This is an optimization exercise on Yosys and OpenROAD, whose aim is small area, not a production implementation. The RTL was checked by simulation tests, not by an equivalence proof against the original design. Not every run is shown, and edits may drop behaviour that the tests do not exercise. In runs 4 to 8 and 10 to 13 the design's own scripts or RTL, not TritonCTS, make the clock network. The flow treats the clock pin as an ideal source. Dropping or thinning the clock tree relies on that and would not hold on a real chip. Power and IR drop assume default switching activity.

`design/flow/config.mk`:
```
export PLATFORM = sky130hd
export DESIGN_NAME = lab6_top
export DESIGN_NICKNAME = lab6_top
export VERILOG_FILES = /design/flow/design.v
export SDC_FILE = /design/flow/constraint.sdc
export NUM_CORES = 4
export LEC_CHECK = 0
export ABC_AREA = 1
export CAP_MARGIN = 20
export CORE_MARGIN = 2
export CORE_UTILIZATION = 40
export SLEW_MARGIN = 20
```
`design/flow/run.sh`:
```
#!/bin/bash
# synth_recipe.tcl (not shown) runs the flow's synth.tcl, then flattens the netlist and writes it again
# the make line also repeats each setting of config.mk as NAME=value (left out here)
make -C /OpenROAD-flow-scripts/flow DESIGN_CONFIG=/design/flow/config.mk WORK_HOME=/design/flow/orfs CLKGATE_MAP_FILE= SYNTH_SCRIPT=/design/flow/synth_recipe.tcl finish
```
`design/flow/constraint.sdc`:
```
create_clock -name core_clock -period 125.0 [get_ports {clk}]
set_input_delay 25.0000 -clock core_clock [delete_from_list [all_inputs] [get_ports {clk}]]
set_output_delay 25.0000 -clock core_clock [all_outputs]
set_load 0.01 [all_outputs]
```
`design/flow/design.v`:
```
module seven_seg_display(input clk, input rst,
 input [3:0] digit,    
 input uscore,         
 output reg [3:0] cnt,
 output a, b, c, d, e, f, g,
 output [3:0] an
 );
always @(posedge clk)
  if (rst) cnt <= 4'd0;
  else cnt <= cnt + 4'd1;
assign an = {~(cnt[3] & cnt[2]), ~(cnt[3] & ~cnt[2]), ~(~cnt[3] & cnt[2]), ~(~cnt[3] & ~cnt[2])};
wire x3 = digit[3], x2 = digit[2], x1 = digit[1], x0 = digit[0];
wire sa = ~x3 & ~x1 & (x2 ^ x0);            
wire sb = x2 & (x1 ^ x0);                   
wire sc = ~x2 & x1 & ~x0;                   
wire sd = (x2 & ~x1 & ~x0) | (~x3 & ~x2 & ~x1 & x0) | (x2 & x1 & x0);  
wire se = x0 | (x2 & ~x1);                  
wire sf = (~x3 & ~x2 & x0) | (~x2 & x1) | (x1 & x0);  
wire sg = (~x3 & ~x2 & ~x1) | (x2 & x1 & x0);         
assign a = sa | uscore;
assign b = sb | uscore;
assign c = sc | uscore;
assign d = sd & ~uscore;
assign e = se | uscore;
assign f = sf | uscore;
assign g = sg | uscore;
endmodule
module tracker(input clk, input rst, input pulse, input one_hz, input half_hz,
               input [1:0] sel,             
               output reg si,
               output reg [7:0] steps_per_sec,
               output reg [3:0] digit,
               output reg uscore);
reg p1, p2, p3, o1, o2, o3, h1, h2, h3;
always @(posedge clk) begin
  p1 <= pulse;   p2 <= p1; p3 <= p2;
  o1 <= one_hz;  o2 <= o1; o3 <= o2;
  h1 <= half_hz; h2 <= h1; h3 <= h2;
end
wire step = p2 & ~p3;
wire sec  = o2 & ~o3;
wire half = h2 & ~h3;
function [3:0] inc10(input [3:0] x);
  inc10 = {x[3] ? ~x[0] : (x[2] & x[1] & x[0]),
           x[2] ^ (x[1] & x[0]),
           (x[1] ^ x[0]) & ~x[3],
           ~x[0]};
endfunction
function nine(input [3:0] x);
  nine = x[3] & x[0];
endfunction
reg [3:0] s0, s1, s2, s3;
wire c0 = nine(s0);
wire c1 = c0 & nine(s1);
wire c2 = c1 & nine(s2);
wire all9 = c2 & nine(s3);
always @(posedge clk) begin
  if (rst) begin
    s0 <= 4'd0; s1 <= 4'd0; s2 <= 4'd0; s3 <= 4'd0; si <= 1'b0;
  end else if (step) begin
    if (all9) si <= 1'b1;
    else begin
      s0 <= inc10(s0);
      if (c0) s1 <= inc10(s1);
      if (c1) s2 <= inc10(s2);
      if (c2) s3 <= inc10(s3);
    end
  end
end
reg started;
reg [10:0] lcount;
reg [3:0] m0, m1;
always @(posedge clk) begin
  if (rst) begin
    started <= 1'b0; lcount <= 11'd0; m0 <= 4'd0; m1 <= 4'd0;
  end else if (step) begin
    started <= 1'b1;
    if (started) begin
      lcount <= lcount + 11'd1;
      if (&lcount) begin
        m0 <= inc10(m0);
        if (nine(m0)) m1 <= inc10(m1);
      end
    end
  end
end
reg [7:0] scount;
reg ge64;   
wire gt32 = ge64 | (scount[5] & (|scount[4:0]));
always @(posedge clk) begin
  if (rst) begin
    scount <= 8'd0; ge64 <= 1'b0; steps_per_sec <= 8'd0;
  end else if (sec) begin
    scount <= 8'd0; ge64 <= 1'b0; steps_per_sec <= scount;
  end else if (step) begin
    scount <= scount + 8'd1;
    if (&scount[5:0]) ge64 <= 1'b1;
  end
end
reg [3:0] nsec, nact;
always @(posedge clk) begin
  if (rst) begin
    nsec <= 4'd0; nact <= 4'd0;
  end else if (sec & ~nine(nsec)) begin
    nsec <= nsec + 4'd1;
    if (gt32) nact <= nact + 4'd1;
  end
end
reg [5:0] run;      
reg [3:0] t0, t1, t2, t3;
wire is59 = (run == 6'd59);
wire is60 = (run == 6'd60);
wire [3:0] t1p6 = t1 + 4'd6;
wire t1c6 = t1[3] | t1[2];    
wire [3:0] t1add6 = t1c6 ? t1 - 4'd4 : t1p6;
wire u0 = nine(t0);
wire u1 = nine(t1);
wire u2 = nine(t2);
always @(posedge clk) begin
  if (rst) begin
    run <= 6'd0; t0 <= 4'd0; t1 <= 4'd0; t2 <= 4'd0; t3 <= 4'd0;
  end else if (sec) begin
    if (!ge64) run <= 6'd0;
    else begin
      if (!is60) run <= run + 6'd1;
      if (is59) begin
        t1 <= t1add6;
        if (t1c6) begin
          t2 <= inc10(t2);
          if (u2) t3 <= inc10(t3);
        end
      end else if (is60) begin
        t0 <= inc10(t0);
        if (u0) begin
          t1 <= inc10(t1);
          if (u1) begin
            t2 <= inc10(t2);
            if (u2) t3 <= inc10(t3);
          end
        end
      end
    end
  end
end
reg [1:0] state;
always @(posedge clk)
  if (rst) state <= 2'd0;
  else if (half) state <= state + 2'd1;
always @(*) begin
  uscore = 1'b0;
  case (state)
    2'd0: case (sel)
            2'd0: digit = s0;
            2'd1: digit = s1;
            2'd2: digit = s2;
            default: digit = s3;
          endcase
    2'd1: case (sel)
            2'd0: digit = {1'b0, lcount[10], 1'b0, lcount[10]};
            2'd1: begin digit = 4'd0; uscore = 1'b1; end
            2'd2: digit = m0;
            default: digit = m1;
          endcase
    2'd2: digit = (sel == 2'd0) ? nact : 4'd0;
    default: case (sel)
            2'd0: digit = t0;
            2'd1: digit = t1;
            2'd2: digit = t2;
            default: digit = t3;
          endcase
  endcase
end
endmodule
module lab6_top(clk, rst, pulse, one_hz, half_hz, si, steps_per_sec, a, b, c, d, e, f, g, an);
input clk, rst;
input pulse, one_hz, half_hz;  
output si, a, b, c, d, e, f, g;
output [3:0] an;
output [7:0] steps_per_sec;
wire [1:0] state;
wire [3:0] digit;
wire uscore;
wire [3:0] cnt;
tracker tracker_inst(.clk(clk), .rst(rst), .pulse(pulse), .one_hz(one_hz), .half_hz(half_hz),
                     .sel(cnt[3:2]), .si(si), .steps_per_sec(steps_per_sec),
                     .digit(digit), .uscore(uscore));
seven_seg_display seven_seg_display_inst(.clk(clk), .rst(rst), .digit(digit), .uscore(uscore),
                     .cnt(cnt), .a(a), .b(b), .c(c), .d(d), .e(e), .f(f), .g(g), .an(an));
endmodule
```
Run 1, placement by cell class:
Fill, decap, tap and diode cells in gray.
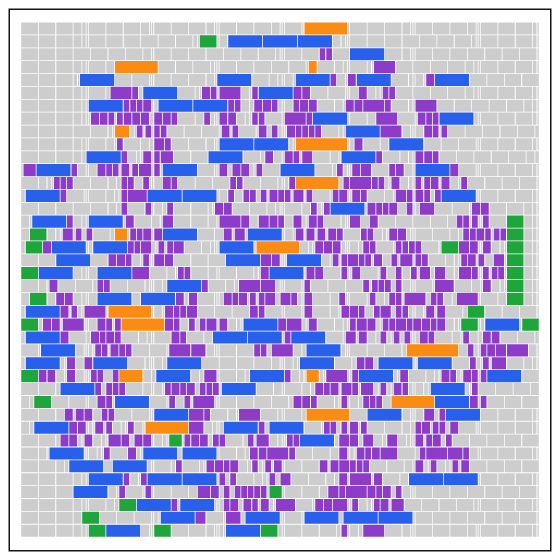
Key: combinational and other logic = purple [cells 563]; clock drivers and dummy loads = orange [cells 16]; sequential cells = blue [cells 99]; remaining buffers and delay cells = green [cells 26]

Run 1, clock tree branches:
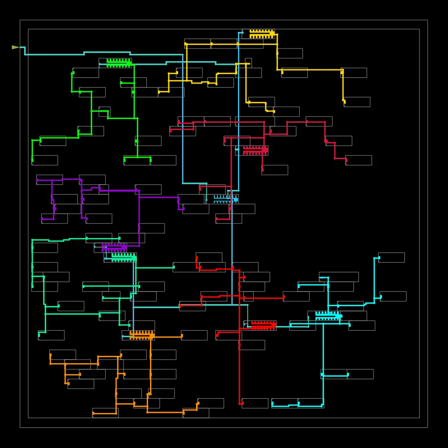
Root Buffer Master: clkbuf_16
clock sink count: 99
H-tree depth: 3

==> results.yml, run 1 <==
placed_design:
  place.gp.congestion: 0.846
  pre_cts_worst_setup_slack_ns: 97.61
  buffer_ports.inserted: 24
  numPlacedInstances: 835
  hpwlAfterDp_mm: 7.66
  placed_instance_area_um2: 5220
clock_network:
  cts-resized-gates: 0
  max-clock-path-buffers: 2
  cts_bufs_inserted: 9
  insertion_delay_ns: 0.35
  postCtsHoldBufs: 0
  cts_tree: "built"
  clk_transition_reported_paths_ns: 0.07
power:
  clock_power_uw: 30.2
  p_clk_frac: 0.451
  power.static_leakage_nw: 2.20
  pg_comb_uw: 4.28
  switching_power_uw: 15.1
  p_sw_frac: 0.225
  fin_total_pwr_uw: 67.1
  top_power_group: "registers"
  worst_ir_drop_vdd_mv: 0.00775
yosys:
  synth_edf_count: 0
  yosysSeqAreaShare: 0.409
  simple_gate_area_share_of_the_yosys_netlist: 0.256
  dominant_combinational_cell_family_by_area_after_synthesis: "simple AND/OR/NAND/NOR gates"
  synth-compound-area-share: 0.171
  synthCells: 676
  synthesized_cell_area_um2: 4850
  synth-adder-area-share: 0.0645
  synth_area_per_cell_um2: 7.17
  post_synth_xor_area_fraction: 0.00723
  ys_async_sr_fraction: 0
  synthesis.nets: 706
  synth_mux_area_frac: 0
grt:
  grt_overflow: 0
  antenna_violations_before_repair: 0
  grt_peak_use_layer: "met2"
  grt_pass1_wl_mm: 18.0
  globalRouteMet1Util: 0.222
  grt_start_max_net_pins: 35
  via_count_of_the_first_global_routing_pass: 3914
  gr-usage-met2: 0.273
routing:
  wl_met2_mm: 4.62
  detail_route.iter0.violations: 198
  met1_length_mm: 5.13
  detail-route-antenna-nets: 0
  routed_via_density: 4.97
  drt-pass1-iter-count: 5
final_layout:
  final_design_area_excluding_fillers_um2: 5550
  regArea_um2: 1980
  finalNonFillerCells: 851
  drive_above_1_share: 0.0696
  layout_common_cells: "129 x nand2_1, 99 x dfxtp_1, 90 x inv_1"
  layout.nets: 729
hold_path:
  worst_hold_path_type: "reg -> reg"
  min_delay_worst_endpoint: "tracker_inst.h2"
  hold_path_depth: 0
sta:
  slew-limit-headroom: 0.611
  finalClockSkew_ns: 0.00653
  hold_ws_ns: 0.329
  slew_violations: 0
  final_period_minus_worst_setup_slack_ns: 27.77
  maxClockFrequency_mhz: 36.0
  postLayoutSetupSlackWorst_ns: 97.23
  rsz_0062_raised_after_global_routing: "no"
  final.setup.tns_ns: 0
  post-route-period-util: 0.222
critical_path:
  crit_arrival_ns: 2.77
  critical_path_required_ns: 100.00
  kind_of_critical_path: "reg -> out"
  startpoint: "seven_seg_display_inst.cnt[2]"
  worstSetupEndpoint: "d"
  regToRegEndpoint: "tracker_inst.run[5]"
  setup.worst_path.start_class: "flip-flop"
  reg_to_reg_startpoint: "tracker_inst.o2"
  timing.critical_path.to_type: "output port"
  worst-path-max-fanout: 17
run:
  drv.max_cap_violation_count: 0
floorplanning:
  row_count: 40
  die_height_um: 114
  die_area_um2: 13000
  die_width_um: 114
outcome:
  status: "finished clean"
Run 1, cell density map:
11 x 11 tiles, from white (low) to dark blue (high), 0 to 100% covered.
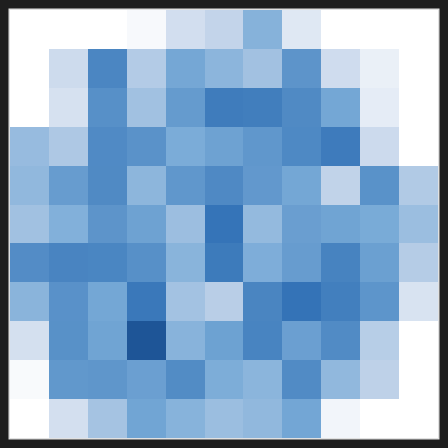
0.80% of the tiles are over 75% full. The mean over all tiles is 41%. The fullest tile reaches 85%. The emptiest ninth of the die: upper right.
core outline area: 11900 µm²
final standard cell utilization of the core: 0.466
initial core utilization: 0.407

Run 1, wire density map:
23 x 23 tiles, from white (low) to dark blue (high), scaled to the fullest tile. Values are wire area over tile area, all layers added.
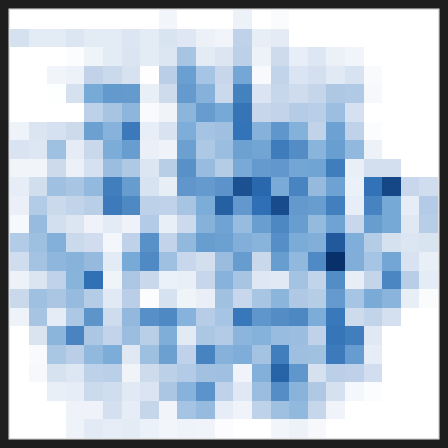
17% of the tiles are over half the peak. The densest ninth of the die: center. The mean over all tiles is 0.13. The emptiest ninth of the die: upper right. 20% of the tiles are nearly empty.
gr usage total: 0.170
detailed-route via count: 4231
WL/cell: 12.2 µm
post-detailed-routing wire length: 10.4 mm

## run 1: cell usage after synthesis, drive strengths merged, types with 6 or more instances
master | count | area share
nand3 | 43 | 0.045
buf | 6 | 0.0077
a21oi | 75 | 0.079
inv | 99 | 0.077
clkbuf | 8 | 0.0062
o21ai | 62 | 0.065
nor3 | 13 | 0.013
nand2 | 133 | 0.11
ha | 25 | 0.065
dfxtp | 99 | 0.41
nand4 | 14 | 0.018
nor2 | 65 | 0.059
## run 1: critical path, cell delays in order, from the launching register on
cell and delay, ns:
dfxtp_1 0.49, nor2_2 0.45, nand2_1 0.12, o21ai_0 0.20
nand3b_1 0.15, nand2_2 0.11, inv_2 0.10, nand3_1 0.09
nand3_1 0.10, nand2_1 0.05, inv_1 0.05, clkdlybuf4s50_1 0.52
## run 1: registers in the layout (all words and copies together), names as in the netlist, 6 cells and up
| signal | count |
|---|---|
| tracker_inst.steps_per_sec | 8 |
| tracker_inst.lcount | 11 |
| tracker_inst.run | 6 |
| tracker_inst.scount | 8 |
## run 1: final cells by class
type	instances	share of cell area
multi-input combinational	462	0.436
sequential	99	0.357
tap	147	0.0332
timing repair buffer	26	0.0460
clock buffer	10	0.0431
clock inverter	6	0.0160
inverter	101	0.0684
## Run 2: what changed since run 1
==> design/flow/flow/run.sh (new file) <==
#!/bin/bash
# Own layout flow: the standard flow with an area-oriented ABC script, plain buf_1 port
# buffers and a smaller clock tree. Each tool's output is kept in its own log here.
set -euo pipefail
W=$PWD
export OWN_WORK=$W
export OWN_ABC_SCRIPT=$W/flow/abc.scr
bash standard.sh SYNTH_SCRIPT=$W/flow/synth.tcl \
  "BUFFER_PORTS_ARGS=-buffer_cell sky130_fd_sc_hd__buf_1" \
  "CTS_ARGS=$(cat $W/flow/cts_args)" \
  finish > $W/flow_make.log 2>&1
==> design/flow/flow/abc.scr (new file) <==
strash
&get -n
&deepsyn -T 60
&dch -f
&nf -R 1000
&put
==> design/flow/flow/cts_args (new file) <==
-sink_clustering_enable -repair_clock_nets -dont_use_dummy_load -buf_list sky130_fd_sc_hd__clkbuf_8
==> design/flow/flow/synth.tcl (new file) <==
# The standard flow's synthesis (synth_recipe.tcl, sourced unchanged) with ABC's technology mapping run on a
# stronger area-recovery script; registers are mapped before ABC and are left as they are.
proc abc {args} {
  set i [lsearch -exact $args -script]
  if { $i >= 0 } { lset args [expr { $i + 1 }] $::env(OWN_ABC_SCRIPT) }
  yosys abc {*}$args
}
source $::env(OWN_WORK)/synth_recipe.tcl
==> design/flow/standard.sh (new file) <==
#!/bin/bash
# synth_recipe.tcl (not shown) runs the flow's synth.tcl, then flattens the netlist and writes it again
# the make line also repeats each setting of config.mk as NAME=value (left out here)
make -C /OpenROAD-flow-scripts/flow DESIGN_CONFIG=/design/flow/config.mk WORK_HOME=/design/flow/orfs CLKGATE_MAP_FILE= SYNTH_SCRIPT=/design/flow/synth_recipe.tcl "${@:-finish}"
removed: design/flow/run.sh
Run 2, wire density map:
21 x 21 tiles, from white (low) to dark blue (high), scaled to the fullest tile. Values are wire area over tile area, all layers added.
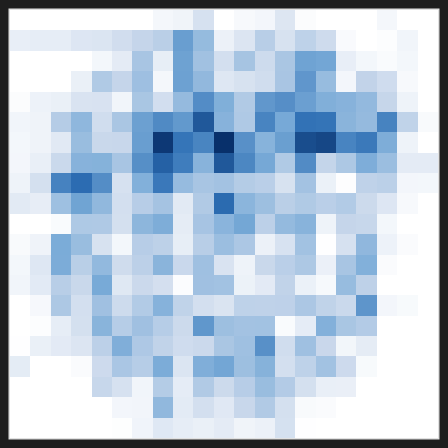
detailed-route via count: 3576
WL/cell: 14.0 µm
post-detailed-routing wire length: 9.02 mm
gr usage total: 0.170

Run 2, placement by cell class:
Fill, decap, tap and diode cells in gray.
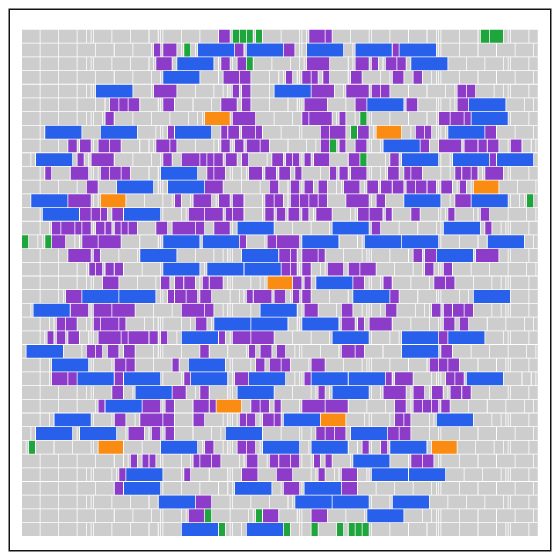
Key: combinational and other logic = purple [cells 373]; sequential cells = blue [cells 99]; remaining buffers and delay cells = green [cells 25]; clock drivers = orange [cells 9]

==> results.yml, run 2 <==
outcome:
  status: "finished clean"
yosys:
  post_synth_xor_area_fraction: 0.00822
  ys_async_sr_fraction: 0
  synth_edf_count: 0
  synth-compound-area-share: 0.180
  post-synth-top-count-cell: "dfxtp_1"
  synth.lib_cells_used.distinct: 40
  synth_area_per_cell_um2: 9.03
  synth_mux_area_frac: 0.0141
  number_of_flip_flops_and_latches_in_the_synthesized_netlist: 99
  cell_type_contributing_the_most_total_cell_area_after_synthesis: "dfxtp_1"
  synth_commonest_cells: "99 x dfxtp_1, 51 x nor2_1, 48 x nor3_1"
  yosysSeqAreaShare: 0.465
  dominant_combinational_cell_family_by_area_after_synthesis: "simple AND/OR/NAND/NOR gates"
  simple_gate_area_share_of_the_yosys_netlist: 0.243
  synthCells: 472
  synth_ff_type: "dfxtp_1"
  synthesized_cell_area_um2: 4260
  netlist.area_leader.share: 0.465
  synthesis.nets: 502
  synth-adder-area-share: 0.0734
  ys_warn_count: 2
  yosys-top-cells-area: "dfxtp_1 47%, ha_1 7.3%, nor3_1 5.6%"
final_layout:
  final_design_area_excluding_fillers_um2: 4650
  layout.nets: 538
  layout_top_registers: "tracker_inst.lcount: 11 flops, tracker_inst.scount: 8 flops, tracker_inst.steps_per_sec: 8 flops"
  largest_register_ffs: 11
  layout_common_cells: "99 x dfxtp_1, 51 x nor2_1, 48 x nor3_1"
  num_antenna_cells: 0
  post_synthesis_to_final_layout_area_growth_pct: 9.22
  finalNonFillerCells: 642
  register_containing_the_most_flip_flops_in_the_final_layout: "tracker_inst.lcount"
  drive_above_1_share: 0.0217
  mostFrequentLayoutCell: "dfxtp_1"
clock_network:
  max-clock-path-buffers: 2
  postCtsHoldBufs: 0
  insertion_delay_ns: 0.38
  cts-resized-gates: 0
  tritoncts_num_sinks: 99
  clk_transition_reported_paths_ns: 0.09
  htree_levels: 3
  cts_tree: "built"
  post_cts_buffers: 0
  cts_root_buffer: "clkbuf_8"
  cts_bufs_inserted: 9
sta:
  report.final.setup_viol: 0
  maxClockFrequency_mhz: 35.4
  final_period_minus_worst_setup_slack_ns: 28.25
  slew_violations: 0
  max_slew.worst_pin.slew_ns: 0.744
  finalClockSkew_ns: 0.0179
  post-route-period-util: 0.226
  rsz_0062_raised_after_global_routing: "no"
  final.setup.tns_ns: 0
  slew-limit-headroom: 0.504
  final-hold-violation-count: 0
  postLayoutSetupSlackWorst_ns: 96.75
  hold_ws_ns: 0.331
power:
  worst_ir_drop_vdd_mv: 0.00645
  pg_comb_uw: 4.67
  intPower_uw: 40.1
  power_dens_cells_nw_per_um2: 11.5
  p_sw_frac: 0.249
  power_sequential_uw: 32.4
  fin_total_pwr_uw: 53.4
  top_power_group: "registers"
  power.static_leakage_nw: 1.82
  p_clk_frac: 0.305
  p_comb_frac: 0.087
  clock_power_uw: 16.3
  switching_power_uw: 13.3
  seq_power_share: 0.607
critical_path:
  critical_path_required_ns: 100.00
  worst-path-max-fanout: 10
  setup.worst_path.start_class: "flip-flop"
  kind_of_critical_path: "reg -> out"
  timing.critical_path.to_type: "output port"
  crit_arrival_ns: 3.25
hold_path:
  worst_hold_path_type: "reg -> reg"
floorplanning:
  die_width_um: 107
  floorplan.io_pins: 25
  die_height_um: 107
  die_area_um2: 11500
  row_count: 37
routing:
  routed_via_density: 5.57
  drt-pass1-iter-count: 5
  detail-route-antenna-nets: 0
  detail_route.iter0.violations: 212
  drt_drc_violations_left: 0
grt:
  grt_start_max_net_pins: 72
  grt_pass1_wl_mm: 15.4
  grt_overflow: 0
  antenna_violations_before_repair: 0
  via_count_of_the_first_global_routing_pass: 3391
placed_design:
  pre_cts_worst_setup_slack_ns: 97.22
  numPlacedInstances: 633
  buffer_ports.inserted: 24
  place.gp.congestion: 0.827
  placed_instance_area_um2: 4530
  hpwlAfterDp_mm: 6.27
run:
  drv.max_cap_violation_count: 0
Run 2, cell density map:
11 x 11 tiles, from white (low) to dark blue (high), 0 to 100% covered.
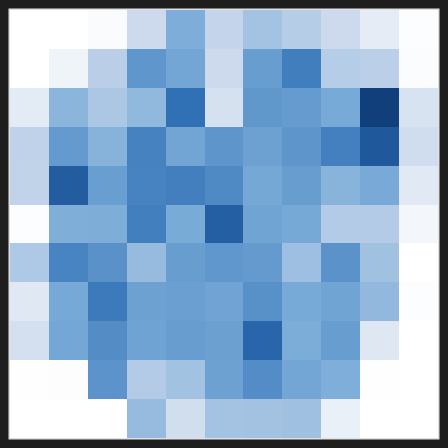
4.1% of the tiles are over 75% full. The mean over all tiles is 39%. 14% of the tiles are nearly empty. The densest ninth of the die: center.
initial core utilization: 0.413
final standard cell utilization of the core: 0.451
core outline area: 10300 µm²

run 2: area by class of cell:
class                   count  area (µm²)
well taps                 136         170
repair buffers             25        98.8
inverters                  18        67.6
flip-flops and latches     99        1980
multi-input cells         355        2210
fillers                  1020        5670
clock buffers               9         124
run 2: critical path, stage by stage, from the launching register on:
cell	delay, ns
dfxtp_1	0.36
nor2_1	0.48
clkinv_1	0.32
o21ai_0	0.26
nor3_1	0.09
o21ai_0	0.54
nor2_1	0.13
xnor2_1	0.26
a31o_1	0.25
buf_1	0.17
run 2: layer usage:
metal,up-vias,part of all wire,track usage
li1,1823,-,-
met1,1675,0.48,0.209
met2,67,0.47,0.278
met3,11,0.040,0.0547
met4,0,0.012,0.0659
met5,-,0,0
run 2: final timing paths:
kind                                 start                 end  slack [ns]  cells past startpoint
max          seven_seg_display_inst.cnt[2]                   c       96.75                      9
min                        tracker_inst.o1     tracker_inst.o2        0.33                      0
max reg2reg                tracker_inst.o2  tracker_inst.t3[3]      121.96                     11
min reg2reg                tracker_inst.o1     tracker_inst.o2        0.33                      0
run 2: logic make-up after synthesis:
logic type / count (synthesis)
flops: 99
simple gates: 204
xor+xnor: 4
buf+inv: 18
compound gates: 116
mux: 6
fa+ha+maj: 25
## Run 3: what changed since run 2
--- a/design/flow/design.v
+++ b/design/flow/design.v
@@ -70,7 +70,10 @@
 reg started;
-reg [10:0] lcount;
+reg [9:0] lq;
+reg half_mile;
 reg [3:0] m0, m1;
+wire lq_low0 = ~|lq[8:0];
+wire lq_last = lq[9] & lq_low0;    
 always @(posedge clk) begin
   if (rst) begin
-    started <= 1'b0; lcount <= 11'd0; m0 <= 4'd0; m1 <= 4'd0;
+    started <= 1'b0; lq <= 10'd0; half_mile <= 1'b0; m0 <= 4'd0; m1 <= 4'd0;
   end else if (step) begin
@@ -78,6 +81,9 @@
     if (started) begin
-      lcount <= lcount + 11'd1;
-      if (&lcount) begin
-        m0 <= inc10(m0);
-        if (nine(m0)) m1 <= inc10(m1);
+      lq <= {lq[8:0], lq[9] ^ lq[6] ^ lq_low0};
+      if (lq_last) begin
+        half_mile <= ~half_mile;
+        if (half_mile) begin
+          m0 <= inc10(m0);
+          if (nine(m0)) m1 <= inc10(m1);
+        end
       end
@@ -108,6 +114,6 @@
 end
-reg [5:0] run;      
+reg [5:0] run;
 reg [3:0] t0, t1, t2, t3;
-wire is59 = (run == 6'd59);
-wire is60 = (run == 6'd60);
+wire is59 = ~run[5] & run[4] & ~run[3] & ~run[1] & ~run[0];
+wire is60 = run[5] & ~run[4] & ~run[2] & ~run[1] & ~run[0];
 wire [3:0] t1p6 = t1 + 4'd6;
@@ -124,3 +130,3 @@
     else begin
-      if (!is60) run <= run + 6'd1;
+      if (!is60) run <= {run[4:0], ~(run[5] ^ run[4])};
       if (is59) begin
@@ -158,3 +164,3 @@
     2'd1: case (sel)
-            2'd0: digit = {1'b0, lcount[10], 1'b0, lcount[10]};
+            2'd0: digit = {1'b0, half_mile, 1'b0, half_mile};
             2'd1: begin digit = 4'd0; uscore = 1'b1; end
==> design/flow/flow/run.sh (replaced) <==
#!/bin/bash
# Own layout flow: the standard flow with an area-oriented ABC script, no separate adder mapping, plain buf_1 port
# buffers and a smaller clock tree. Each tool's output is kept in its own log here.
set -euo pipefail
W=$PWD
export OWN_WORK=$W
export OWN_ABC_SCRIPT=$W/flow/abc.scr
bash standard.sh SYNTH_SCRIPT=$W/flow/synth.tcl \
  ADDER_MAP_FILE= "BUFFER_PORTS_ARGS=-buffer_cell sky130_fd_sc_hd__buf_1" \
  "CTS_ARGS=$(cat $W/flow/cts_args)" \
  finish > $W/flow_make.log 2>&1
Run 3, clock tree branches:
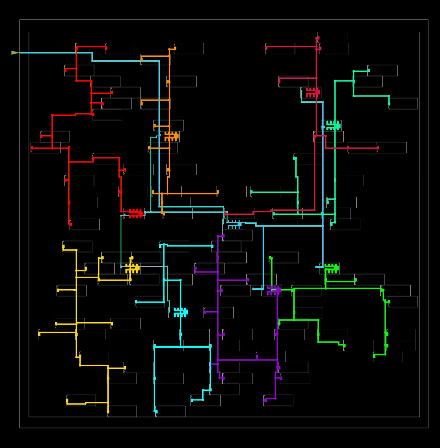
Root Buffer Master: clkbuf_8
layout sequential cell count: 99
cts bufs inserted: 9

Run 3, critical path on the layout:
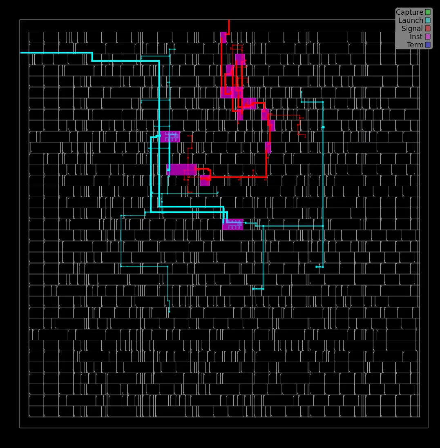
non-filler instance count after layout: 558
setup ws final: 96.96 ns
final standard cell utilization of the core: 0.449
setup TNS: 0 ns

==> results.yml, run 3 <==
power:
  clock_power_uw: 16.0
  power.static_leakage_nw: 1.55
  switching_power_uw: 12.2
  top_power_group: "registers"
  intPower_uw: 39.6
  pg_comb_uw: 3.52
  seq_power_share: 0.623
  worst_ir_drop_vdd_mv: 0.00501
  power_dens_cells_nw_per_um2: 12.6
  fin_total_pwr_uw: 51.8
  p_comb_frac: 0.068
  p_clk_frac: 0.310
  power_sequential_uw: 32.3
  p_sw_frac: 0.235
routing:
  routed_via_density: 5.54
  wl_met2_mm: 3.51
  drt-pass1-iter-count: 4
  detail-route-antenna-nets: 0
  post_drt_wl_per_cell_um: 13.9
  via_count: 3093
  met3RoutedLength_um: 383
  drt_drc_violations_left: 0
  routed.top_layer: "met4"
  detail_route.iter0.violations: 144
  met1_length_mm: 3.68
  finalWirelength_mm: 7.77
floorplanning:
  floorplan.initialDensity: 0.409
  core_outline_area_um2: 9200
  die_height_um: 101
  floorplan.io_pins: 25
  die_width_um: 101
  row_count: 35
  die_area_um2: 10200
critical_path:
  timing.critical_path.to_type: "output port"
  reg_to_reg_startpoint: "tracker_inst.o3"
  setup.reg_to_reg.worst_slack_ns: 121.29
  worstRegToRegCells: 13
  cell_with_the_biggest_individual_delay_on_the_critical_path: "nor2b_1"
  startpoint: "seven_seg_display_inst.cnt[3]"
  kind_of_critical_path: "reg -> out"
  cpPeakStageDelay_ns: 0.50
  critical_path_required_ns: 100.00
  crit_arrival_ns: 3.04
  cp_cell_sequence: "nor2b_1 -> clkinv_1 -> nor2_1 -> nor3_1 -> nor2_1 -> o21ai_0 -> a211oi_1 -> nor2b_1 -> nand2_1 -> o21ai_0 -> a21o_1 -> buf_1"
  worst-path-max-fanout: 9
  setup.worst_path.start_class: "flip-flop"
  regToRegEndpoint: "tracker_inst.t3[3]"
sta:
  max_slew.worst_pin.slew_ns: 1.00
  maxClockFrequency_mhz: 35.7
  post-route-period-util: 0.224
  rsz_0062_raised_after_global_routing: "no"
  slew_violations: 0
  final_period_minus_worst_setup_slack_ns: 28.04
  final-hold-violation-count: 0
  finalClockSkew_ns: 0.0183
  hold_ws_ns: 0.335
  slew-limit-headroom: 0.329
  report.final.setup_viol: 0
yosys:
  synth_edf_count: 0
  synthesized_cell_area_um2: 3760
  ys_async_sr_fraction: 0
  netlist.area_leader.share: 0.527
  cell_type_contributing_the_most_total_cell_area_after_synthesis: "dfxtp_1"
  synthCells: 413
  yosysSeqAreaShare: 0.527
  synth_commonest_cells: "99 x dfxtp_1, 61 x nor2_1, 41 x a21oi_1"
  number_of_flip_flops_and_latches_in_the_synthesized_netlist: 99
  synth_ff_type: "dfxtp_1"
  yosys-top-cells-area: "dfxtp_1 53%, nor2_1 6.1%, a22o_1 6.1%"
  synth_area_per_cell_um2: 9.11
  synth.lib_cells_used.distinct: 34
  synthesis.nets: 418
  post-synth-top-count-cell: "dfxtp_1"
  ys_warn_count: 2
grt:
  grt_peak_use_layer: "met2"
  via_count_of_the_first_global_routing_pass: 2782
  gr-usage-met2: 0.247
  globalRouteMet1Util: 0.205
  grt_pass1_wl_mm: 12.9
  grtUsageTotal: 0.160
  grt_start_max_net_pins: 66
  groute.layer.met3.usage: 0.0506
  antenna_violations_before_repair: 0
  grt_overflow: 0
placed_design:
  numPlacedInstances: 549
  buffer_ports.inserted: 24
  place.gp.congestion: 0.876
  pre_cts_worst_setup_slack_ns: 97.36
  placed_instance_area_um2: 4000
  hpwlAfterDp_mm: 5.42
hold_path:
  hold_path_depth: 0
  hold_path_startpoint: "tracker_inst.p1"
  worst_hold_path_type: "reg -> reg"
  min_delay_worst_endpoint: "tracker_inst.p2"
final_layout:
  largest_register_ffs: 10
  drive_above_1_share: 0.0246
  register_containing_the_most_flip_flops_in_the_final_layout: "tracker_inst.lq"
  multiInputGateArea_um2: 1760
  layout_common_cells: "99 x dfxtp_1, 61 x nor2_1, 41 x a21oi_1"
  n_fill_cell: 906
  post_synthesis_to_final_layout_area_growth_pct: 9.61
  final_design_area_excluding_fillers_um2: 4130
  num_antenna_cells: 0
  mostFrequentLayoutCell: "dfxtp_1"
  layout.nets: 454
  regArea_um2: 1980
  layout_top_registers: "tracker_inst.lq: 10 flops, tracker_inst.scount: 8 flops, tracker_inst.steps_per_sec: 8 flops"
clock_network:
  cts-resized-gates: 0
  max-clock-path-buffers: 2
  tritoncts_num_sinks: 99
  htree_levels: 3
  insertion_delay_ns: 0.36
  post_cts_buffers: 0
  cts_tree: "built"
  postCtsHoldBufs: 0
  clk_transition_reported_paths_ns: 0.08
run:
  drv.max_cap_violation_count: 0
outcome:
  status: "finished clean"
Run 3, cell density map:
10 x 10 tiles, from white (low) to dark blue (high), 0 to 100% covered.
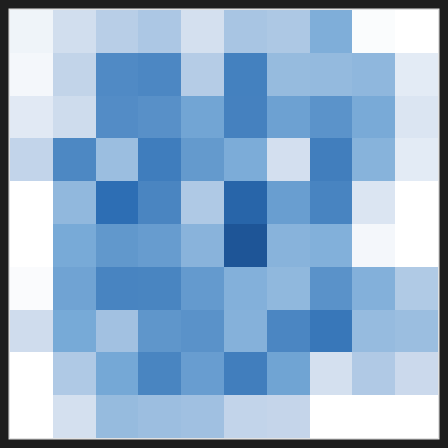
10% of the tiles are nearly empty. The fullest tile reaches 85%. The densest ninth of the die: center. The mean over all tiles is 39%. 3.0% of the tiles are over 75% full.

==> run 3: changes by cell type after synthesis, sizes merged, moves of 8 or more <==
| cell | change |
|---|---|
| a22o | +17 |
| a31oi | -13 |
| and3 | -8 |
| clkinv | -11 |
| ha | -25 |
| nand3 | -10 |
| nor2 | +10 |
| nor3 | -9 |
| o21a | +8 |
==> run 3: final cells by class <==
class                   instances  share of cell area
multi-input cells             307               0.426
clock buffers                   9              0.0300
flip-flops and latches         99               0.480
well taps                     111              0.0337
repair buffers                 25              0.0240
inverters                       7             0.00637
==> run 3: critical path, delay by kind of cell, from the launching register on <==
family	cells	cell delay (ns)
buf+inv	2	0.42
simple gates	6	1.13
compound gates	4	0.76
flops	1	0.38
==> run 3: cell families (layout without fill, tap and decap cells) <==
family                    count (synthesis)  after routing  synth area share
xor gates and xnor gates                  1              1           0.00233
DFF                                      99             99             0.527
muxes                                     1              1           0.00266
buffers and inverters                     7             41           0.00698
AOI/OAI and AO/OA                       136            136             0.244
and+or+nand+nor                         169            169             0.218
==> run 3: how the worst max path moves through the flow <==
stage,endpoint
floorplan,a
global placement,a
detailed placement,a
CTS,a
global route,a
finish,a
## Run 4: what changed since run 3
--- a/design/flow/design.v
+++ b/design/flow/design.v
@@ -69,3 +69,2 @@
 end
-reg started;
 reg [9:0] lq;
@@ -73,17 +72,14 @@
 reg [3:0] m0, m1;
-wire lq_low0 = ~|lq[8:0];
-wire lq_last = lq[9] & lq_low0;    
+wire lq_last = lq[9] & ~|lq[8:0];
+wire mile_step = lq_last & (s1[0] | s1[1] | s1[2]);
 always @(posedge clk) begin
   if (rst) begin
-    started <= 1'b0; lq <= 10'd0; half_mile <= 1'b0; m0 <= 4'd0; m1 <= 4'd0;
+    lq <= 10'b1000000000; half_mile <= 1'b0; m0 <= 4'd0; m1 <= 4'd0;
   end else if (step) begin
-    started <= 1'b1;
-    if (started) begin
-      lq <= {lq[8:0], lq[9] ^ lq[6] ^ lq_low0};
-      if (lq_last) begin
-        half_mile <= ~half_mile;
-        if (half_mile) begin
-          m0 <= inc10(m0);
-          if (nine(m0)) m1 <= inc10(m1);
-        end
+    lq <= {lq[8:0], lq[9] ^ lq[6] ^ ~|lq[8:0]};
+    if (mile_step) begin
+      half_mile <= ~half_mile;
+      if (half_mile) begin
+        m0 <= inc10(m0);
+        if (nine(m0)) m1 <= inc10(m1);
       end
--- a/design/flow/flow/run.sh
+++ b/design/flow/flow/run.sh
@@ -2,3 +2,3 @@
 # Own layout flow: the standard flow with an area-oriented ABC script, no separate adder mapping, plain buf_1 port
-# buffers and a smaller clock tree. Each tool's output is kept in its own log here.
+# buffers and a two-level inverter clock tree in place of the one CTS builds. Each tool's output is kept in its own log here.
 set -euo pipefail
@@ -7,2 +7,3 @@
 export OWN_ABC_SCRIPT=$W/flow/abc.scr
+export POST_CTS_TCL=$W/flow/cts_post.tcl
 bash standard.sh SYNTH_SCRIPT=$W/flow/synth.tcl \
==> design/flow/flow/cts_post.tcl (new file) <==
# POST_CTS hook: swap the clock tree CTS built for a smaller two-level inverter tree,
# then legalise the new cells.
source $::env(OWN_WORK)/flow/owntree.tcl
own_clock_tree sky130_fd_sc_hd__inv_4 sky130_fd_sc_hd__inv_12 4
detailed_placement
check_placement -verbose
estimate_parasitics -placement
report_clock_skew
==> design/flow/flow/owntree.tcl (new file) <==
# Replace the clock tree that CTS built with a two-level inverter tree:
# clk port -> one root inverter -> nleaf leaf inverters -> flip-flop clock pins.
# Leaves drive flip-flop groups found by k-means on the flip-flop positions.
proc own_clock_tree {root_master leaf_master nleaf} {
  set db [ord::get_db]
  set block [ord::get_db_block]
  set clknet [[$block findBTerm clk] getNet]
  set sinks {}
  foreach inst [$block getInsts] {
    if {[[$inst getMaster] isSequential]} {
      foreach it [$inst getITerms] {
        if {[[$it getMTerm] getName] == "CLK"} { lappend sinks $it }
      }
    }
  }
  # remove the cells CTS added and their nets
  foreach inst [$block getInsts] {
    set n [$inst getName]
    if {[string match clkbuf_* $n] || [string match clkload* $n]} { odb::dbInst_destroy $inst }
  }
  foreach net [$block getNets] {
    if {[string match clknet_* [$net getName]]} { odb::dbNet_destroy $net }
  }
  # sink positions
  set pts {}
  foreach it $sinks {
    set b [[$it getInst] getBBox]
    lappend pts [list [expr {([$b xMin]+[$b xMax])/2}] [expr {([$b yMin]+[$b yMax])/2}]]
  }
  set n [llength $pts]
  # k-means, seeded with points spread along the sorted order
  set order [lsort -integer -index 0 $pts]
  set cent {}
  for {set k 0} {$k < $nleaf} {incr k} { lappend cent [lindex $order [expr {int(($k+0.5)*$n/$nleaf)}]] }
  set cap [expr {int(ceil(double($n)/$nleaf)) + 2}]
  for {set iter 0} {$iter < 30} {incr iter} {
    # balanced assignment: greedy by distance with a size cap
    set pairs {}
    for {set i 0} {$i < $n} {incr i} {
      set p [lindex $pts $i]
      for {set k 0} {$k < $nleaf} {incr k} {
        set c [lindex $cent $k]
        lappend pairs [list [expr {abs([lindex $p 0]-[lindex $c 0]) + abs([lindex $p 1]-[lindex $c 1])}] $i $k]
      }
    }
    set pairs [lsort -integer -index 0 $pairs]
    set asg [lrepeat $n -1]
    set cnt [lrepeat $nleaf 0]
    foreach pr $pairs {
      lassign $pr d i k
      if {[lindex $asg $i] >= 0 || [lindex $cnt $k] >= $cap} continue
      lset asg $i $k
      lset cnt $k [expr {[lindex $cnt $k] + 1}]
    }
    set sx [lrepeat $nleaf 0]; set sy [lrepeat $nleaf 0]
    for {set i 0} {$i < $n} {incr i} {
      set k [lindex $asg $i]; set p [lindex $pts $i]
      lset sx $k [expr {[lindex $sx $k] + [lindex $p 0]}]
      lset sy $k [expr {[lindex $sy $k] + [lindex $p 1]}]
    }
    set cent {}
    for {set k 0} {$k < $nleaf} {incr k} {
      set c [expr {max(1,[lindex $cnt $k])}]
      lappend cent [list [expr {[lindex $sx $k]/$c}] [expr {[lindex $sy $k]/$c}]]
    }
  }
  # build the tree
  set rootm [$db findMaster $root_master]
  set leafm [$db findMaster $leaf_master]
  set rnet [odb::dbNet_create $block clknet_root]
  $rnet setSigType CLOCK
  set root [odb::dbInst_create $block $rootm clkbuf_root]
  [$root findITerm A] connect $clknet
  [$root findITerm Y] connect $rnet
  set rx 0; set ry 0
  for {set k 0} {$k < $nleaf} {incr k} {
    set net [odb::dbNet_create $block "clknet_leaf_$k"]
    $net setSigType CLOCK
    set inst [odb::dbInst_create $block $leafm "clkbuf_leaf_$k"]
    [$inst findITerm A] connect $rnet
    [$inst findITerm Y] connect $net
    set c [lindex $cent $k]
    $inst setLocation [lindex $c 0] [lindex $c 1]
    $inst setPlacementStatus PLACED
    incr rx [lindex $c 0]; incr ry [lindex $c 1]
  }
  for {set i 0} {$i < $n} {incr i} {
    set it [lindex $sinks $i]
    $it disconnect
    $it connect [$block findNet "clknet_leaf_[lindex $asg $i]"]
  }
  $root setLocation [expr {$rx/$nleaf}] [expr {$ry/$nleaf}]
  $root setPlacementStatus PLACED
}
Run 4, critical path on the layout:
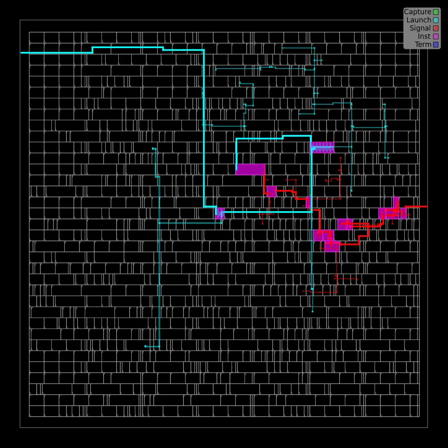
non-filler instance count after layout: 553
min cycle time layout: 27.95 ns
final standard cell utilization of the core: 0.442
setup ws final: 97.05 ns

Run 4, wire density map:
20 x 20 tiles, from white (low) to dark blue (high), scaled to the fullest tile. Values are wire area over tile area, all layers added.
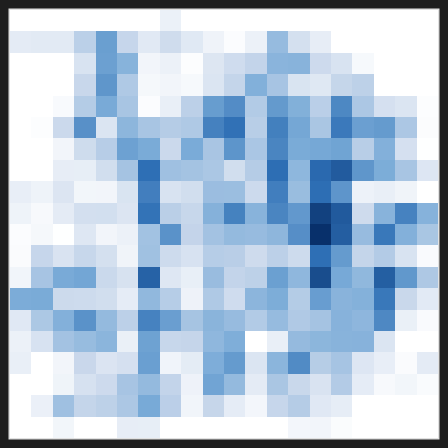
The mean over all tiles is 0.12. 19% of the tiles are nearly empty. The densest ninth of the die: middle right. 16% of the tiles are over half the peak. The fullest tile reaches 0.45.

==> results.yml, run 4 <==
final_layout:
  register_containing_the_most_flip_flops_in_the_final_layout: "tracker_inst.lq"
  n_fill_cell: 929
  drive_above_1_share: 0.0158
  layout_top_registers: "tracker_inst.lq: 10 flops, tracker_inst.scount: 8 flops, tracker_inst.steps_per_sec: 8 flops"
  largest_register_ffs: 10
  layout_common_cells: "98 x dfxtp_1, 52 x a21oi_1, 50 x nor2_1"
  post_synthesis_to_final_layout_area_growth_pct: 8.22
  num_antenna_cells: 0
  final_design_area_excluding_fillers_um2: 4070
  mostFrequentLayoutCell: "dfxtp_1"
  layout.nets: 449
clock_network:
  insertion_delay_ns: 0.26
  tritoncts_num_sinks: 98
  clk_transition_reported_paths_ns: 0.10
critical_path:
  critical_path_required_ns: 100.00
  cp_num_cells: 11
  cell_with_the_biggest_individual_delay_on_the_critical_path: "nor2b_1"
  timing.critical_path.to_type: "output port"
  setup.worst_path.start_class: "flip-flop"
  cpPeakStageDelay_ns: 0.44
  worst_path_dominant_cell_family: "simple AND/OR/NAND/NOR gates"
  worstRegToRegCells: 12
  crit_arrival_ns: 2.95
power:
  power_dens_cells_nw_per_um2: 12.0
  power.static_leakage_nw: 1.49
  p_comb_frac: 0.072
  pg_comb_uw: 3.51
  worst_ir_drop_vdd_mv: 0.00585
  top_power_group: "registers"
  switching_power_uw: 13.9
  intPower_uw: 34.8
  p_sw_frac: 0.285
  fin_total_pwr_uw: 48.6
  clock_power_uw: 13.0
grt:
  globalRouteMet1Util: 0.222
  grt_start_max_net_pins: 65
  grtUsageTotal: 0.155
placed_design:
  place.gp.congestion: 0.862
  hpwlAfterDp_mm: 5.48
  placed_instance_area_um2: 4000
  numPlacedInstances: 548
  buffer_ports.inserted: 24
  pre_cts_worst_setup_slack_ns: 97.37
yosys:
  synthCells: 412
  ys_warn_count: 2
  synthesis.nets: 417
  ys_async_sr_fraction: 0
  post-synth-top-count-cell: "dfxtp_1"
  synthesized_cell_area_um2: 3760
  dominant_combinational_cell_family_by_area_after_synthesis: "compound AO/OA/AOI/OAI gates"
  netlist.area_leader.share: 0.522
  simple_gate_area_share_of_the_yosys_netlist: 0.214
  synth_mux_area_frac: 0
  synth_ff_type: "dfxtp_1"
  yosysSeqAreaShare: 0.522
  number_of_flip_flops_and_latches_in_the_synthesized_netlist: 98
  synth_commonest_cells: "98 x dfxtp_1, 52 x a21oi_1, 50 x nor2_1"
  synth-compound-area-share: 0.253
  synth_area_per_cell_um2: 9.12
  cell_type_contributing_the_most_total_cell_area_after_synthesis: "dfxtp_1"
  synth.lib_cells_used.distinct: 41
  synth_edf_count: 0
  post_synth_xor_area_fraction: 0.00233
  synth-adder-area-share: 0
sta:
  final-hold-violation-count: 0
  hold_ws_ns: 0.337
  slew_violations: 0
  final.setup.tns_ns: 0
  finalClockSkew_ns: 0.0151
  post-route-period-util: 0.224
  rsz_0062_raised_after_global_routing: "no"
  report.final.setup_viol: 0
  slew-limit-headroom: 0.330
run:
  drv.max_cap_violation_count: 0
floorplanning:
  die_area_um2: 10200
  core_outline_area_um2: 9200
  die_width_um: 101
  die_height_um: 101
  row_count: 35
  floorplan.io_pins: 25
routing:
  detail_route.iter0.violations: 155
  via_count: 3104
  finalWirelength_mm: 7.84
  met3RoutedLength_um: 208
  wl_met2_mm: 3.43
  met1_length_mm: 4.08
  routed_via_density: 5.61
  detail-route-antenna-nets: 0
  drt_drc_violations_left: 0
  routed.top_layer: "met4"
  post_drt_wl_per_cell_um: 14.2
outcome:
  status: "finished clean"
Run 4, sequential cells grouped by signal name:
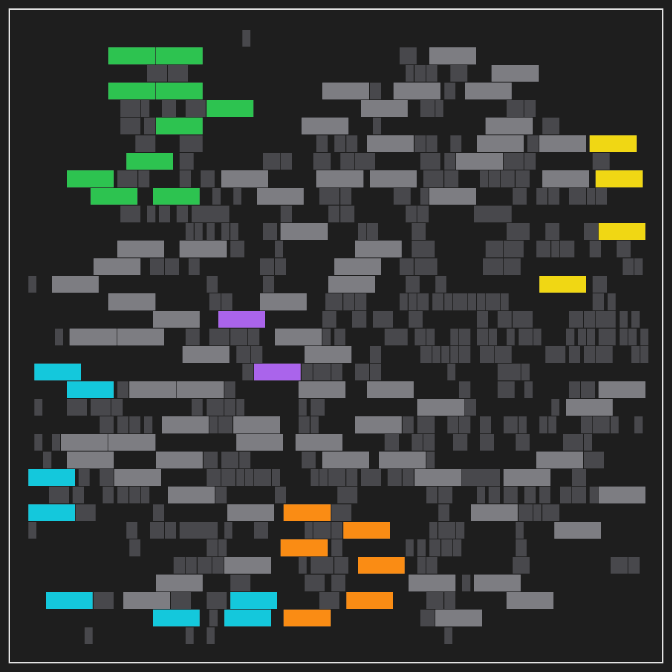
Key: tracker_inst.m1 = yellow [sequential cells 4]; tracker_inst.run = orange [sequential cells 6, where bottom center]; tracker_inst.steps_per_sec = cyan [sequential cells 8, where lower left]; tracker_inst.state = purple [sequential cells 2]; tracker_inst.lq = green [sequential cells 10, where upper left]
Another 68 sequential cells are not colored.
sequential share of cell area: 0.482
power drawn by the sequential cells: 32.2 µW
footprint of the flip-flops and latches: 1960 µm²

## run 4: cell types whose count changed in the layout (fill, tap and decap cells not counted), sizes merged, moves of 3 or more
cell and delta:
inv +5, or3 +5, a221oi -5, a21oi +11
a21o -6, nor2 -11, o21ai +3, a22o -6
nand2b +3, clkbuf -9, and3 -3, nor3 -4
## run 4: cell type report
type / count / area, µm² / area share
Sequential cell: 98 / 1960 / 0.482
Multi-Input combinational cell: 306 / 1770 / 0.434
Tap cell: 111 / 139 / 0.0341
Inverter: 13 / 101 / 0.0249
Timing Repair Buffer: 25 / 98.8 / 0.0243
## run 4: kinds of logic after synthesis
| logic type | Yosys count |
|---|---|
| xor gates and xnor gates | 1 |
| DFF | 98 |
| AOI/OAI and AO/OA | 145 |
| and+or+nand+nor | 160 |
| buffers and inverters | 8 |
## run 4: final timing paths
check / slack (ns) / start / endpoint
worst min-delay path: 0.34 / tracker_inst.o1 / tracker_inst.o2
worst max-delay path: 97.05 / seven_seg_display_inst.cnt[3] / a
worst min register to register: 0.34 / tracker_inst.o1 / tracker_inst.o2
worst max register to register: 121.57 / tracker_inst.o2 / tracker_inst.t3[3]
## Run 5: what changed since run 4
--- a/design/flow/flow/run.sh
+++ b/design/flow/flow/run.sh
@@ -1,3 +1,3 @@
 #!/bin/bash
-# Own layout flow: the standard flow with an area-oriented ABC script, no separate adder mapping, plain buf_1 port
+# Own layout flow: the standard flow with an area-oriented ABC script (best of several seeds), no separate adder mapping, plain buf_1 port
 # buffers and a two-level inverter clock tree in place of the one CTS builds. Each tool's output is kept in its own log here.
@@ -7,2 +7,3 @@
 export OWN_ABC_SCRIPT=$W/flow/abc.scr
+export OWN_ABC_SEEDS="1 2 3 4 5 6"
 export POST_CTS_TCL=$W/flow/cts_post.tcl
==> design/flow/flow/abc.scr (replaced) <==
strash
&get -n
&deepsyn -T 30 -S @SEED@
&dch -f
&nf -R 1000 -p
&put
==> design/flow/flow/synth.tcl (replaced) <==
# The standard flow's synthesis (synth_recipe.tcl, sourced unchanged) with ABC's technology mapping run on a
# stronger area-recovery script: deepsyn with a few random seeds, keeping the smallest result.
# Registers are mapped before ABC and are left as they are.
proc abc {args} {
  set i [lsearch -exact $args -script]
  set lib_args {}
  foreach lib $::env(LIB_FILES) { lappend lib_args -liberty $lib }
  yosys design -save own_pre
  set best_area -1
  foreach seed $::env(OWN_ABC_SEEDS) {
    yosys design -load own_pre
    set scr [file join $::env(OBJECTS_DIR) own_abc_$seed.script]
    set fh [open $::env(OWN_ABC_SCRIPT) r]
    set body [string map [list @SEED@ $seed] [read $fh]]
    close $fh
    set fh [open $scr w]; puts -nonewline $fh $body; close $fh
    if { $i >= 0 } { lset args [expr { $i + 1 }] $scr }
    yosys abc {*}$args
    set rpt [file join $::env(OBJECTS_DIR) own_abc_$seed.stat]
    yosys tee -q -o $rpt stat {*}$lib_args
    set fh [open $rpt r]; set txt [read $fh]; close $fh
    regexp {Chip area for module[^:]*:\s*([0-9.]+)} $txt -> area
    puts "own abc seed $seed: area $area"
    if { $best_area < 0 || $area < $best_area } {
      set best_area $area
      yosys design -save own_best
    }
  }
  yosys design -load own_best
  puts "own abc: kept area $best_area"
}
source $::env(OWN_WORK)/synth_recipe.tcl
--- a/design/flow/config.mk
+++ b/design/flow/config.mk
@@ -8,5 +8,5 @@
 export ABC_AREA = 1
-export CAP_MARGIN = 20
+export CAP_MARGIN = 0
 export CORE_MARGIN = 2
 export CORE_UTILIZATION = 40
-export SLEW_MARGIN = 20
+export SLEW_MARGIN = 0
Run 5, cell density map:
10 x 10 tiles, from white (low) to dark blue (high), 0 to 100% covered.
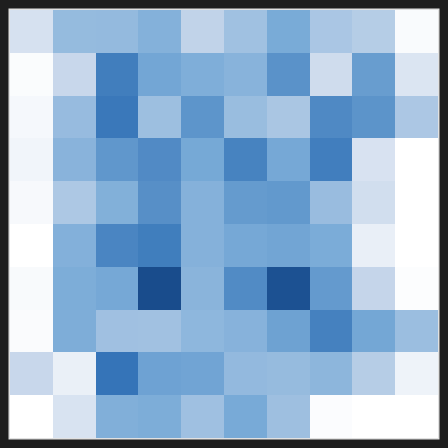
The densest ninth of the die: center. The mean over all tiles is 39%. The fullest tile reaches 89%.
core outline area: 9150 µm²
final standard cell utilization of the core: 0.442

Run 5, wire density map:
20 x 20 tiles, from white (low) to dark blue (high), scaled to the fullest tile. Values are wire area over tile area, all layers added.
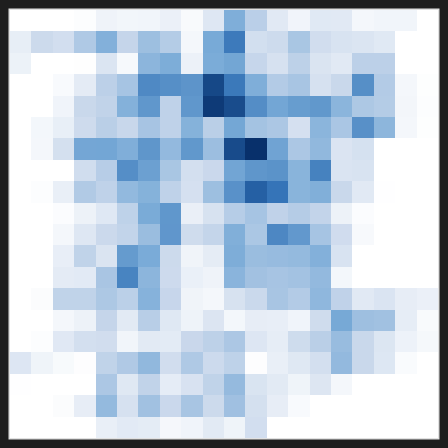
24% of the tiles are nearly empty. The densest ninth of the die: top center. 11% of the tiles are over half the peak. The mean over all tiles is 0.12. The fullest tile reaches 0.56.
WL/cell: 14.4 µm
detailed-route via count: 3118
post-detailed-routing wire length: 7.85 mm
gr usage total: 0.153

==> results.yml, run 5 <==
outcome:
  status: "finished clean"
placed_design:
  placed_instance_area_um2: 3970
  numPlacedInstances: 539
  pre_cts_worst_setup_slack_ns: 97.41
  buffer_ports.inserted: 24
power:
  p_sw_frac: 0.284
  top_power_group: "registers"
  power_sequential_uw: 32.0
  intPower_uw: 34.6
  switching_power_uw: 13.7
  power_dens_cells_nw_per_um2: 12.0
  power.static_leakage_nw: 1.45
critical_path:
  worstRegToRegCells: 12
  setup.worst_path.start_class: "flip-flop"
  critical_path_required_ns: 100.00
  setup.reg_to_reg.worst_slack_ns: 121.64
  reg_to_reg_startpoint: "tracker_inst.o2"
  cpPeakStageDelay_ns: 0.48
  regToRegEndpoint: "tracker_inst.t3[3]"
  crit_arrival_ns: 2.94
sta:
  slew-limit-headroom: 0.340
  slew_violations: 0
  postLayoutSetupSlackWorst_ns: 97.06
  report.final.setup_viol: 0
  final_period_minus_worst_setup_slack_ns: 27.94
  final.setup.tns_ns: 0
  finalClockSkew_ns: 0.0122
  post-route-period-util: 0.223
  final-hold-violation-count: 0
final_layout:
  finalNonFillerCells: 544
  mostFrequentLayoutCell: "dfxtp_1"
  layout.nets: 440
  largest_register_ffs: 10
  layout_common_cells: "98 x dfxtp_1, 48 x a21oi_1, 42 x nor2_1"
  multiInputGateArea_um2: 1740
  regArea_um2: 1960
  drive_above_1_share: 0.0162
  post_synthesis_to_final_layout_area_growth_pct: 8.28
  n_fill_cell: 905
  final_design_area_excluding_fillers_um2: 4040
routing:
  drt_drc_violations_left: 0
  met3RoutedLength_um: 263
  detail-route-antenna-nets: 0
  detail_route.iter0.violations: 160
  routed.top_layer: "met4"
clock_network:
  clk_transition_reported_paths_ns: 0.09
  tritoncts_num_sinks: 98
  insertion_delay_ns: 0.26
yosys:
  synth_edf_count: 0
  dominant_combinational_cell_family_by_area_after_synthesis: "compound AO/OA/AOI/OAI gates"
  number_of_flip_flops_and_latches_in_the_synthesized_netlist: 98
  netlist.area_leader.share: 0.526
  synth_mux_area_frac: 0
  ys_async_sr_fraction: 0
  synth_commonest_cells: "98 x dfxtp_1, 48 x a21oi_1, 42 x nor2_1"
  synth-adder-area-share: 0
  post-synth-top-count-cell: "dfxtp_1"
  synthesized_cell_area_um2: 3730
  synth.lib_cells_used.distinct: 43
  ys_warn_count: 2
  yosysSeqAreaShare: 0.526
  synth_ff_type: "dfxtp_1"
  synth_area_per_cell_um2: 9.26
  cell_type_contributing_the_most_total_cell_area_after_synthesis: "dfxtp_1"
grt:
  globalRouteMet1Util: 0.217
  grt_start_max_net_pins: 62
floorplanning:
  floorplan.io_pins: 25
  row_count: 35
  die_width_um: 101
  die_area_um2: 10100
  die_height_um: 101
hold_path:
  hold_path_startpoint: "tracker_inst.h1"
run:
  drv.max_cap_violation_count: 0
Run 5, placement by cell class:
Fill, decap, tap and diode cells in gray.
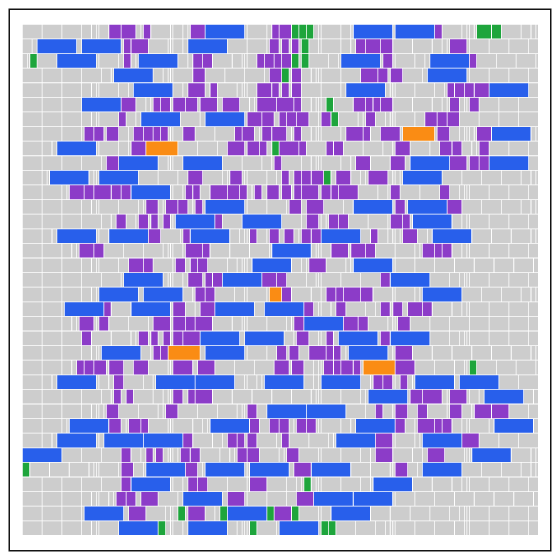
Key: remaining buffers and delay cells = green [cells 25]; combinational and other logic = purple [cells 305]; clock drivers = orange [cells 5]; sequential cells = blue [cells 98]

## run 5: cell types whose count changed after synthesis, moves of 4 or more
cell	change
a21oi_1	-4
nand2_1	+9
nor2_1	-8
o21ai_0	-5
or3_1	-4
## run 5: stage by stage
stage | util | total power [mW]
floorplan | - | 0.0349
global placement | 0.434 | 0.0360
detailed placement | 0.434 | 0.0362
global route | 0.442 | 0.0505
finish | 0.442 | 0.0483
## run 5: worst max-delay path, delay by kind of cell, from the launching register on
kind / cells / cell delay [ns]
buffers and inverters: 2 / 0.47
AOI/OAI and AO/OA: 3 / 1.00
and+or+nand+nor: 4 / 0.82
DFF: 1 / 0.39
## run 5: how the worst max path moves through the flow
stage                                        from  endpoint  slack (ns)  depth (start not counted)
global route        seven_seg_display_inst.cnt[3]         f       96.67                          9
detailed placement  seven_seg_display_inst.cnt[3]         f       97.41                          9
global placement    seven_seg_display_inst.cnt[3]         a       97.59                         10
floorplan           seven_seg_display_inst.cnt[3]         f       97.69                          8
finish              seven_seg_display_inst.cnt[3]         f       97.06                          9
## run 5: cell type report
class,count,share of cell area
Sequential cell,98,0.485
Multi-Input combinational cell,298,0.432
Tap cell,111,0.0344
Timing Repair Buffer,25,0.0245
Inverter,12,0.0241
## Run 6: what changed since run 5
--- a/design/flow/design.v
+++ b/design/flow/design.v
@@ -114,5 +114,7 @@
 wire is60 = run[5] & ~run[4] & ~run[2] & ~run[1] & ~run[0];
-wire [3:0] t1p6 = t1 + 4'd6;
 wire t1c6 = t1[3] | t1[2];    
-wire [3:0] t1add6 = t1c6 ? t1 - 4'd4 : t1p6;
+wire [3:0] t1add6 = {~t1[2] & t1[1],
+                     ~t1[2] & ~t1[1],
+                     (~t1[3] & ~t1[2] & ~t1[1]) | (t1[2] & t1[1]),
+                     t1[0]};    
 wire u0 = nine(t0);
--- a/design/flow/flow/run.sh
+++ b/design/flow/flow/run.sh
@@ -7,3 +7,3 @@
 export OWN_ABC_SCRIPT=$W/flow/abc.scr
-export OWN_ABC_SEEDS="1 2 3 4 5 6"
+export OWN_ABC_SEEDS="1 2 3 4 5 6 7 8"
 export POST_CTS_TCL=$W/flow/cts_post.tcl
==> design/flow/flow/abc.scr (replaced) <==
strash
&get -n
&deepsyn -T 30 -S @SEED@
&dch -f
&nf -R 1000 -p -F 8 -A 8
&put
strash
&get -n
&dch -f
&nf -R 1000 -p -F 8 -A 8
&put
strash
&get -n
&dch -f
&nf -R 1000 -p -F 8 -A 8
&put
--- a/design/flow/flow/cts_post.tcl
+++ b/design/flow/flow/cts_post.tcl
@@ -3,3 +3,3 @@
 source $::env(OWN_WORK)/flow/owntree.tcl
-own_clock_tree sky130_fd_sc_hd__inv_4 sky130_fd_sc_hd__inv_12 4
+own_clock_tree sky130_fd_sc_hd__inv_4 sky130_fd_sc_hd__inv_8 5
 detailed_placement
Run 6, placement by cell class:
Fill, decap, tap and diode cells in gray.
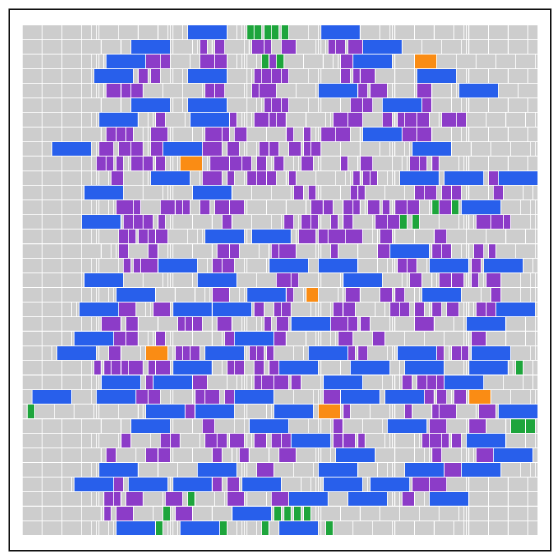
Key: clock drivers = orange [cells 6]; sequential cells = blue [cells 98]; combinational and other logic = purple [cells 316]; remaining buffers and delay cells = green [cells 25]
final design area excluding fillers: 4040 µm²
sequential share of cell area: 0.485
Site Rows: 35

Run 6, critical path on the layout:
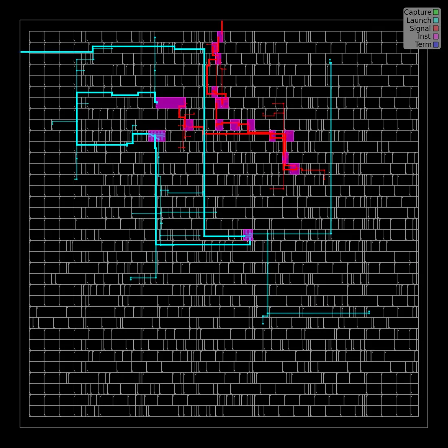
min cycle time layout: 27.83 ns
non-filler instance count after layout: 556
setup ws final: 97.17 ns

==> results.yml, run 6 <==
outcome:
  status: "finished clean"
hold_path:
  hold_path_depth: 0
  worst_hold_path_type: "reg -> reg"
sta:
  report.final.setup_viol: 0
  rsz_0062_raised_after_global_routing: "no"
  final.setup.tns_ns: 0
  final-hold-violation-count: 0
  slew_violations: 0
  max_slew.worst_pin.slew_ns: 1.21
  post-route-period-util: 0.223
  maxClockFrequency_mhz: 35.9
  finalClockSkew_ns: 0.0208
  hold_ws_ns: 0.339
  slew-limit-headroom: 0.188
yosys:
  synth.lib_cells_used.distinct: 38
  synthesized_cell_area_um2: 3740
  ys_warn_count: 2
  synth-compound-area-share: 0.242
  yosys-top-cells-area: "dfxtp_1 52%, a21oi_1 7.4%, a22o_1 4.2%"
  synth_area_per_cell_um2: 9.04
  post-synth-top-count-cell: "dfxtp_1"
  synth_ff_type: "dfxtp_1"
  simple_gate_area_share_of_the_yosys_netlist: 0.218
  number_of_flip_flops_and_latches_in_the_synthesized_netlist: 98
  synth_mux_area_frac: 0
  synthesis.nets: 419
  ys_async_sr_fraction: 0
  netlist.area_leader.share: 0.524
  synthCells: 414
  synth_edf_count: 0
  synth-adder-area-share: 0
  yosysSeqAreaShare: 0.524
  dominant_combinational_cell_family_by_area_after_synthesis: "compound AO/OA/AOI/OAI gates"
  post_synth_xor_area_fraction: 0.00702
  cell_type_contributing_the_most_total_cell_area_after_synthesis: "dfxtp_1"
  synth_commonest_cells: "98 x dfxtp_1, 55 x a21oi_1, 41 x nor2_1"
critical_path:
  cp_num_cells: 14
  cp_cell_sequence: "nor2b_1 -> clkinv_1 -> o22ai_1 -> nor4_1 -> nor2_1 -> a21oi_1 -> a31oi_1 -> a21oi_1 -> nor2_1 -> nand3_1 -> nand2_1 -> nand2_1 -> nand2_1 -> buf_1"
  kind_of_critical_path: "reg -> out"
  worst_path_dominant_cell_family: "simple AND/OR/NAND/NOR gates"
  setup.worst_path.start_class: "flip-flop"
  critical_path_required_ns: 100.00
  cell_with_the_biggest_individual_delay_on_the_critical_path: "nor2b_1"
  cp_common_cell: "nand2_1"
  crit_arrival_ns: 2.83
  worstRegToRegCells: 11
  timing.critical_path.to_type: "output port"
  critical_path.n_buffers_inverters: 2
  worst-path-max-fanout: 9
  cpPeakStageDelay_ns: 0.51
clock_network:
  insertion_delay_ns: 0.25
  tritoncts_num_sinks: 98
  clk_transition_reported_paths_ns: 0.11
routing:
  drt_drc_violations_left: 0
  post_drt_wl_per_cell_um: 14.1
  via_count: 3110
  detail_route.iter0.violations: 172
  routed_via_density: 5.59
  detail-route-antenna-nets: 0
  drt-pass1-iter-count: 4
  finalWirelength_mm: 7.82
grt:
  via_count_of_the_first_global_routing_pass: 2869
  grt_overflow: 0
  grt_start_max_net_pins: 68
  grt_pass1_wl_mm: 13.6
  grtUsageTotal: 0.160
  antenna_violations_before_repair: 0
power:
  p_sw_frac: 0.279
  intPower_uw: 34.3
  power.static_leakage_nw: 1.49
  p_comb_frac: 0.069
  worst_ir_drop_vdd_mv: 0.00519
  seq_power_share: 0.673
  switching_power_uw: 13.3
  fin_total_pwr_uw: 47.6
  power_dens_cells_nw_per_um2: 11.8
  p_clk_frac: 0.258
floorplanning:
  die_area_um2: 10100
  die_width_um: 101
  die_height_um: 101
  floorplan.io_pins: 25
  core_outline_area_um2: 9150
  floorplan.initialDensity: 0.409
final_layout:
  largest_register_ffs: 10
  post_synthesis_to_final_layout_area_growth_pct: 8.03
  layout_common_cells: "98 x dfxtp_1, 55 x a21oi_1, 41 x nor2_1"
  num_antenna_cells: 0
  layout_top_registers: "tracker_inst.lq: 10 flops, tracker_inst.scount: 8 flops, tracker_inst.steps_per_sec: 8 flops"
  n_fill_cell: 927
  fin_util: 0.442
  drive_above_1_share: 0.0180
  mostFrequentLayoutCell: "dfxtp_1"
  layout.nets: 452
  register_containing_the_most_flip_flops_in_the_final_layout: "tracker_inst.lq"
placed_design:
  placed_instance_area_um2: 3980
  buffer_ports.inserted: 24
  hpwlAfterDp_mm: 5.48
  numPlacedInstances: 550
  place.gp.congestion: 0.898
  pre_cts_worst_setup_slack_ns: 97.45
run:
  drv.max_cap_violation_count: 0
Run 6, sequential cells grouped by signal name:
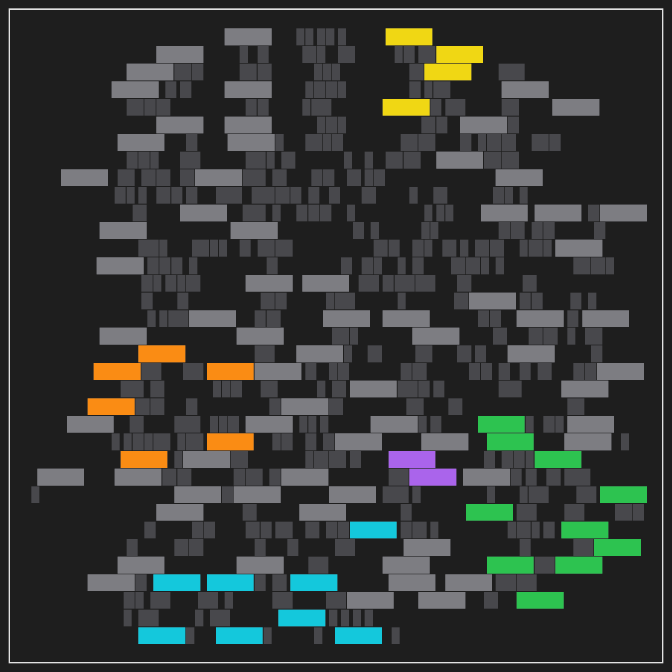
power drawn by the sequential cells: 32.0 µW

==> run 6: layer usage <==
metal / global-route usage / routed length, µm / share of wire
met1: 0.222 / 3840 / 0.49
met2: 0.261 / 3590 / 0.46
met3: 0.0264 / 253 / 0.032
met4: 0.0411 / 140 / 0.018
met5: 0 / 0 / 0
==> run 6: area by class of cell <==
| type | instances | area [µm²] | area share |
|---|---|---|---|
| inverter | 14 | 92.6 | 0.0229 |
| multi-input combinational | 308 | 1750 | 0.433 |
| sequential | 98 | 1960 | 0.485 |
| tap | 111 | 139 | 0.0344 |
| timing repair buffer | 25 | 98.8 | 0.0245 |
==> run 6: power by group through the flow <==
stage / combinational, mW / sequential [mW] / clock (mW)
floorplan: 0.00216 / 0.0326 / 0
global route: 0.00375 / 0.0321 / 0.0143
finish: 0.00330 / 0.0320 / 0.0122
global placement: 0.00323 / 0.0327 / 0
detailed placement: 0.00330 / 0.0327 / 0
==> run 6: worst paths after layout <==
kind	start	to	slack, ns
max	seven_seg_display_inst.cnt[3]	a	97.17
min reg2reg	tracker_inst.p1	tracker_inst.p2	0.34
min	tracker_inst.p1	tracker_inst.p2	0.34
max reg2reg	tracker_inst.o2	tracker_inst.t3[2]	121.77
## Run 7: what changed since run 6
--- a/design/flow/design.v
+++ b/design/flow/design.v
@@ -17,3 +17,3 @@
 wire se = x0 | (x2 & ~x1);                  
-wire sf = (~x3 & ~x2 & x0) | (~x2 & x1) | (x1 & x0);  
+wire sf = ~x3 & ((~x2 & x0) | (~x2 & x1) | (x1 & x0));  
 wire sg = (~x3 & ~x2 & ~x1) | (x2 & x1 & x0);         
@@ -29,3 +29,3 @@
                input [1:0] sel,             
-               output reg si,
+               output si,
                output reg [7:0] steps_per_sec,
@@ -52,2 +52,3 @@
 reg [3:0] s0, s1, s2, s3;
+assign si = s0[3] & s0[1];
 wire c0 = nine(s0);
@@ -55,8 +56,8 @@
 wire c2 = c1 & nine(s2);
-wire all9 = c2 & nine(s3);
+wire all9 = c2 & nine(s3);    
 always @(posedge clk) begin
   if (rst) begin
-    s0 <= 4'd0; s1 <= 4'd0; s2 <= 4'd0; s3 <= 4'd0; si <= 1'b0;
+    s0 <= 4'd0; s1 <= 4'd0; s2 <= 4'd0; s3 <= 4'd0;
   end else if (step) begin
-    if (all9) si <= 1'b1;
+    if (all9) s0 <= 4'b1011;
     else begin
--- a/design/flow/flow/run.sh
+++ b/design/flow/flow/run.sh
@@ -7,3 +7,3 @@
 export OWN_ABC_SCRIPT=$W/flow/abc.scr
-export OWN_ABC_SEEDS="1 2 3 4 5 6 7 8"
+export OWN_ABC_SEEDS="1 2 3 4 5 6 7 8 9 10 11 12"
 export POST_CTS_TCL=$W/flow/cts_post.tcl
--- a/design/flow/flow/abc.scr
+++ b/design/flow/flow/abc.scr
@@ -2,3 +2,3 @@
 &get -n
-&deepsyn -T 30 -S @SEED@
+&deepsyn -T 20 -S @SEED@
 &dch -f
Run 7, critical path on the layout:
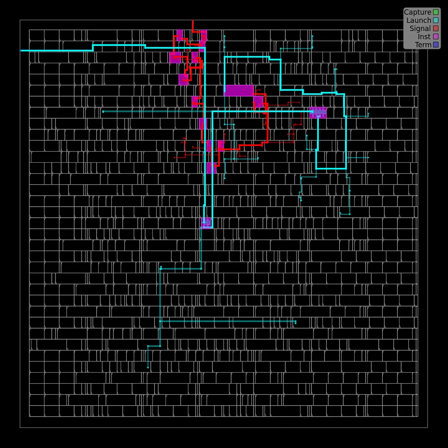
final standard cell utilization of the core: 0.441
non-filler instance count after layout: 559
min cycle time layout: 27.84 ns
setup ws final: 97.16 ns

Run 7, wire density map:
20 x 20 tiles, from white (low) to dark blue (high), scaled to the fullest tile. Values are wire area over tile area, all layers added.
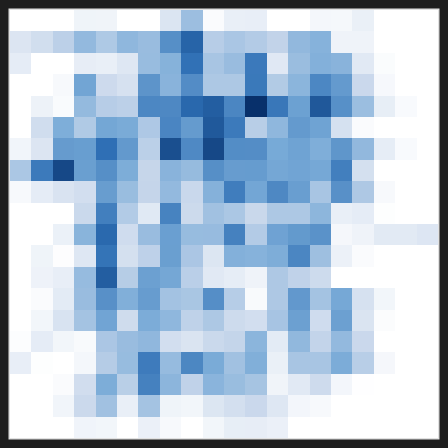
20% of the tiles are over half the peak. The mean over all tiles is 0.12. 23% of the tiles are nearly empty. The emptiest ninth of the die: lower right. The fullest tile reaches 0.45. The densest ninth of the die: top center.
WL/cell: 14.1 µm
gr usage total: 0.155
detailed-route via count: 3144
post-detailed-routing wire length: 7.91 mm

==> results.yml, run 7 <==
power:
  p_clk_frac: 0.261
  power.static_leakage_nw: 1.48
  seq_power_share: 0.671
  clock_power_uw: 12.3
  power_dens_cells_nw_per_um2: 11.8
  p_comb_frac: 0.067
  pg_comb_uw: 3.18
  top_power_group: "registers"
  p_sw_frac: 0.282
  worst_ir_drop_vdd_mv: 0.00631
  switching_power_uw: 13.3
outcome:
  status: "finished clean"
yosys:
  synthesis.nets: 422
  number_of_flip_flops_and_latches_in_the_synthesized_netlist: 97
  synthCells: 417
  cell_type_contributing_the_most_total_cell_area_after_synthesis: "dfxtp_1"
  dominant_combinational_cell_family_by_area_after_synthesis: "compound AO/OA/AOI/OAI gates"
  synth_commonest_cells: "97 x dfxtp_1, 54 x a21oi_1, 44 x nor2_1"
  yosys-top-cells-area: "dfxtp_1 52%, a21oi_1 7.3%, a22o_1 5.7%"
  synth_mux_area_frac: 0
  ys_async_sr_fraction: 0
  post-synth-top-count-cell: "dfxtp_1"
  synth-adder-area-share: 0
  synth_edf_count: 0
  netlist.area_leader.share: 0.523
  synth.lib_cells_used.distinct: 33
routing:
  wl_met2_mm: 3.52
  routed.top_layer: "met4"
  routed_via_density: 5.62
  met3RoutedLength_um: 231
  detail-route-antenna-nets: 0
  drt_drc_violations_left: 0
  met1_length_mm: 4.06
  detail_route.iter0.violations: 104
sta:
  finalClockSkew_ns: 0.0152
  final-hold-violation-count: 0
  final.setup.tns_ns: 0
  slew_violations: 0
  slew-limit-headroom: 0.386
  maxClockFrequency_mhz: 35.9
critical_path:
  reg_to_reg_startpoint: "tracker_inst.o2"
  cp_num_cells: 12
  critical_path.n_buffers_inverters: 2
  critical_path_required_ns: 100.00
  worst_path_dominant_cell_family: "simple AND/OR/NAND/NOR gates"
  setup.worst_path.start_class: "flip-flop"
  cp_cell_sequence: "nor2b_1 -> clkinv_1 -> o22ai_1 -> nor2_1 -> o21ai_0 -> nand2_1 -> nor2_1 -> and2_0 -> a21o_1 -> nand2_1 -> nand2_1 -> buf_1"
  cpPeakStageDelay_ns: 0.55
  crit_arrival_ns: 2.84
  worstSetupEndpoint: "a"
final_layout:
  post_synthesis_to_final_layout_area_growth_pct: 8.05
  layout.nets: 455
  largest_register_ffs: 10
  num_antenna_cells: 0
  drive_above_1_share: 0.0156
grt:
  via_count_of_the_first_global_routing_pass: 2803
  globalRouteMet1Util: 0.221
  gr-usage-met2: 0.248
  grt_start_max_net_pins: 41
  groute.layer.met3.usage: 0.0265
  grt_overflow: 0
floorplanning:
  die_area_um2: 10100
  die_width_um: 100
hold_path:
  worst_hold_path_type: "reg -> reg"
  hold_path_depth: 0
placed_design:
  numPlacedInstances: 553
  buffer_ports.inserted: 24
clock_network:
  tritoncts_num_sinks: 97
  insertion_delay_ns: 0.25
  clk_transition_reported_paths_ns: 0.11
Run 7, sequential cells grouped by signal name:
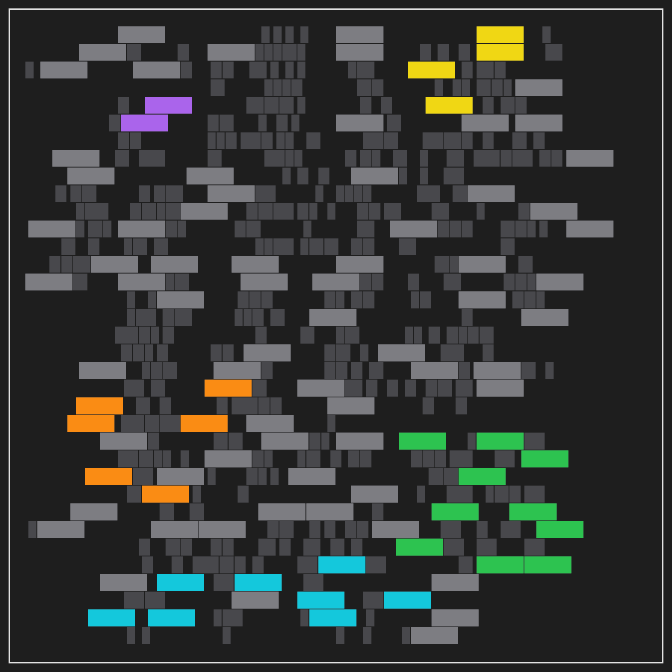
footprint of the flip-flops and latches: 1940 µm²
power drawn by the sequential cells: 31.7 µW
sequential share of cell area: 0.484

## run 7: cell types whose count changed after synthesis, sizes merged, moves of 3 or more
cell and delta:
o21ai +21, o21a -7, a22o +6, nand2 -6
nor4 -5, and2 +4, o22ai +4, a211oi -3
nor2 +3, nor3b -3, or3 +3
## run 7: through the flow
| step | total power, mW | utilization | hold WS [ns] | instance area, µm² | setup WS, ns |
|---|---|---|---|---|---|
| after floorplan | 0.0344 | - | 0.310 | 3710 | 97.82 |
| after global placement | 0.0354 | 0.434 | 0.311 | 3950 | 97.67 |
| after detailed placement | 0.0355 | 0.434 | 0.315 | 3950 | 97.49 |
| after global routing | 0.0493 | 0.441 | 0.344 | 4010 | 96.82 |
| final | 0.0472 | 0.441 | 0.335 | 4010 | 97.16 |
## run 7: final cells by class
| cell class | instances | area (µm²) |
|---|---|---|
| multi-input cells | 312 | 1740 |
| inverters | 14 | 92.6 |
| repair buffers | 25 | 97.6 |
| well taps | 111 | 139 |
| fillers | 910 | 5100 |
| flip-flops and latches | 97 | 1940 |
## Run 8: what changed since run 7
==> design/flow/flow/adapt.tcl (new file) <==
# Try clock trees from the smallest up; keep the first whose estimated worst flip-flop
# clock-pin slew is below the target.
proc own_max_clk_slew {} {
  set ms 0
  foreach p [get_pins -hierarchical */CLK] {
    set s [get_property $p slew_max]
    if { $s > $ms } { set ms $s }
  }
  return $ms
}
proc own_adaptive_tree {target candidates} {
  foreach c $candidates {
    lassign $c rm lm n
    own_clock_tree $rm $lm $n
    estimate_parasitics -placement
    set s [own_max_clk_slew]
    puts "own clock tree $rm + $n x $lm: estimated worst clock-pin slew [format %.4f $s] ns"
    if { $s < $target } { return $c }
  }
  error "no clock tree candidate met the slew target"
}
==> design/flow/flow/cts_post.tcl (replaced) <==
source $::env(OWN_WORK)/flow/owntree.tcl
source $::env(OWN_WORK)/flow/adapt.tcl
set_propagated_clock [all_clocks]
set own_tree [own_adaptive_tree 0.118 {
  {sky130_fd_sc_hd__inv_2 sky130_fd_sc_hd__inv_8 4}
  {sky130_fd_sc_hd__inv_4 sky130_fd_sc_hd__inv_8 4}
  {sky130_fd_sc_hd__inv_4 sky130_fd_sc_hd__inv_12 3}
  {sky130_fd_sc_hd__inv_4 sky130_fd_sc_hd__inv_8 5}
  {sky130_fd_sc_hd__inv_6 sky130_fd_sc_hd__inv_8 5}
  {sky130_fd_sc_hd__inv_4 sky130_fd_sc_hd__inv_12 4}
  {sky130_fd_sc_hd__inv_6 sky130_fd_sc_hd__inv_12 4}
  {sky130_fd_sc_hd__inv_6 sky130_fd_sc_hd__inv_16 4}
}]
puts "own clock tree chosen: $own_tree"
detailed_placement
check_placement -verbose
estimate_parasitics -placement
report_clock_skew
--- a/design/flow/config.mk
+++ b/design/flow/config.mk
@@ -10,3 +10,4 @@
 export CORE_MARGIN = 2
-export CORE_UTILIZATION = 40
+export CORE_UTILIZATION = 60
+export PLACE_DENSITY = 0.8
 export SLEW_MARGIN = 0
Run 8, sequential cells grouped by signal name:
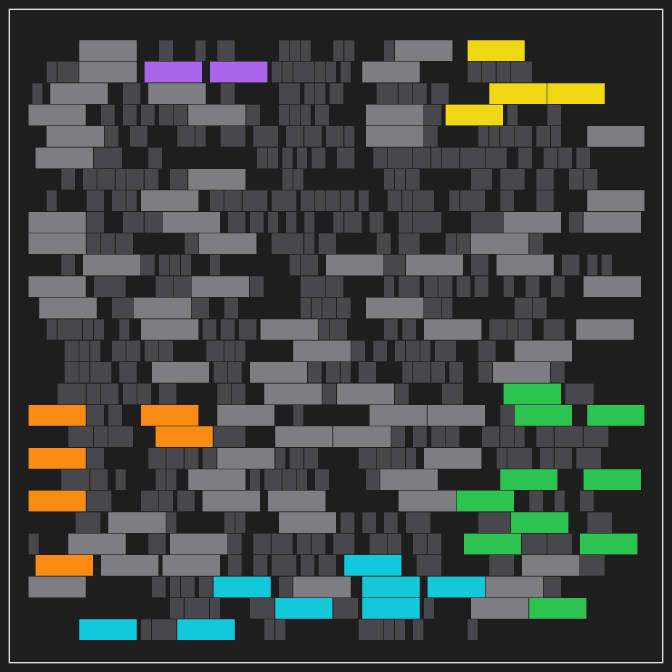
Key: tracker_inst.lq = green [sequential cells 10, where lower right]; tracker_inst.m1 = yellow [sequential cells 4, where upper right]; tracker_inst.steps_per_sec = cyan [sequential cells 8, where bottom center]; tracker_inst.run = orange [sequential cells 6]; tracker_inst.state = purple [sequential cells 2]
Another 67 sequential cells are not colored.

Run 8, critical path on the layout:
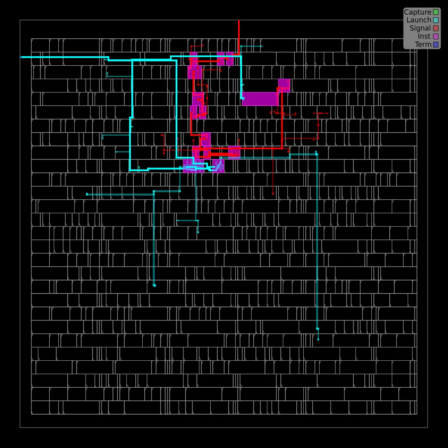
final standard cell utilization of the core: 0.666
non-filler instance count after layout: 523
setup ws final: 97.21 ns

==> results.yml, run 8 <==
sta:
  report.final.setup_viol: 0
  final-hold-violation-count: 0
  max_slew.worst_pin.slew_ns: 0.902
  maxClockFrequency_mhz: 36.0
  final.setup.tns_ns: 0
  final_period_minus_worst_setup_slack_ns: 27.79
  rsz_0062_raised_after_global_routing: "no"
  slew-limit-headroom: 0.397
  slew_violations: 0
  hold_ws_ns: 0.326
  post-route-period-util: 0.222
  finalClockSkew_ns: 0.0224
final_layout:
  regArea_um2: 1940
  post_synthesis_to_final_layout_area_growth_pct: 6.84
  multiInputGateArea_um2: 1740
  multi_input_area_share: 0.439
  drive_above_1_share: 0.0156
  inverters_excl_clock: 14
  design.seq.count: 97
  n_multi_input_combinational_cell: 312
  layout_top_registers: "tracker_inst.lq: 10 flops, tracker_inst.scount: 8 flops, tracker_inst.steps_per_sec: 8 flops"
  mostFrequentLayoutCell: "dfxtp_1"
  n_fill_cell: 521
  layout_common_cells: "97 x dfxtp_1, 54 x a21oi_1, 44 x nor2_1"
  num_antenna_cells: 0
  register_containing_the_most_flip_flops_in_the_final_layout: "tracker_inst.lq"
  largestClassByArea: "sequential cells"
  layout.nets: 455
  sh_seq_area: 0.489
  largest_register_ffs: 10
  final_design_area_excluding_fillers_um2: 3970
floorplanning:
  die_width_um: 82.7
  die_height_um: 82.7
  row_count: 28
  floorplan.io_pins: 25
  die_area_um2: 6830
  tap-cell-count: 75
routing:
  finalWirelength_mm: 7.69
  drt_drc_violations_left: 0
  detail-route-antenna-nets: 0
  via_count: 3176
  drt-pass1-iter-count: 4
  detail_route.iter0.violations: 170
  post_drt_wl_per_cell_um: 14.7
  routed_via_density: 6.07
yosys:
  synth_edf_count: 0
  yosys-top-cells-area: "dfxtp_1 52%, a21oi_1 7.3%, a22o_1 5.7%"
  synth_commonest_cells: "97 x dfxtp_1, 54 x a21oi_1, 44 x nor2_1"
  ys_warn_count: 2
  post-synth-top-count-cell: "dfxtp_1"
  yosysSeqAreaShare: 0.523
  synth.lib_cells_used.distinct: 33
  number_of_flip_flops_and_latches_in_the_synthesized_netlist: 97
  synthesis.nets: 422
  synth_area_per_cell_um2: 8.91
  synth_ff_type: "dfxtp_1"
  cell_type_contributing_the_most_total_cell_area_after_synthesis: "dfxtp_1"
  ys_async_sr_fraction: 0
  netlist.area_leader.share: 0.523
  synthCells: 417
  synthesized_cell_area_um2: 3710
grt:
  antenna_violations_before_repair: 0
  via_count_of_the_first_global_routing_pass: 2831
  grt_overflow: 0
  grt_start_max_net_pins: 41
  grt_pass1_wl_mm: 12.8
  grtUsageTotal: 0.233
power:
  seq_power_share: 0.679
  p_comb_frac: 0.068
  power_dens_cells_nw_per_um2: 11.8
  p_sw_frac: 0.273
  worst_ir_drop_vdd_mv: 0.00900
  power.static_leakage_nw: 1.48
  p_clk_frac: 0.253
  switching_power_uw: 12.7
  intPower_uw: 33.9
  fin_total_pwr_uw: 46.6
clock_network:
  clk_transition_reported_paths_ns: 0.10
  tritoncts_num_sinks: 97
  insertion_delay_ns: 0.24
run:
  drv.max_cap_violation_count: 0
placed_design:
  numPlacedInstances: 517
  pre_cts_worst_setup_slack_ns: 97.50
  placed_instance_area_um2: 3910
  place.gp.congestion: 0.848
  buffer_ports.inserted: 24
  hpwlAfterDp_mm: 5.36
outcome:
  status: "finished clean"
critical_path:
  worst-path-max-fanout: 9
  setup.worst_path.start_class: "flip-flop"
  cell_with_the_biggest_individual_delay_on_the_critical_path: "nor2b_1"
  timing.critical_path.to_type: "output port"
  critical_path.n_buffers_inverters: 2
  cp_cell_sequence: "nor2b_1 -> clkinv_1 -> o22ai_1 -> nor2_1 -> o21ai_0 -> nand2_1 -> nor2_1 -> and2_0 -> a21o_1 -> nand2_1 -> nand2_1 -> buf_1"
  crit_arrival_ns: 2.79
  kind_of_critical_path: "reg -> out"
  cpPeakStageDelay_ns: 0.55
  worst_path_dominant_cell_family: "simple AND/OR/NAND/NOR gates"
  critical_path_required_ns: 100.00
hold_path:
  worst_hold_path_type: "reg -> reg"
Run 8, cell density map:
8 x 8 tiles, from white (low) to dark blue (high), 0 to 100% covered.
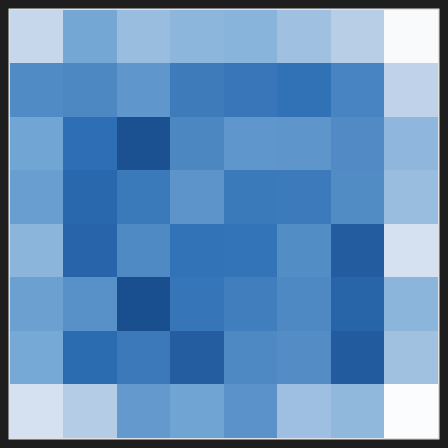
initial core utilization: 0.624
core outline area: 5960 µm²

## run 8: cell counts in the layout (fill, tap and decap cells not counted)
No cell type changed its count.
## run 8: kinds of logic after synthesis
family	synth area share
DFF	0.523
AOI/OAI and AO/OA	0.263
buffers and inverters	0.00809
and+or+nand+nor	0.206
## run 8: routing by layer
layer  track usage  vias to the layer above  part of all wire
li1              -                     1629                 -
met1         0.321                     1493              0.49
met2         0.398                       46              0.46
met3        0.0337                        8             0.036
met4        0.0344                        0             0.012
met5             0                        -                 0
## run 8: worst paths after layout
check	to	start	cells past startpoint	slack, ns
worst max-delay path	a	seven_seg_display_inst.cnt[3]	12	97.21
worst min-delay path	tracker_inst.o2	tracker_inst.o1	0	0.33
worst min register to register	tracker_inst.o2	tracker_inst.o1	0	0.33
worst max register to register	tracker_inst.t3[3]	tracker_inst.o2	11	121.32
## run 8: power groups by stage
stage	clock, mW	combinational (mW)	sequential, mW
after global routing	0.0132	0.00362	0.0317
final	0.0118	0.00316	0.0317
after floorplan	0	0.00210	0.0323
after global placement	0	0.00303	0.0323
after detailed placement	0	0.00315	0.0324
## Run 9: what changed since run 8
--- a/design/flow/config.mk
+++ b/design/flow/config.mk
@@ -10,4 +10,4 @@
 export CORE_MARGIN = 2
-export CORE_UTILIZATION = 60
-export PLACE_DENSITY = 0.8
+export CORE_UTILIZATION = 85
+export PLACE_DENSITY = 0.95
 export SLEW_MARGIN = 0
==> results.yml, run 9 <==
yosys:
  synthCells: 415
  post-synth-top-count-cell: "dfxtp_1"
  synth_ff_type: "dfxtp_1"
  yosys-top-cells-area: "dfxtp_1 52%, a21oi_1 7.4%, nor2_1 5.3%"
  ys_async_sr_fraction: 0
  synth_area_per_cell_um2: 8.97
  ys_warn_count: 2
  number_of_flip_flops_and_latches_in_the_synthesized_netlist: 97
  synth_edf_count: 0
  synth_commonest_cells: "97 x dfxtp_1, 55 x a21oi_1, 53 x nor2_1"
  synthesis.nets: 420
  netlist.area_leader.share: 0.522
  yosysSeqAreaShare: 0.522
  cell_type_contributing_the_most_total_cell_area_after_synthesis: "dfxtp_1"
  synthesized_cell_area_um2: 3720
  synth.lib_cells_used.distinct: 38
placed_design:
  buffer_ports.inserted: 24
floorplanning:
  row_count: 24
  floorplan.io_pins: 25
  die_width_um: 70.2
  floorplan.initialDensity: 0.867
  die_height_um: 70.2
outcome:
  flow.first_error: "[ERROR GPL-0301] Utilization 101.875 % exceeds 100%."
  status: "did not finish"
  haltStage: "global placement"
run 9: cell count changes after synthesis, moves of 4 or more:
| cell | delta |
|---|---|
| o21a_1 | +8 |
| nor2_1 | +9 |
| o21ai_0 | -21 |
| nand2_1 | -6 |
| nor3_1 | +8 |
| a22o_1 | -4 |
run 9: cells by family after synthesis:
family          after synthesis  share of synthesized area
compound gates              139                      0.239
simple gates                170                      0.227
xor+xnor                      2                    0.00471
flops                        97                      0.522
buf+inv                       7                    0.00706
## Run 10: what changed since run 9
--- a/design/flow/config.mk
+++ b/design/flow/config.mk
@@ -10,4 +10,4 @@
 export CORE_MARGIN = 2
-export CORE_UTILIZATION = 85
-export PLACE_DENSITY = 0.95
+export CORE_UTILIZATION = 75
+export PLACE_DENSITY = 0.9
 export SLEW_MARGIN = 0
Run 10, sequential cells grouped by signal name:
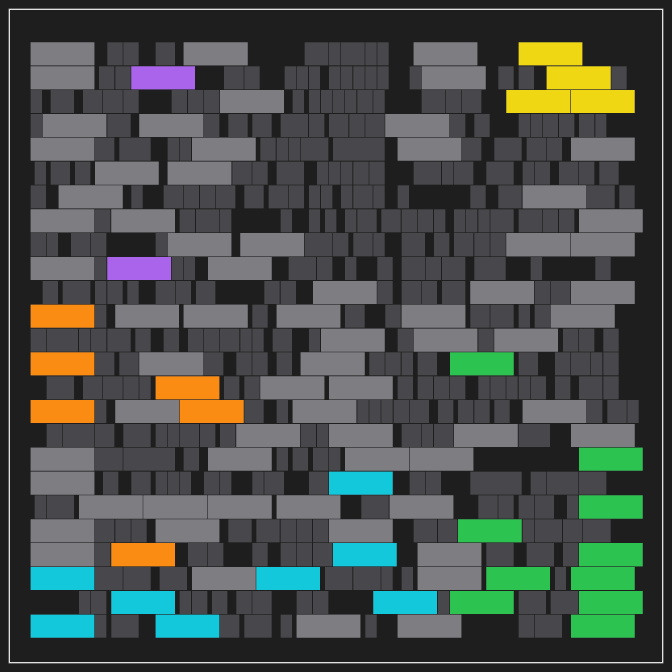
Key: tracker_inst.lq = green [sequential cells 10, where lower right]; tracker_inst.run = orange [sequential cells 6, where middle left]; tracker_inst.m1 = yellow [sequential cells 4, where upper right]; tracker_inst.state = purple [sequential cells 2]; tracker_inst.steps_per_sec = cyan [sequential cells 8]
Another 67 sequential cells are not colored.
sequential share of cell area: 0.492
final standard cell utilization of the core: 0.831

Run 10, critical path on the layout:
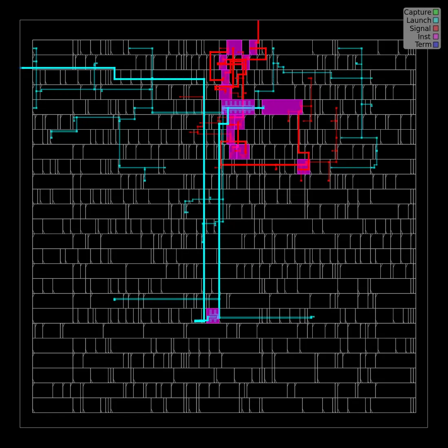
min cycle time layout: 27.81 ns
setup ws final: 97.19 ns
non-filler instance count after layout: 513

==> results.yml, run 10 <==
yosys:
  synthesis.nets: 422
  yosysSeqAreaShare: 0.523
  post-synth-top-count-cell: "dfxtp_1"
  synth-adder-area-share: 0
  synth_ff_type: "dfxtp_1"
  synth_edf_count: 0
  ys_warn_count: 2
  ys_async_sr_fraction: 0
  simple_gate_area_share_of_the_yosys_netlist: 0.206
  dominant_combinational_cell_family_by_area_after_synthesis: "compound AO/OA/AOI/OAI gates"
  cell_type_contributing_the_most_total_cell_area_after_synthesis: "dfxtp_1"
  synthesized_cell_area_um2: 3710
  synth_area_per_cell_um2: 8.91
  synth-compound-area-share: 0.263
  post_synth_xor_area_fraction: 0
  synth_mux_area_frac: 0
  yosys-top-cells-area: "dfxtp_1 52%, a21oi_1 7.3%, a22o_1 5.7%"
  synth_commonest_cells: "97 x dfxtp_1, 54 x a21oi_1, 44 x nor2_1"
  synthCells: 417
  netlist.area_leader.share: 0.523
  synth.lib_cells_used.distinct: 33
  number_of_flip_flops_and_latches_in_the_synthesized_netlist: 97
critical_path:
  timing.critical_path.to_type: "output port"
  kind_of_critical_path: "reg -> out"
  critical_path.n_buffers_inverters: 2
  setup.worst_path.start_class: "flip-flop"
  crit_arrival_ns: 2.81
  critical_path_required_ns: 100.00
  reg_to_reg_startpoint: "tracker_inst.o2"
  cp_common_cell: "nand2_1"
  cpPeakStageDelay_ns: 0.53
  startpoint: "seven_seg_display_inst.cnt[3]"
  cell_with_the_biggest_individual_delay_on_the_critical_path: "nor2b_1"
floorplanning:
  floorplan.io_pins: 25
  die_area_um2: 5530
  die_width_um: 74.4
  floorplan.initialDensity: 0.781
  die_height_um: 74.4
  core_outline_area_um2: 4750
  row_count: 25
power:
  power_dens_cells_nw_per_um2: 11.7
  power_sequential_uw: 31.7
  seq_power_share: 0.687
  intPower_uw: 33.8
  top_power_group: "registers"
  p_comb_frac: 0.069
  power.static_leakage_nw: 1.47
  worst_ir_drop_vdd_mv: 0.0148
  p_clk_frac: 0.244
  fin_total_pwr_uw: 46.1
  switching_power_uw: 12.3
  p_sw_frac: 0.268
placed_design:
  numPlacedInstances: 509
  place.gp.congestion: 0.916
  buffer_ports.inserted: 24
  pre_cts_worst_setup_slack_ns: 97.56
  hpwlAfterDp_mm: 5.58
sta:
  slew_violations: 0
  max_slew.worst_pin.slew_ns: 0.911
  report.final.setup_viol: 0
  hold_ws_ns: 0.338
  slew-limit-headroom: 0.388
  final-hold-violation-count: 0
  finalClockSkew_ns: 0.00974
  rsz_0062_raised_after_global_routing: "no"
  maxClockFrequency_mhz: 36.0
  final.setup.tns_ns: 0
clock_network:
  insertion_delay_ns: 0.23
  tritoncts_num_sinks: 97
final_layout:
  num_antenna_cells: 0
  layout.nets: 453
  largest_register_ffs: 10
  layout_common_cells: "97 x dfxtp_1, 54 x a21oi_1, 44 x nor2_1"
  layout_top_registers: "tracker_inst.lq: 10 flops, tracker_inst.scount: 8 flops, tracker_inst.steps_per_sec: 8 flops"
  post_synthesis_to_final_layout_area_growth_pct: 6.37
  drive_above_1_share: 0.0112
run:
  drv.max_cap_violation_count: 0
hold_path:
  worst_hold_path_type: "reg -> reg"
outcome:
  status: "finished clean"
grt:
  grt_overflow: 0
  grtUsageTotal: 0.296
  grt_start_max_net_pins: 41
  via_count_of_the_first_global_routing_pass: 2891
  antenna_violations_before_repair: 0
routing:
  detail-route-antenna-nets: 0
  drt_drc_violations_left: 0
  finalWirelength_mm: 8.11
  via_count: 3299
  post_drt_wl_per_cell_um: 15.8
  detail_route.iter0.violations: 376
Run 10, wire density map:
15 x 15 tiles, from white (low) to dark blue (high), scaled to the fullest tile. Values are wire area over tile area, all layers added.
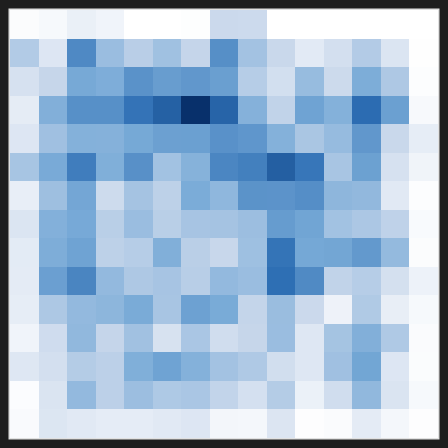
The densest ninth of the die: center. The mean over all tiles is 0.24. The emptiest ninth of the die: lower right. 7.6% of the tiles are nearly empty. The fullest tile reaches 0.72.

## run 10: cell count changes after synthesis, sizes merged, moves of 4 or more
| cell | delta |
|---|---|
| o21a | -8 |
| nand2 | +6 |
| a22o | +4 |
| nor3 | -8 |
| o21ai | +21 |
| nor2 | -9 |
## run 10: layout make-up
type                       instances  area [µm²]
inverter                          12        85.1
fill                             312         805
sequential                        97        1940
tap                               67        83.8
multi-input combinational        312        1740
timing repair buffer              25        97.6
## run 10: cell families (layout without fill, tap and decap cells)
| kind of cell | count (synthesis) | in the layout |
|---|---|---|
| AO/OA/AOI/OAI | 157 | 157 |
| buffers and inverters | 8 | 37 |
| flip-flops | 97 | 97 |
| AND/OR/NAND/NOR | 155 | 155 |
## run 10: path summary, 6_finish.rpt
kind	cells after the start	to	slack, ns
worst max-delay path	12	a	97.19
worst min-delay path	0	tracker_inst.o2	0.34
worst max register to register	11	tracker_inst.t3[3]	121.26
worst min register to register	0	tracker_inst.o2	0.34
## run 10: routing by layer
layer	GRT usage	wire [µm]	vias to the layer above
met5	0	0	-
met4	0.0714	114	0
met3	0.0366	445	12
met2	0.515	3970	113
met1	0.395	3580	1555
li1	-	-	1619
## Run 11: what changed since run 10
--- a/design/flow/flow/run.sh
+++ b/design/flow/flow/run.sh
@@ -7,3 +7,3 @@
 export OWN_ABC_SCRIPT=$W/flow/abc.scr
-export OWN_ABC_SEEDS="1 2 3 4 5 6 7 8 9 10 11 12"
+export OWN_ABC_SEEDS="1 2 3 4 5 6 7 8 9 10 11 12 13 14 15 16 17 18 19 20 21 22 23 24"
 export POST_CTS_TCL=$W/flow/cts_post.tcl
Run 11, cell density map:
7 x 7 tiles, from white (low) to dark blue (high), 0 to 100% covered.
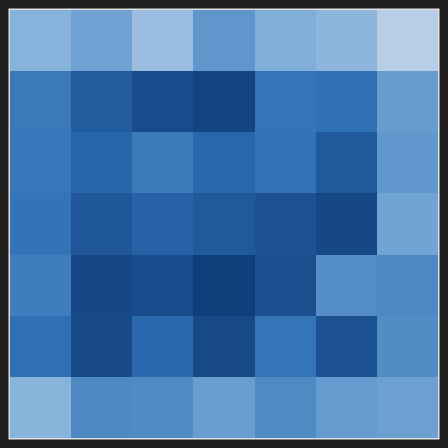
The fullest tile reaches 94%. 39% of the tiles are over 75% full. The emptiest ninth of the die: upper right. The mean over all tiles is 70%.
core outline area: 4750 µm²
initial core utilization: 0.781

==> results.yml, run 11 <==
outcome:
  status: "finished clean"
yosys:
  synth_commonest_cells: "97 x dfxtp_1, 54 x a21oi_1, 44 x nor2_1"
  synth_ff_type: "dfxtp_1"
  ys_warn_count: 2
  ys_async_sr_fraction: 0
  synth_edf_count: 0
  synthCells: 417
  post-synth-top-count-cell: "dfxtp_1"
  number_of_flip_flops_and_latches_in_the_synthesized_netlist: 97
  yosys-top-cells-area: "dfxtp_1 52%, a21oi_1 7.3%, a22o_1 5.7%"
  synth.lib_cells_used.distinct: 33
  cell_type_contributing_the_most_total_cell_area_after_synthesis: "dfxtp_1"
  netlist.area_leader.share: 0.523
  synthesized_cell_area_um2: 3710
  yosysSeqAreaShare: 0.523
  synthesis.nets: 422
  synth_area_per_cell_um2: 8.91
final_layout:
  post_synthesis_to_final_layout_area_growth_pct: 6.37
  n_fill_cell: 312
  layout_top_registers: "tracker_inst.lq: 10 flops, tracker_inst.scount: 8 flops, tracker_inst.steps_per_sec: 8 flops"
  mostFrequentLayoutCell: "dfxtp_1"
  num_antenna_cells: 0
  largest_register_ffs: 10
  fin_util: 0.831
  register_containing_the_most_flip_flops_in_the_final_layout: "tracker_inst.lq"
  regArea_um2: 1940
  finalNonFillerCells: 513
  layout_common_cells: "97 x dfxtp_1, 54 x a21oi_1, 44 x nor2_1"
  layout.nets: 453
  drive_above_1_share: 0.0112
  multiInputGateArea_um2: 1740
critical_path:
  regToRegEndpoint: "tracker_inst.t3[3]"
  critical_path_required_ns: 100.00
  cp_cell_sequence: "nor2b_1 -> clkinv_1 -> o22ai_1 -> nor2_1 -> o21ai_0 -> nand2_1 -> nor2_1 -> and2_0 -> a21o_1 -> nand2_1 -> nand2_1 -> buf_1"
  startpoint: "seven_seg_display_inst.cnt[3]"
  worstSetupEndpoint: "a"
  reg_to_reg_startpoint: "tracker_inst.o2"
  timing.critical_path.to_type: "output port"
  kind_of_critical_path: "reg -> out"
  critical_path.n_buffers_inverters: 2
  crit_arrival_ns: 2.81
  setup.worst_path.start_class: "flip-flop"
  worstRegToRegCells: 11
  cell_with_the_biggest_individual_delay_on_the_critical_path: "nor2b_1"
  cp_common_cell: "nand2_1"
  cp_num_cells: 12
  setup.reg_to_reg.worst_slack_ns: 121.26
  cpPeakStageDelay_ns: 0.53
  worst-path-max-fanout: 9
  worst_path_dominant_cell_family: "simple AND/OR/NAND/NOR gates"
sta:
  final-hold-violation-count: 0
  slew_violations: 0
  final.setup.tns_ns: 0
  rsz_0062_raised_after_global_routing: "no"
  final_period_minus_worst_setup_slack_ns: 27.81
  slew-limit-headroom: 0.388
  report.final.setup_viol: 0
  hold_ws_ns: 0.338
  finalClockSkew_ns: 0.00974
  max_slew.worst_pin.slew_ns: 0.911
  maxClockFrequency_mhz: 36.0
  post-route-period-util: 0.222
power:
  worst_ir_drop_vdd_mv: 0.0148
  power_dens_cells_nw_per_um2: 11.7
  power.static_leakage_nw: 1.47
routing:
  finalWirelength_mm: 8.11
  detail-route-antenna-nets: 0
  drt_drc_violations_left: 0
  routed_via_density: 6.43
  drt-pass1-iter-count: 5
  post_drt_wl_per_cell_um: 15.8
  detail_route.iter0.violations: 376
  via_count: 3299
floorplanning:
  die_area_um2: 5530
  die_height_um: 74.4
  die_width_um: 74.4
  floorplan.io_pins: 25
hold_path:
  hold_path_startpoint: "tracker_inst.o1"
  min_delay_worst_endpoint: "tracker_inst.o2"
  worst_hold_path_type: "reg -> reg"
  hold_path_depth: 0
clock_network:
  tritoncts_num_sinks: 97
  clk_transition_reported_paths_ns: 0.11
  insertion_delay_ns: 0.23
placed_design:
  buffer_ports.inserted: 24
  hpwlAfterDp_mm: 5.58
  place.gp.congestion: 0.916
  numPlacedInstances: 509
  placed_instance_area_um2: 3890
grt:
  grt_pass1_wl_mm: 13.1
  antenna_violations_before_repair: 0
  via_count_of_the_first_global_routing_pass: 2891
  grt_overflow: 0
  grtUsageTotal: 0.296
  grt_start_max_net_pins: 41
run:
  drv.max_cap_violation_count: 0
Run 11, placement by cell class:
Fill, decap, tap and diode cells in gray.
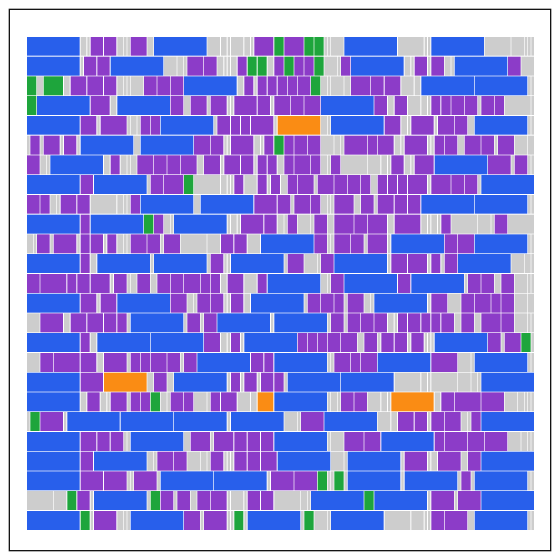
Key: remaining buffers and delay cells = green [cells 25]; clock drivers = orange [cells 4]; sequential cells = blue [cells 97]; combinational and other logic = purple [cells 320]
Site Rows: 25
final design area excluding fillers: 3950 µm²

==> run 11: cell counts after synthesis <==
No cell type changed its count.
==> run 11: where the power goes <==
| group | total, mW | internal [mW] | switching [mW] |
|---|---|---|---|
| combinational | 0.00318 | 0.00104 | 0.00213 |
| sequential | 0.0317 | 0.0313 | 0.000369 |
| clock | 0.0113 | 0.00140 | 0.00985 |
==> run 11: metrics by stage <==
step	setup WS (ns)	total power, mW
after floorplan	97.82	0.0344
after global placement	97.70	0.0353
after detailed placement	97.56	0.0355
after global routing	96.98	0.0476
final	97.19	0.0461
==> run 11: area by class of cell <==
type | instances | share of cell area
tap | 67 | 0.0212
sequential | 97 | 0.492
multi-input combinational | 312 | 0.441
inverter | 12 | 0.0215
timing repair buffer | 25 | 0.0247
==> run 11: per-layer routing <==
metal	track usage	routed length [µm]
met1	0.395	3580
met2	0.515	3970
met3	0.0366	445
met4	0.0714	114
met5	0	0
==> run 11: kinds of logic (layout without fill, tap and decap cells) <==
family	after synthesis	in the layout	synth area share
AO/OA/AOI/OAI	157	157	0.263
AND/OR/NAND/NOR	155	155	0.206
flip-flops	97	97	0.523
buffers and inverters	8	37	0.00809
## Run 12: what changed since run 11
--- a/design/flow/design.v
+++ b/design/flow/design.v
@@ -106,4 +106,4 @@
     nsec <= 4'd0; nact <= 4'd0;
-  end else if (sec & ~nine(nsec)) begin
-    nsec <= nsec + 4'd1;
+  end else if (sec & ~(nsec[3] & nsec[2])) begin
+    nsec <= {nsec[2:0], ~(nsec[3] ^ nsec[0])};
     if (gt32) nact <= nact + 4'd1;
--- a/design/flow/flow/run.sh
+++ b/design/flow/flow/run.sh
@@ -7,3 +7,3 @@
 export OWN_ABC_SCRIPT=$W/flow/abc.scr
-export OWN_ABC_SEEDS="1 2 3 4 5 6 7 8 9 10 11 12 13 14 15 16 17 18 19 20 21 22 23 24"
+export OWN_ABC_SEEDS="1 2 3 4 5 6 7 8 9 10 11 12"
 export POST_CTS_TCL=$W/flow/cts_post.tcl
Run 12, cell density map:
7 x 7 tiles, from white (low) to dark blue (high), 0 to 100% covered.
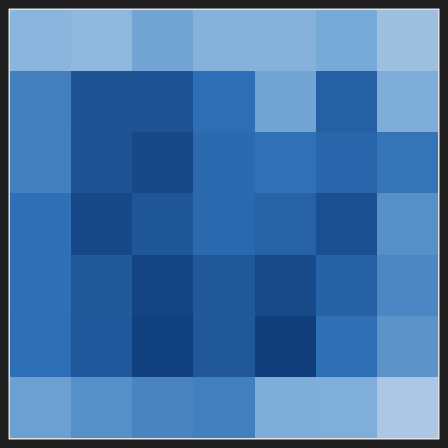
45% of the tiles are over 75% full. The fullest tile reaches 94%. The mean over all tiles is 70%.

Run 12, sequential cells grouped by signal name:
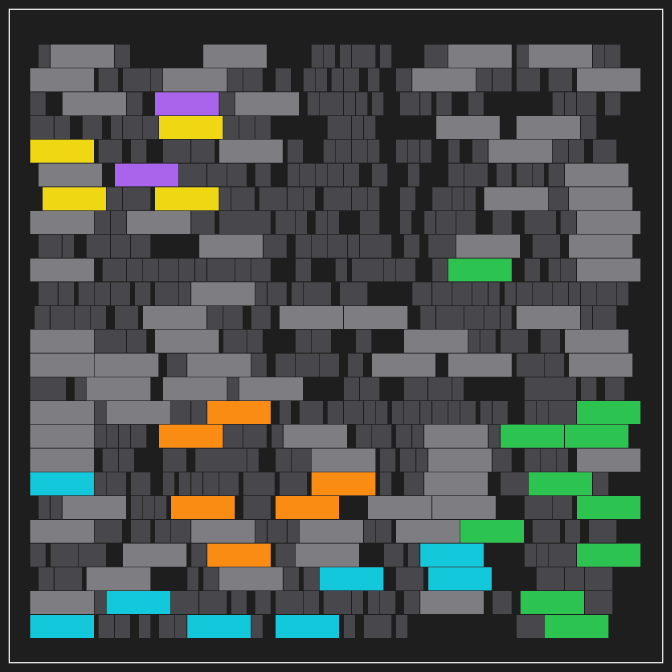
sequential share of cell area: 0.488
final standard cell utilization of the core: 0.837

==> results.yml, run 12 <==
power:
  clock_power_uw: 11.3
  power_dens_cells_nw_per_um2: 11.7
  seq_power_share: 0.683
  power_sequential_uw: 31.7
  switching_power_uw: 12.5
  worst_ir_drop_vdd_mv: 0.00891
  fin_total_pwr_uw: 46.4
  pg_comb_uw: 3.43
  intPower_uw: 33.9
  power.static_leakage_nw: 1.51
  p_sw_frac: 0.270
  top_power_group: "registers"
  p_comb_frac: 0.074
  p_clk_frac: 0.243
routing:
  finalWirelength_mm: 8.48
  detail-route-antenna-nets: 0
  drt-pass1-iter-count: 5
  drt_drc_violations_left: 0
  via_count: 3318
  detail_route.iter0.violations: 265
  post_drt_wl_per_cell_um: 16.6
  routed_via_density: 6.48
yosys:
  ys_async_sr_fraction: 0
  ys_warn_count: 2
  synth_edf_count: 0
  yosys-top-cells-area: "dfxtp_1 52%, a21oi_1 6.7%, a22o_1 5.4%"
  yosysSeqAreaShare: 0.519
  synthCells: 416
  number_of_flip_flops_and_latches_in_the_synthesized_netlist: 97
  post-synth-top-count-cell: "dfxtp_1"
  synth_area_per_cell_um2: 9.00
  synthesized_cell_area_um2: 3740
  synthesis.nets: 421
  cell_type_contributing_the_most_total_cell_area_after_synthesis: "dfxtp_1"
  synth_commonest_cells: "97 x dfxtp_1, 52 x nor2_1, 50 x a21oi_1"
  netlist.area_leader.share: 0.519
  synth.lib_cells_used.distinct: 39
  synth_ff_type: "dfxtp_1"
sta:
  postLayoutSetupSlackWorst_ns: 97.02
  report.final.setup_viol: 0
  post-route-period-util: 0.224
  final.setup.tns_ns: 0
  final_period_minus_worst_setup_slack_ns: 27.98
  hold_ws_ns: 0.355
  slew-limit-headroom: 0.303
  final-hold-violation-count: 0
  rsz_0062_raised_after_global_routing: "no"
  finalClockSkew_ns: 0.0134
  max_slew.worst_pin.slew_ns: 1.04
  slew_violations: 0
  maxClockFrequency_mhz: 35.7
final_layout:
  regArea_um2: 1940
  layout_top_registers: "tracker_inst.lq: 10 flops, tracker_inst.scount: 8 flops, tracker_inst.steps_per_sec: 8 flops"
  largest_register_ffs: 10
  mostFrequentLayoutCell: "dfxtp_1"
  layout.nets: 452
  finalNonFillerCells: 512
  num_antenna_cells: 0
  layout_common_cells: "97 x dfxtp_1, 52 x nor2_1, 50 x a21oi_1"
  n_fill_cell: 288
  drive_above_1_share: 0.0135
  register_containing_the_most_flip_flops_in_the_final_layout: "tracker_inst.lq"
  multiInputGateArea_um2: 1780
  post_synthesis_to_final_layout_area_growth_pct: 6.35
hold_path:
  hold_path_startpoint: "tracker_inst.h1"
  worst_hold_path_type: "reg -> reg"
  hold_path_depth: 0
  min_delay_worst_endpoint: "tracker_inst.h2"
critical_path:
  cpPeakStageDelay_ns: 0.55
  cp_common_cell: "o21ai_0"
  setup.worst_path.start_class: "flip-flop"
  cp_cell_sequence: "nor2b_1 -> clkinv_1 -> nor2_1 -> nor3_1 -> o21ai_0 -> o21ai_0 -> a211o_1 -> o21ai_0 -> o21ai_0 -> o31ai_1 -> buf_1"
  setup.reg_to_reg.worst_slack_ns: 121.46
  crit_arrival_ns: 2.98
  kind_of_critical_path: "reg -> out"
  critical_path_required_ns: 100.00
  timing.critical_path.to_type: "output port"
  reg_to_reg_startpoint: "tracker_inst.run[4]"
  worst-path-max-fanout: 8
  worstRegToRegCells: 12
  regToRegEndpoint: "tracker_inst.t3[3]"
  worstSetupEndpoint: "a"
  cell_with_the_biggest_individual_delay_on_the_critical_path: "nor2b_1"
  startpoint: "seven_seg_display_inst.cnt[3]"
grt:
  grt_pass1_wl_mm: 13.7
  grt_start_max_net_pins: 62
  antenna_violations_before_repair: 0
  grtUsageTotal: 0.314
  grt_overflow: 0
  via_count_of_the_first_global_routing_pass: 2988
  grt_peak_use_layer: "met2"
  gr-usage-met2: 0.552
  globalRouteMet1Util: 0.407
  groute.layer.met3.usage: 0.0442
floorplanning:
  core_outline_area_um2: 4750
  row_count: 25
  die_width_um: 74.7
  die_height_um: 74.7
  floorplan.io_pins: 25
  die_area_um2: 5570
  floorplan.initialDensity: 0.787
placed_design:
  pre_cts_worst_setup_slack_ns: 97.35
  place.gp.congestion: 0.896
  buffer_ports.inserted: 24
  placed_instance_area_um2: 3930
  hpwlAfterDp_mm: 5.83
  numPlacedInstances: 508
run:
  drv.max_cap_violation_count: 0
clock_network:
  insertion_delay_ns: 0.23
  tritoncts_num_sinks: 97
  clk_transition_reported_paths_ns: 0.11
outcome:
  status: "finished clean"
Run 12, placement by cell class:
Fill, decap, tap and diode cells in gray.
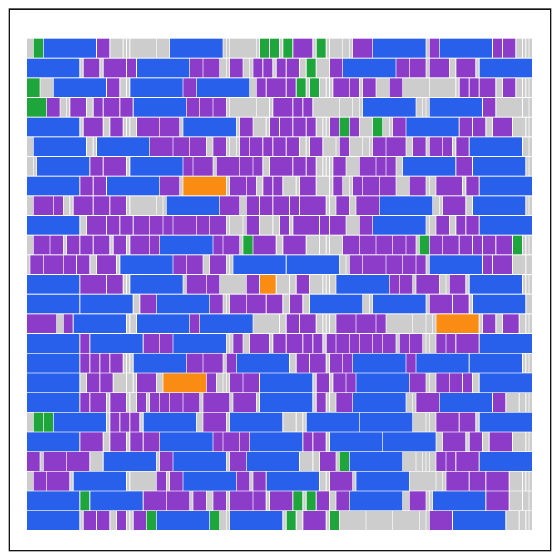
Key: clock drivers = orange [cells 4]; combinational and other logic = purple [cells 319]; sequential cells = blue [cells 97]; remaining buffers and delay cells = green [cells 25]
final design area excluding fillers: 3980 µm²

## run 12: changes by cell type in the layout (fill, tap and decap cells not counted), moves of 2 or more
cell / change
a21oi_1: -4
a31oi_1: +3
or3_1: -3
a22oi_1: -4
o21bai_1: +6
nor3_1: +6
o21a_1: +6
o21ai_0: -22
nand2b_1: +3
xnor2_1: +3
nor2_1: +8
and3_1: -2
o22ai_1: -2
and2_0: -3
## run 12: per-layer routing
layer / vias up / share of wire
li1: 1608 / -
met1: 1573 / 0.42
met2: 116 / 0.50
met3: 21 / 0.059
met4: 0 / 0.022
met5: - / 0
## run 12: layout make-up
cell class	instances	area share
Sequential cell	97	0.488
Multi-Input combinational cell	312	0.446
Timing Repair Buffer	25	0.0248
Tap cell	67	0.0211
Inverter	11	0.0204
## run 12: cell families (layout without fill, tap and decap cells)
family,after synthesis,count (layout),synth area share
simple gates,167,167,0.218
compound gates,140,140,0.243
flops,97,97,0.519
buf+inv,7,36,0.00702
xor+xnor,3,3,0.00702
mux,2,2,0.00568
## run 12: worst max-delay path: cells and delay by family (launching register included)
family,cells,cell delay (ns)
AOI/OAI and AO/OA,6,1.13
buffers and inverters,2,0.48
DFF,1,0.39
and+or+nand+nor,3,0.77
## Run 13: what changed since run 12
--- a/design/flow/design.v
+++ b/design/flow/design.v
@@ -90,3 +90,4 @@
 reg [7:0] scount;
-reg ge64;   
+reg over128;
+wire ge64 = over128 | scount[7] | scount[6];
 wire gt32 = ge64 | (scount[5] & (|scount[4:0]));
@@ -94,8 +95,8 @@
   if (rst) begin
-    scount <= 8'd0; ge64 <= 1'b0; steps_per_sec <= 8'd0;
+    scount <= 8'd0; over128 <= 1'b0; steps_per_sec <= 8'd0;
   end else if (sec) begin
-    scount <= 8'd0; ge64 <= 1'b0; steps_per_sec <= scount;
-  end else if (step) begin
-    scount <= scount + 8'd1;
-    if (&scount[5:0]) ge64 <= 1'b1;
+    scount <= 8'd0; over128 <= 1'b0; steps_per_sec <= scount;
+  end else begin
+    if (step) scount <= scount + 8'd1;
+    if (scount[7]) over128 <= 1'b1;
   end
@@ -106,4 +107,4 @@
     nsec <= 4'd0; nact <= 4'd0;
-  end else if (sec & ~(nsec[3] & nsec[2])) begin
-    nsec <= {nsec[2:0], ~(nsec[3] ^ nsec[0])};
+  end else if (sec & ~nine(nsec)) begin
+    nsec <= nsec + 4'd1;
     if (gt32) nact <= nact + 4'd1;
Run 13, placement by cell class:
Fill, decap, tap and diode cells in gray.
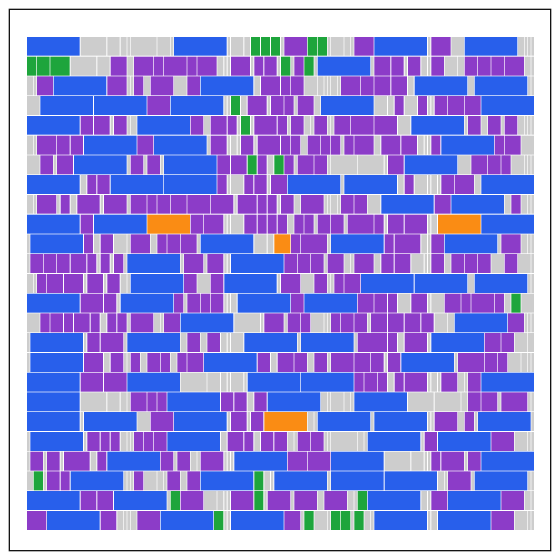
Key: remaining buffers and delay cells = green [cells 25]; clock drivers = orange [cells 4]; sequential cells = blue [cells 97]; combinational and other logic = purple [cells 310]

Run 13, wire density map:
15 x 15 tiles, from white (low) to dark blue (high), scaled to the fullest tile. Values are wire area over tile area, all layers added.
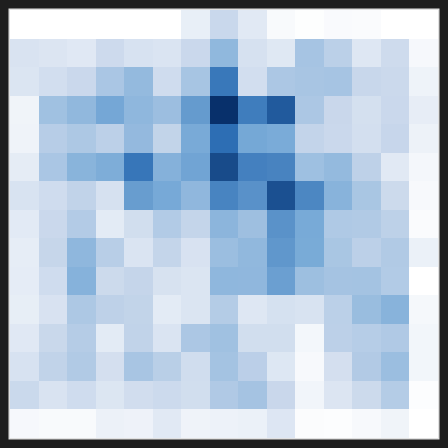
The densest ninth of the die: center. The fullest tile reaches 0.86. 6.2% of the tiles are nearly empty.

==> results.yml, run 13 <==
outcome:
  status: "finished clean"
placed_design:
  numPlacedInstances: 499
  placed_instance_area_um2: 3900
  buffer_ports.inserted: 24
  place.gp.congestion: 0.852
  pre_cts_worst_setup_slack_ns: 97.22
  hpwlAfterDp_mm: 5.55
sta:
  final-hold-violation-count: 0
  slew-limit-headroom: 0.332
  finalClockSkew_ns: 0.0110
  maxClockFrequency_mhz: 35.5
  final.setup.tns_ns: 0
  postLayoutSetupSlackWorst_ns: 96.82
  post-route-period-util: 0.225
  slew_violations: 0
  max_slew.worst_pin.slew_ns: 0.998
  rsz_0062_raised_after_global_routing: "no"
  report.final.setup_viol: 0
  hold_ws_ns: 0.339
power:
  power.static_leakage_nw: 1.43
  p_sw_frac: 0.268
  p_comb_frac: 0.073
  p_clk_frac: 0.241
  worst_ir_drop_vdd_mv: 0.0119
  fin_total_pwr_uw: 46.2
  switching_power_uw: 12.4
  seq_power_share: 0.686
  power_dens_cells_nw_per_um2: 11.7
  power_sequential_uw: 31.7
  clock_power_uw: 11.1
  intPower_uw: 33.8
final_layout:
  register_containing_the_most_flip_flops_in_the_final_layout: "tracker_inst.lq"
  largest_register_ffs: 10
  regArea_um2: 1940
  num_antenna_cells: 0
  largestClassByArea: "sequential cells"
  n_multi_input_combinational_cell: 304
  multi_input_area_share: 0.443
  layout.nets: 443
  layout_top_registers: "tracker_inst.lq: 10 flops, tracker_inst.scount: 8 flops, tracker_inst.steps_per_sec: 8 flops"
  inverters_excl_clock: 10
  design.seq.count: 97
  mostFrequentLayoutCell: "dfxtp_1"
  drive_above_1_share: 0.0138
  post_synthesis_to_final_layout_area_growth_pct: 6.40
  final_design_area_excluding_fillers_um2: 3950
  n_fill_cell: 313
  sh_seq_area: 0.491
grt:
  grt_pass1_wl_mm: 12.8
  grt_start_max_net_pins: 64
  gr-usage-met2: 0.514
  grt_peak_use_layer: "met2"
  antenna_violations_before_repair: 0
  groute.layer.met3.usage: 0.0434
  grt_overflow: 0
  via_count_of_the_first_global_routing_pass: 2856
  grtUsageTotal: 0.293
floorplanning:
  floorplan.initialDensity: 0.781
  core_outline_area_um2: 4750
  die_width_um: 74.4
  floorplan.io_pins: 25
  die_area_um2: 5530
  tap-cell-count: 67
  die_height_um: 74.4
  row_count: 25
yosys:
  yosys-top-cells-area: "dfxtp_1 52%, a21oi_1 6.2%, a22o_1 5.4%"
  simple_gate_area_share_of_the_yosys_netlist: 0.220
  synth.lib_cells_used.distinct: 39
  synth-adder-area-share: 0
  synth_ff_type: "dfxtp_1"
  post_synth_xor_area_fraction: 0.00708
  dominant_combinational_cell_family_by_area_after_synthesis: "compound AO/OA/AOI/OAI gates"
  synth_commonest_cells: "97 x dfxtp_1, 52 x nor2_1, 46 x a21oi_1"
  ys_warn_count: 2
  netlist.area_leader.share: 0.523
  synth_edf_count: 0
  yosysSeqAreaShare: 0.523
  synth_mux_area_frac: 0
  synthCells: 407
  synth_area_per_cell_um2: 9.12
  post-synth-top-count-cell: "dfxtp_1"
  synth-compound-area-share: 0.244
  synthesis.nets: 412
  number_of_flip_flops_and_latches_in_the_synthesized_netlist: 97
  ys_async_sr_fraction: 0
routing:
  finalWirelength_mm: 7.93
  wl_met2_mm: 3.90
  via_count: 3256
  met1_length_mm: 3.42
  detail_route.iter0.violations: 334
  met3RoutedLength_um: 405
  routed_via_density: 6.47
  post_drt_wl_per_cell_um: 15.8
  drt_drc_violations_left: 0
  drt-pass1-iter-count: 5
  routed.top_layer: "met4"
  detail-route-antenna-nets: 0
critical_path:
  setup.worst_path.start_class: "flip-flop"
  worst_path_dominant_cell_family: "compound AO/OA/AOI/OAI gates"
  cp_cell_sequence: "nor2b_1 -> clkinv_1 -> o221ai_1 -> o21ai_0 -> a32oi_1 -> o21ai_0 -> or2_0 -> a21oi_1 -> nor3_1 -> buf_1"
  crit_arrival_ns: 3.18
  worst-path-max-fanout: 9
  cpPeakStageDelay_ns: 0.57
  cp_common_cell: "o21ai_0"
  timing.critical_path.to_type: "output port"
  cell_with_the_biggest_individual_delay_on_the_critical_path: "nor2b_1"
  critical_path_required_ns: 100.00
  critical_path.n_buffers_inverters: 2
  kind_of_critical_path: "reg -> out"
hold_path:
  worst_hold_path_type: "reg -> reg"
clock_network:
  clk_transition_reported_paths_ns: 0.11
  insertion_delay_ns: 0.23
  tritoncts_num_sinks: 97
run:
  drv.max_cap_violation_count: 0
Run 13, critical path on the layout:
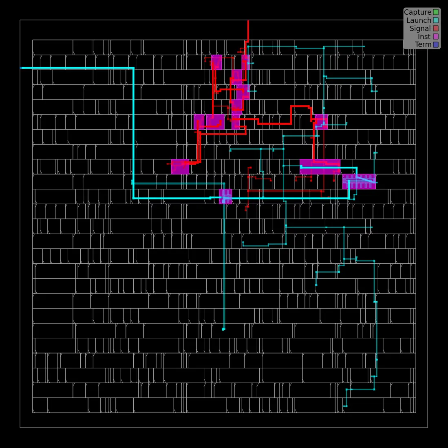
min cycle time layout: 28.18 ns
final standard cell utilization of the core: 0.831
non-filler instance count after layout: 503

[run 13: changes by cell type in the layout (fill, tap and decap cells not counted), moves of 3 or more]
| cell | before | now |
|---|---|---|
| nand3_1 | 5 | 2 |
| o21bai_1 | 6 | 3 |
| xor2_1 | 0 | 3 |
| xnor2_1 | 3 | 0 |
| nor3_1 | 35 | 38 |
| a21oi_1 | 50 | 46 |
| and2_0 | 9 | 13 |
| nand2_1 | 23 | 19 |
[run 13: worst paths after layout]
check | to | startpoint | slack, ns | depth (start not counted)
hold / removal | tracker_inst.o2 | tracker_inst.o1 | 0.34 | 0
setup / recovery | f | seven_seg_display_inst.cnt[3] | 96.82 | 10
setup reg to reg | tracker_inst.t3[3] | tracker_inst.scount[7] | 121.34 | 11
hold reg to reg | tracker_inst.o2 | tracker_inst.o1 | 0.34 | 0
[run 13: worst register-to-register path, stage by stage, from the launching register on]
cell      delay, ns
dfxtp_1        0.42
nor3_1         0.10
or4_1          0.53
nor3_1         0.71
and3_1         0.34
and2_0         0.25
nor2_1         0.09
nor2_1         0.24
and3_1         0.32
and3_1         0.26
a21oi_1        0.09
a311oi_1       0.23

==> notes/layouts.md <==
Pictures saved along the way, in no particular order.

Sequential cells grouped by signal name.
panel A
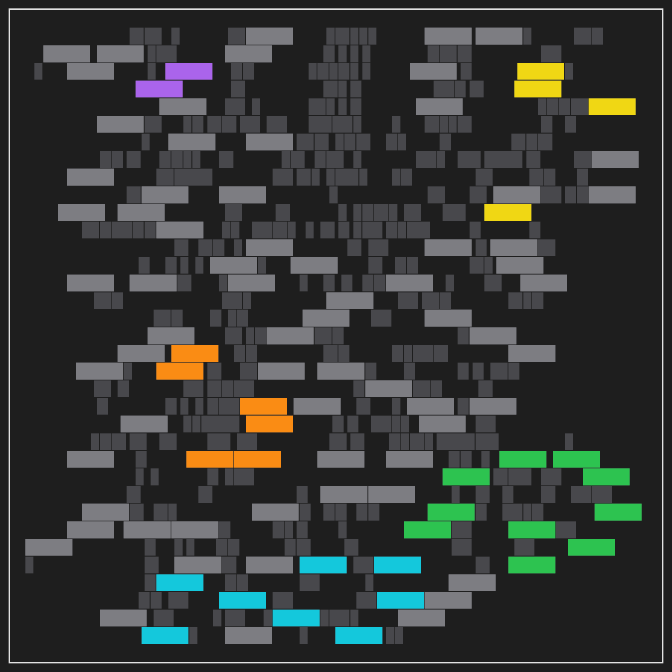
panel B
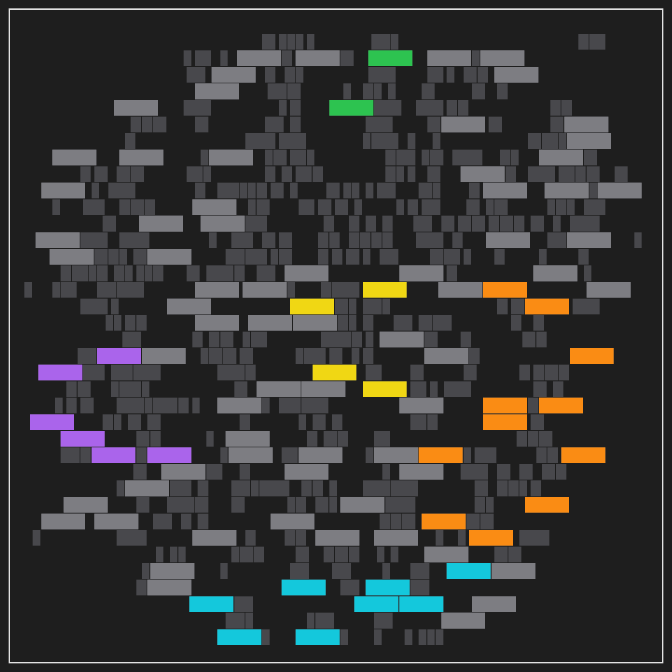
panel C
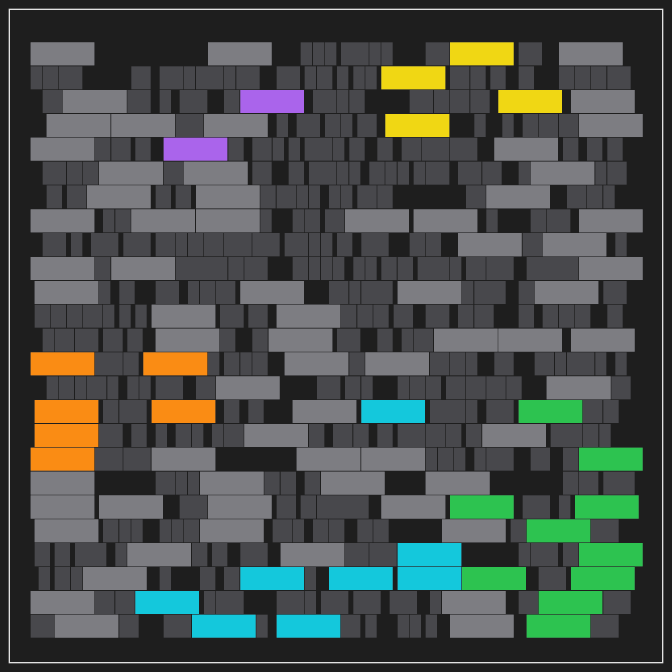
panel D
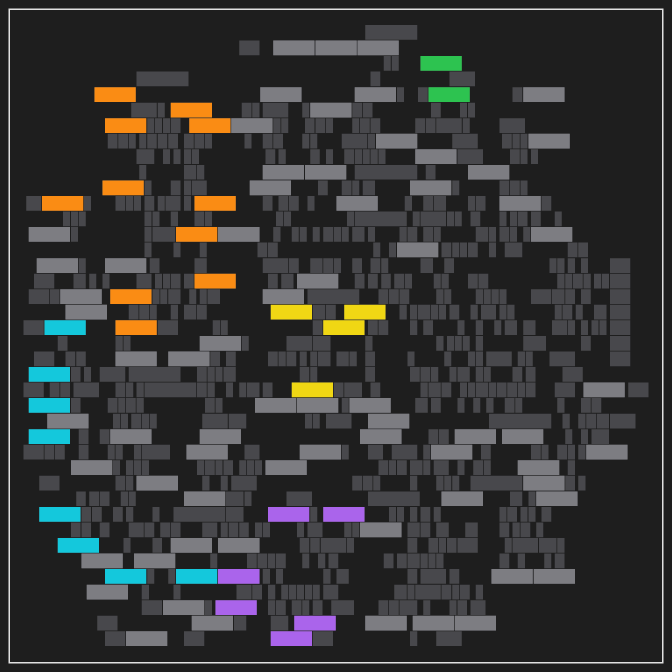
panel E
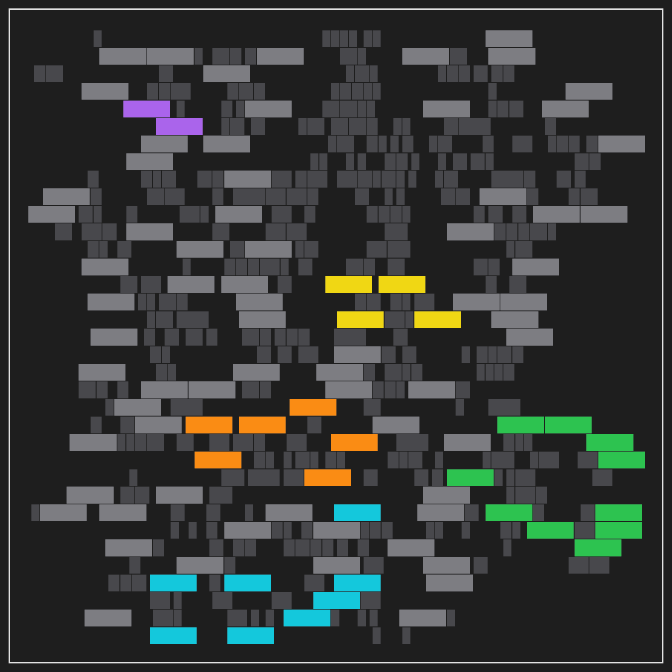
panel A: run 5
panel B: run 2
panel E: run 3
panel C: run 13
panel D: run 1


==> gallery <==
Cell density map.
Plate I
10 x 10 tiles, from white (low) to dark blue (high), 0 to 100% covered.
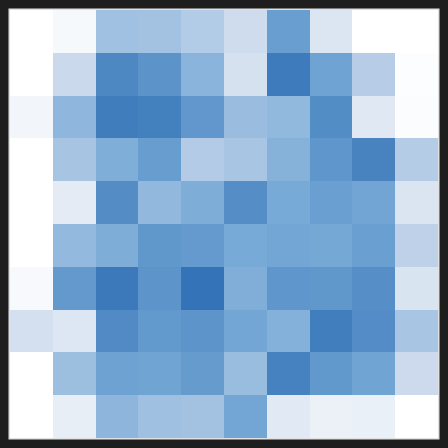
Plate II
10 x 10 tiles, from white (low) to dark blue (high), 0 to 100% covered.
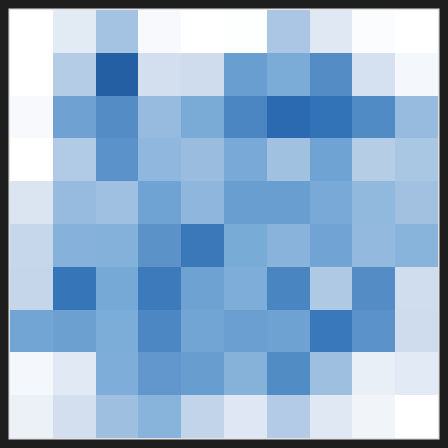
Plate III
10 x 10 tiles, from white (low) to dark blue (high), 0 to 100% covered.
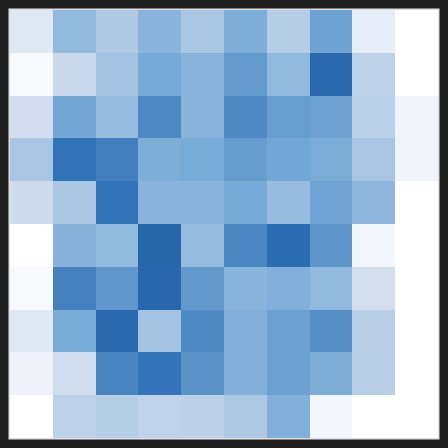
Plate IV
7 x 7 tiles, from white (low) to dark blue (high), 0 to 100% covered.
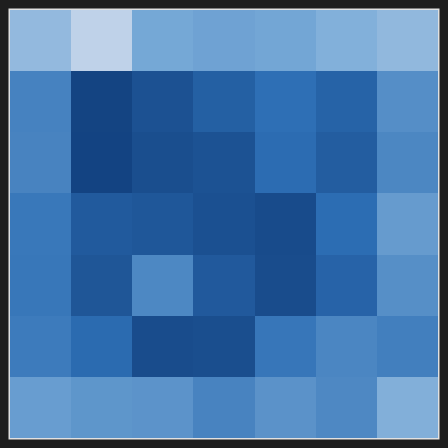
- highest utilization: Plate IV
run 13: Plate IV
run 4: Plate II
run 6: Plate I
run 7: Plate III

Key to Plate I:
12% of the tiles are nearly empty. The mean over all tiles is 39%. The fullest tile reaches 73%.

Re-timed with assumed drivers on the ports (clkbuf_16 on the clock, buf_2 on other inputs), run 13 has 96.781 ns of setup slack against 96.816 ns with ideal ports, and 97.040 ns once port delays also move by the mid clock arrival of 0.259 ns.
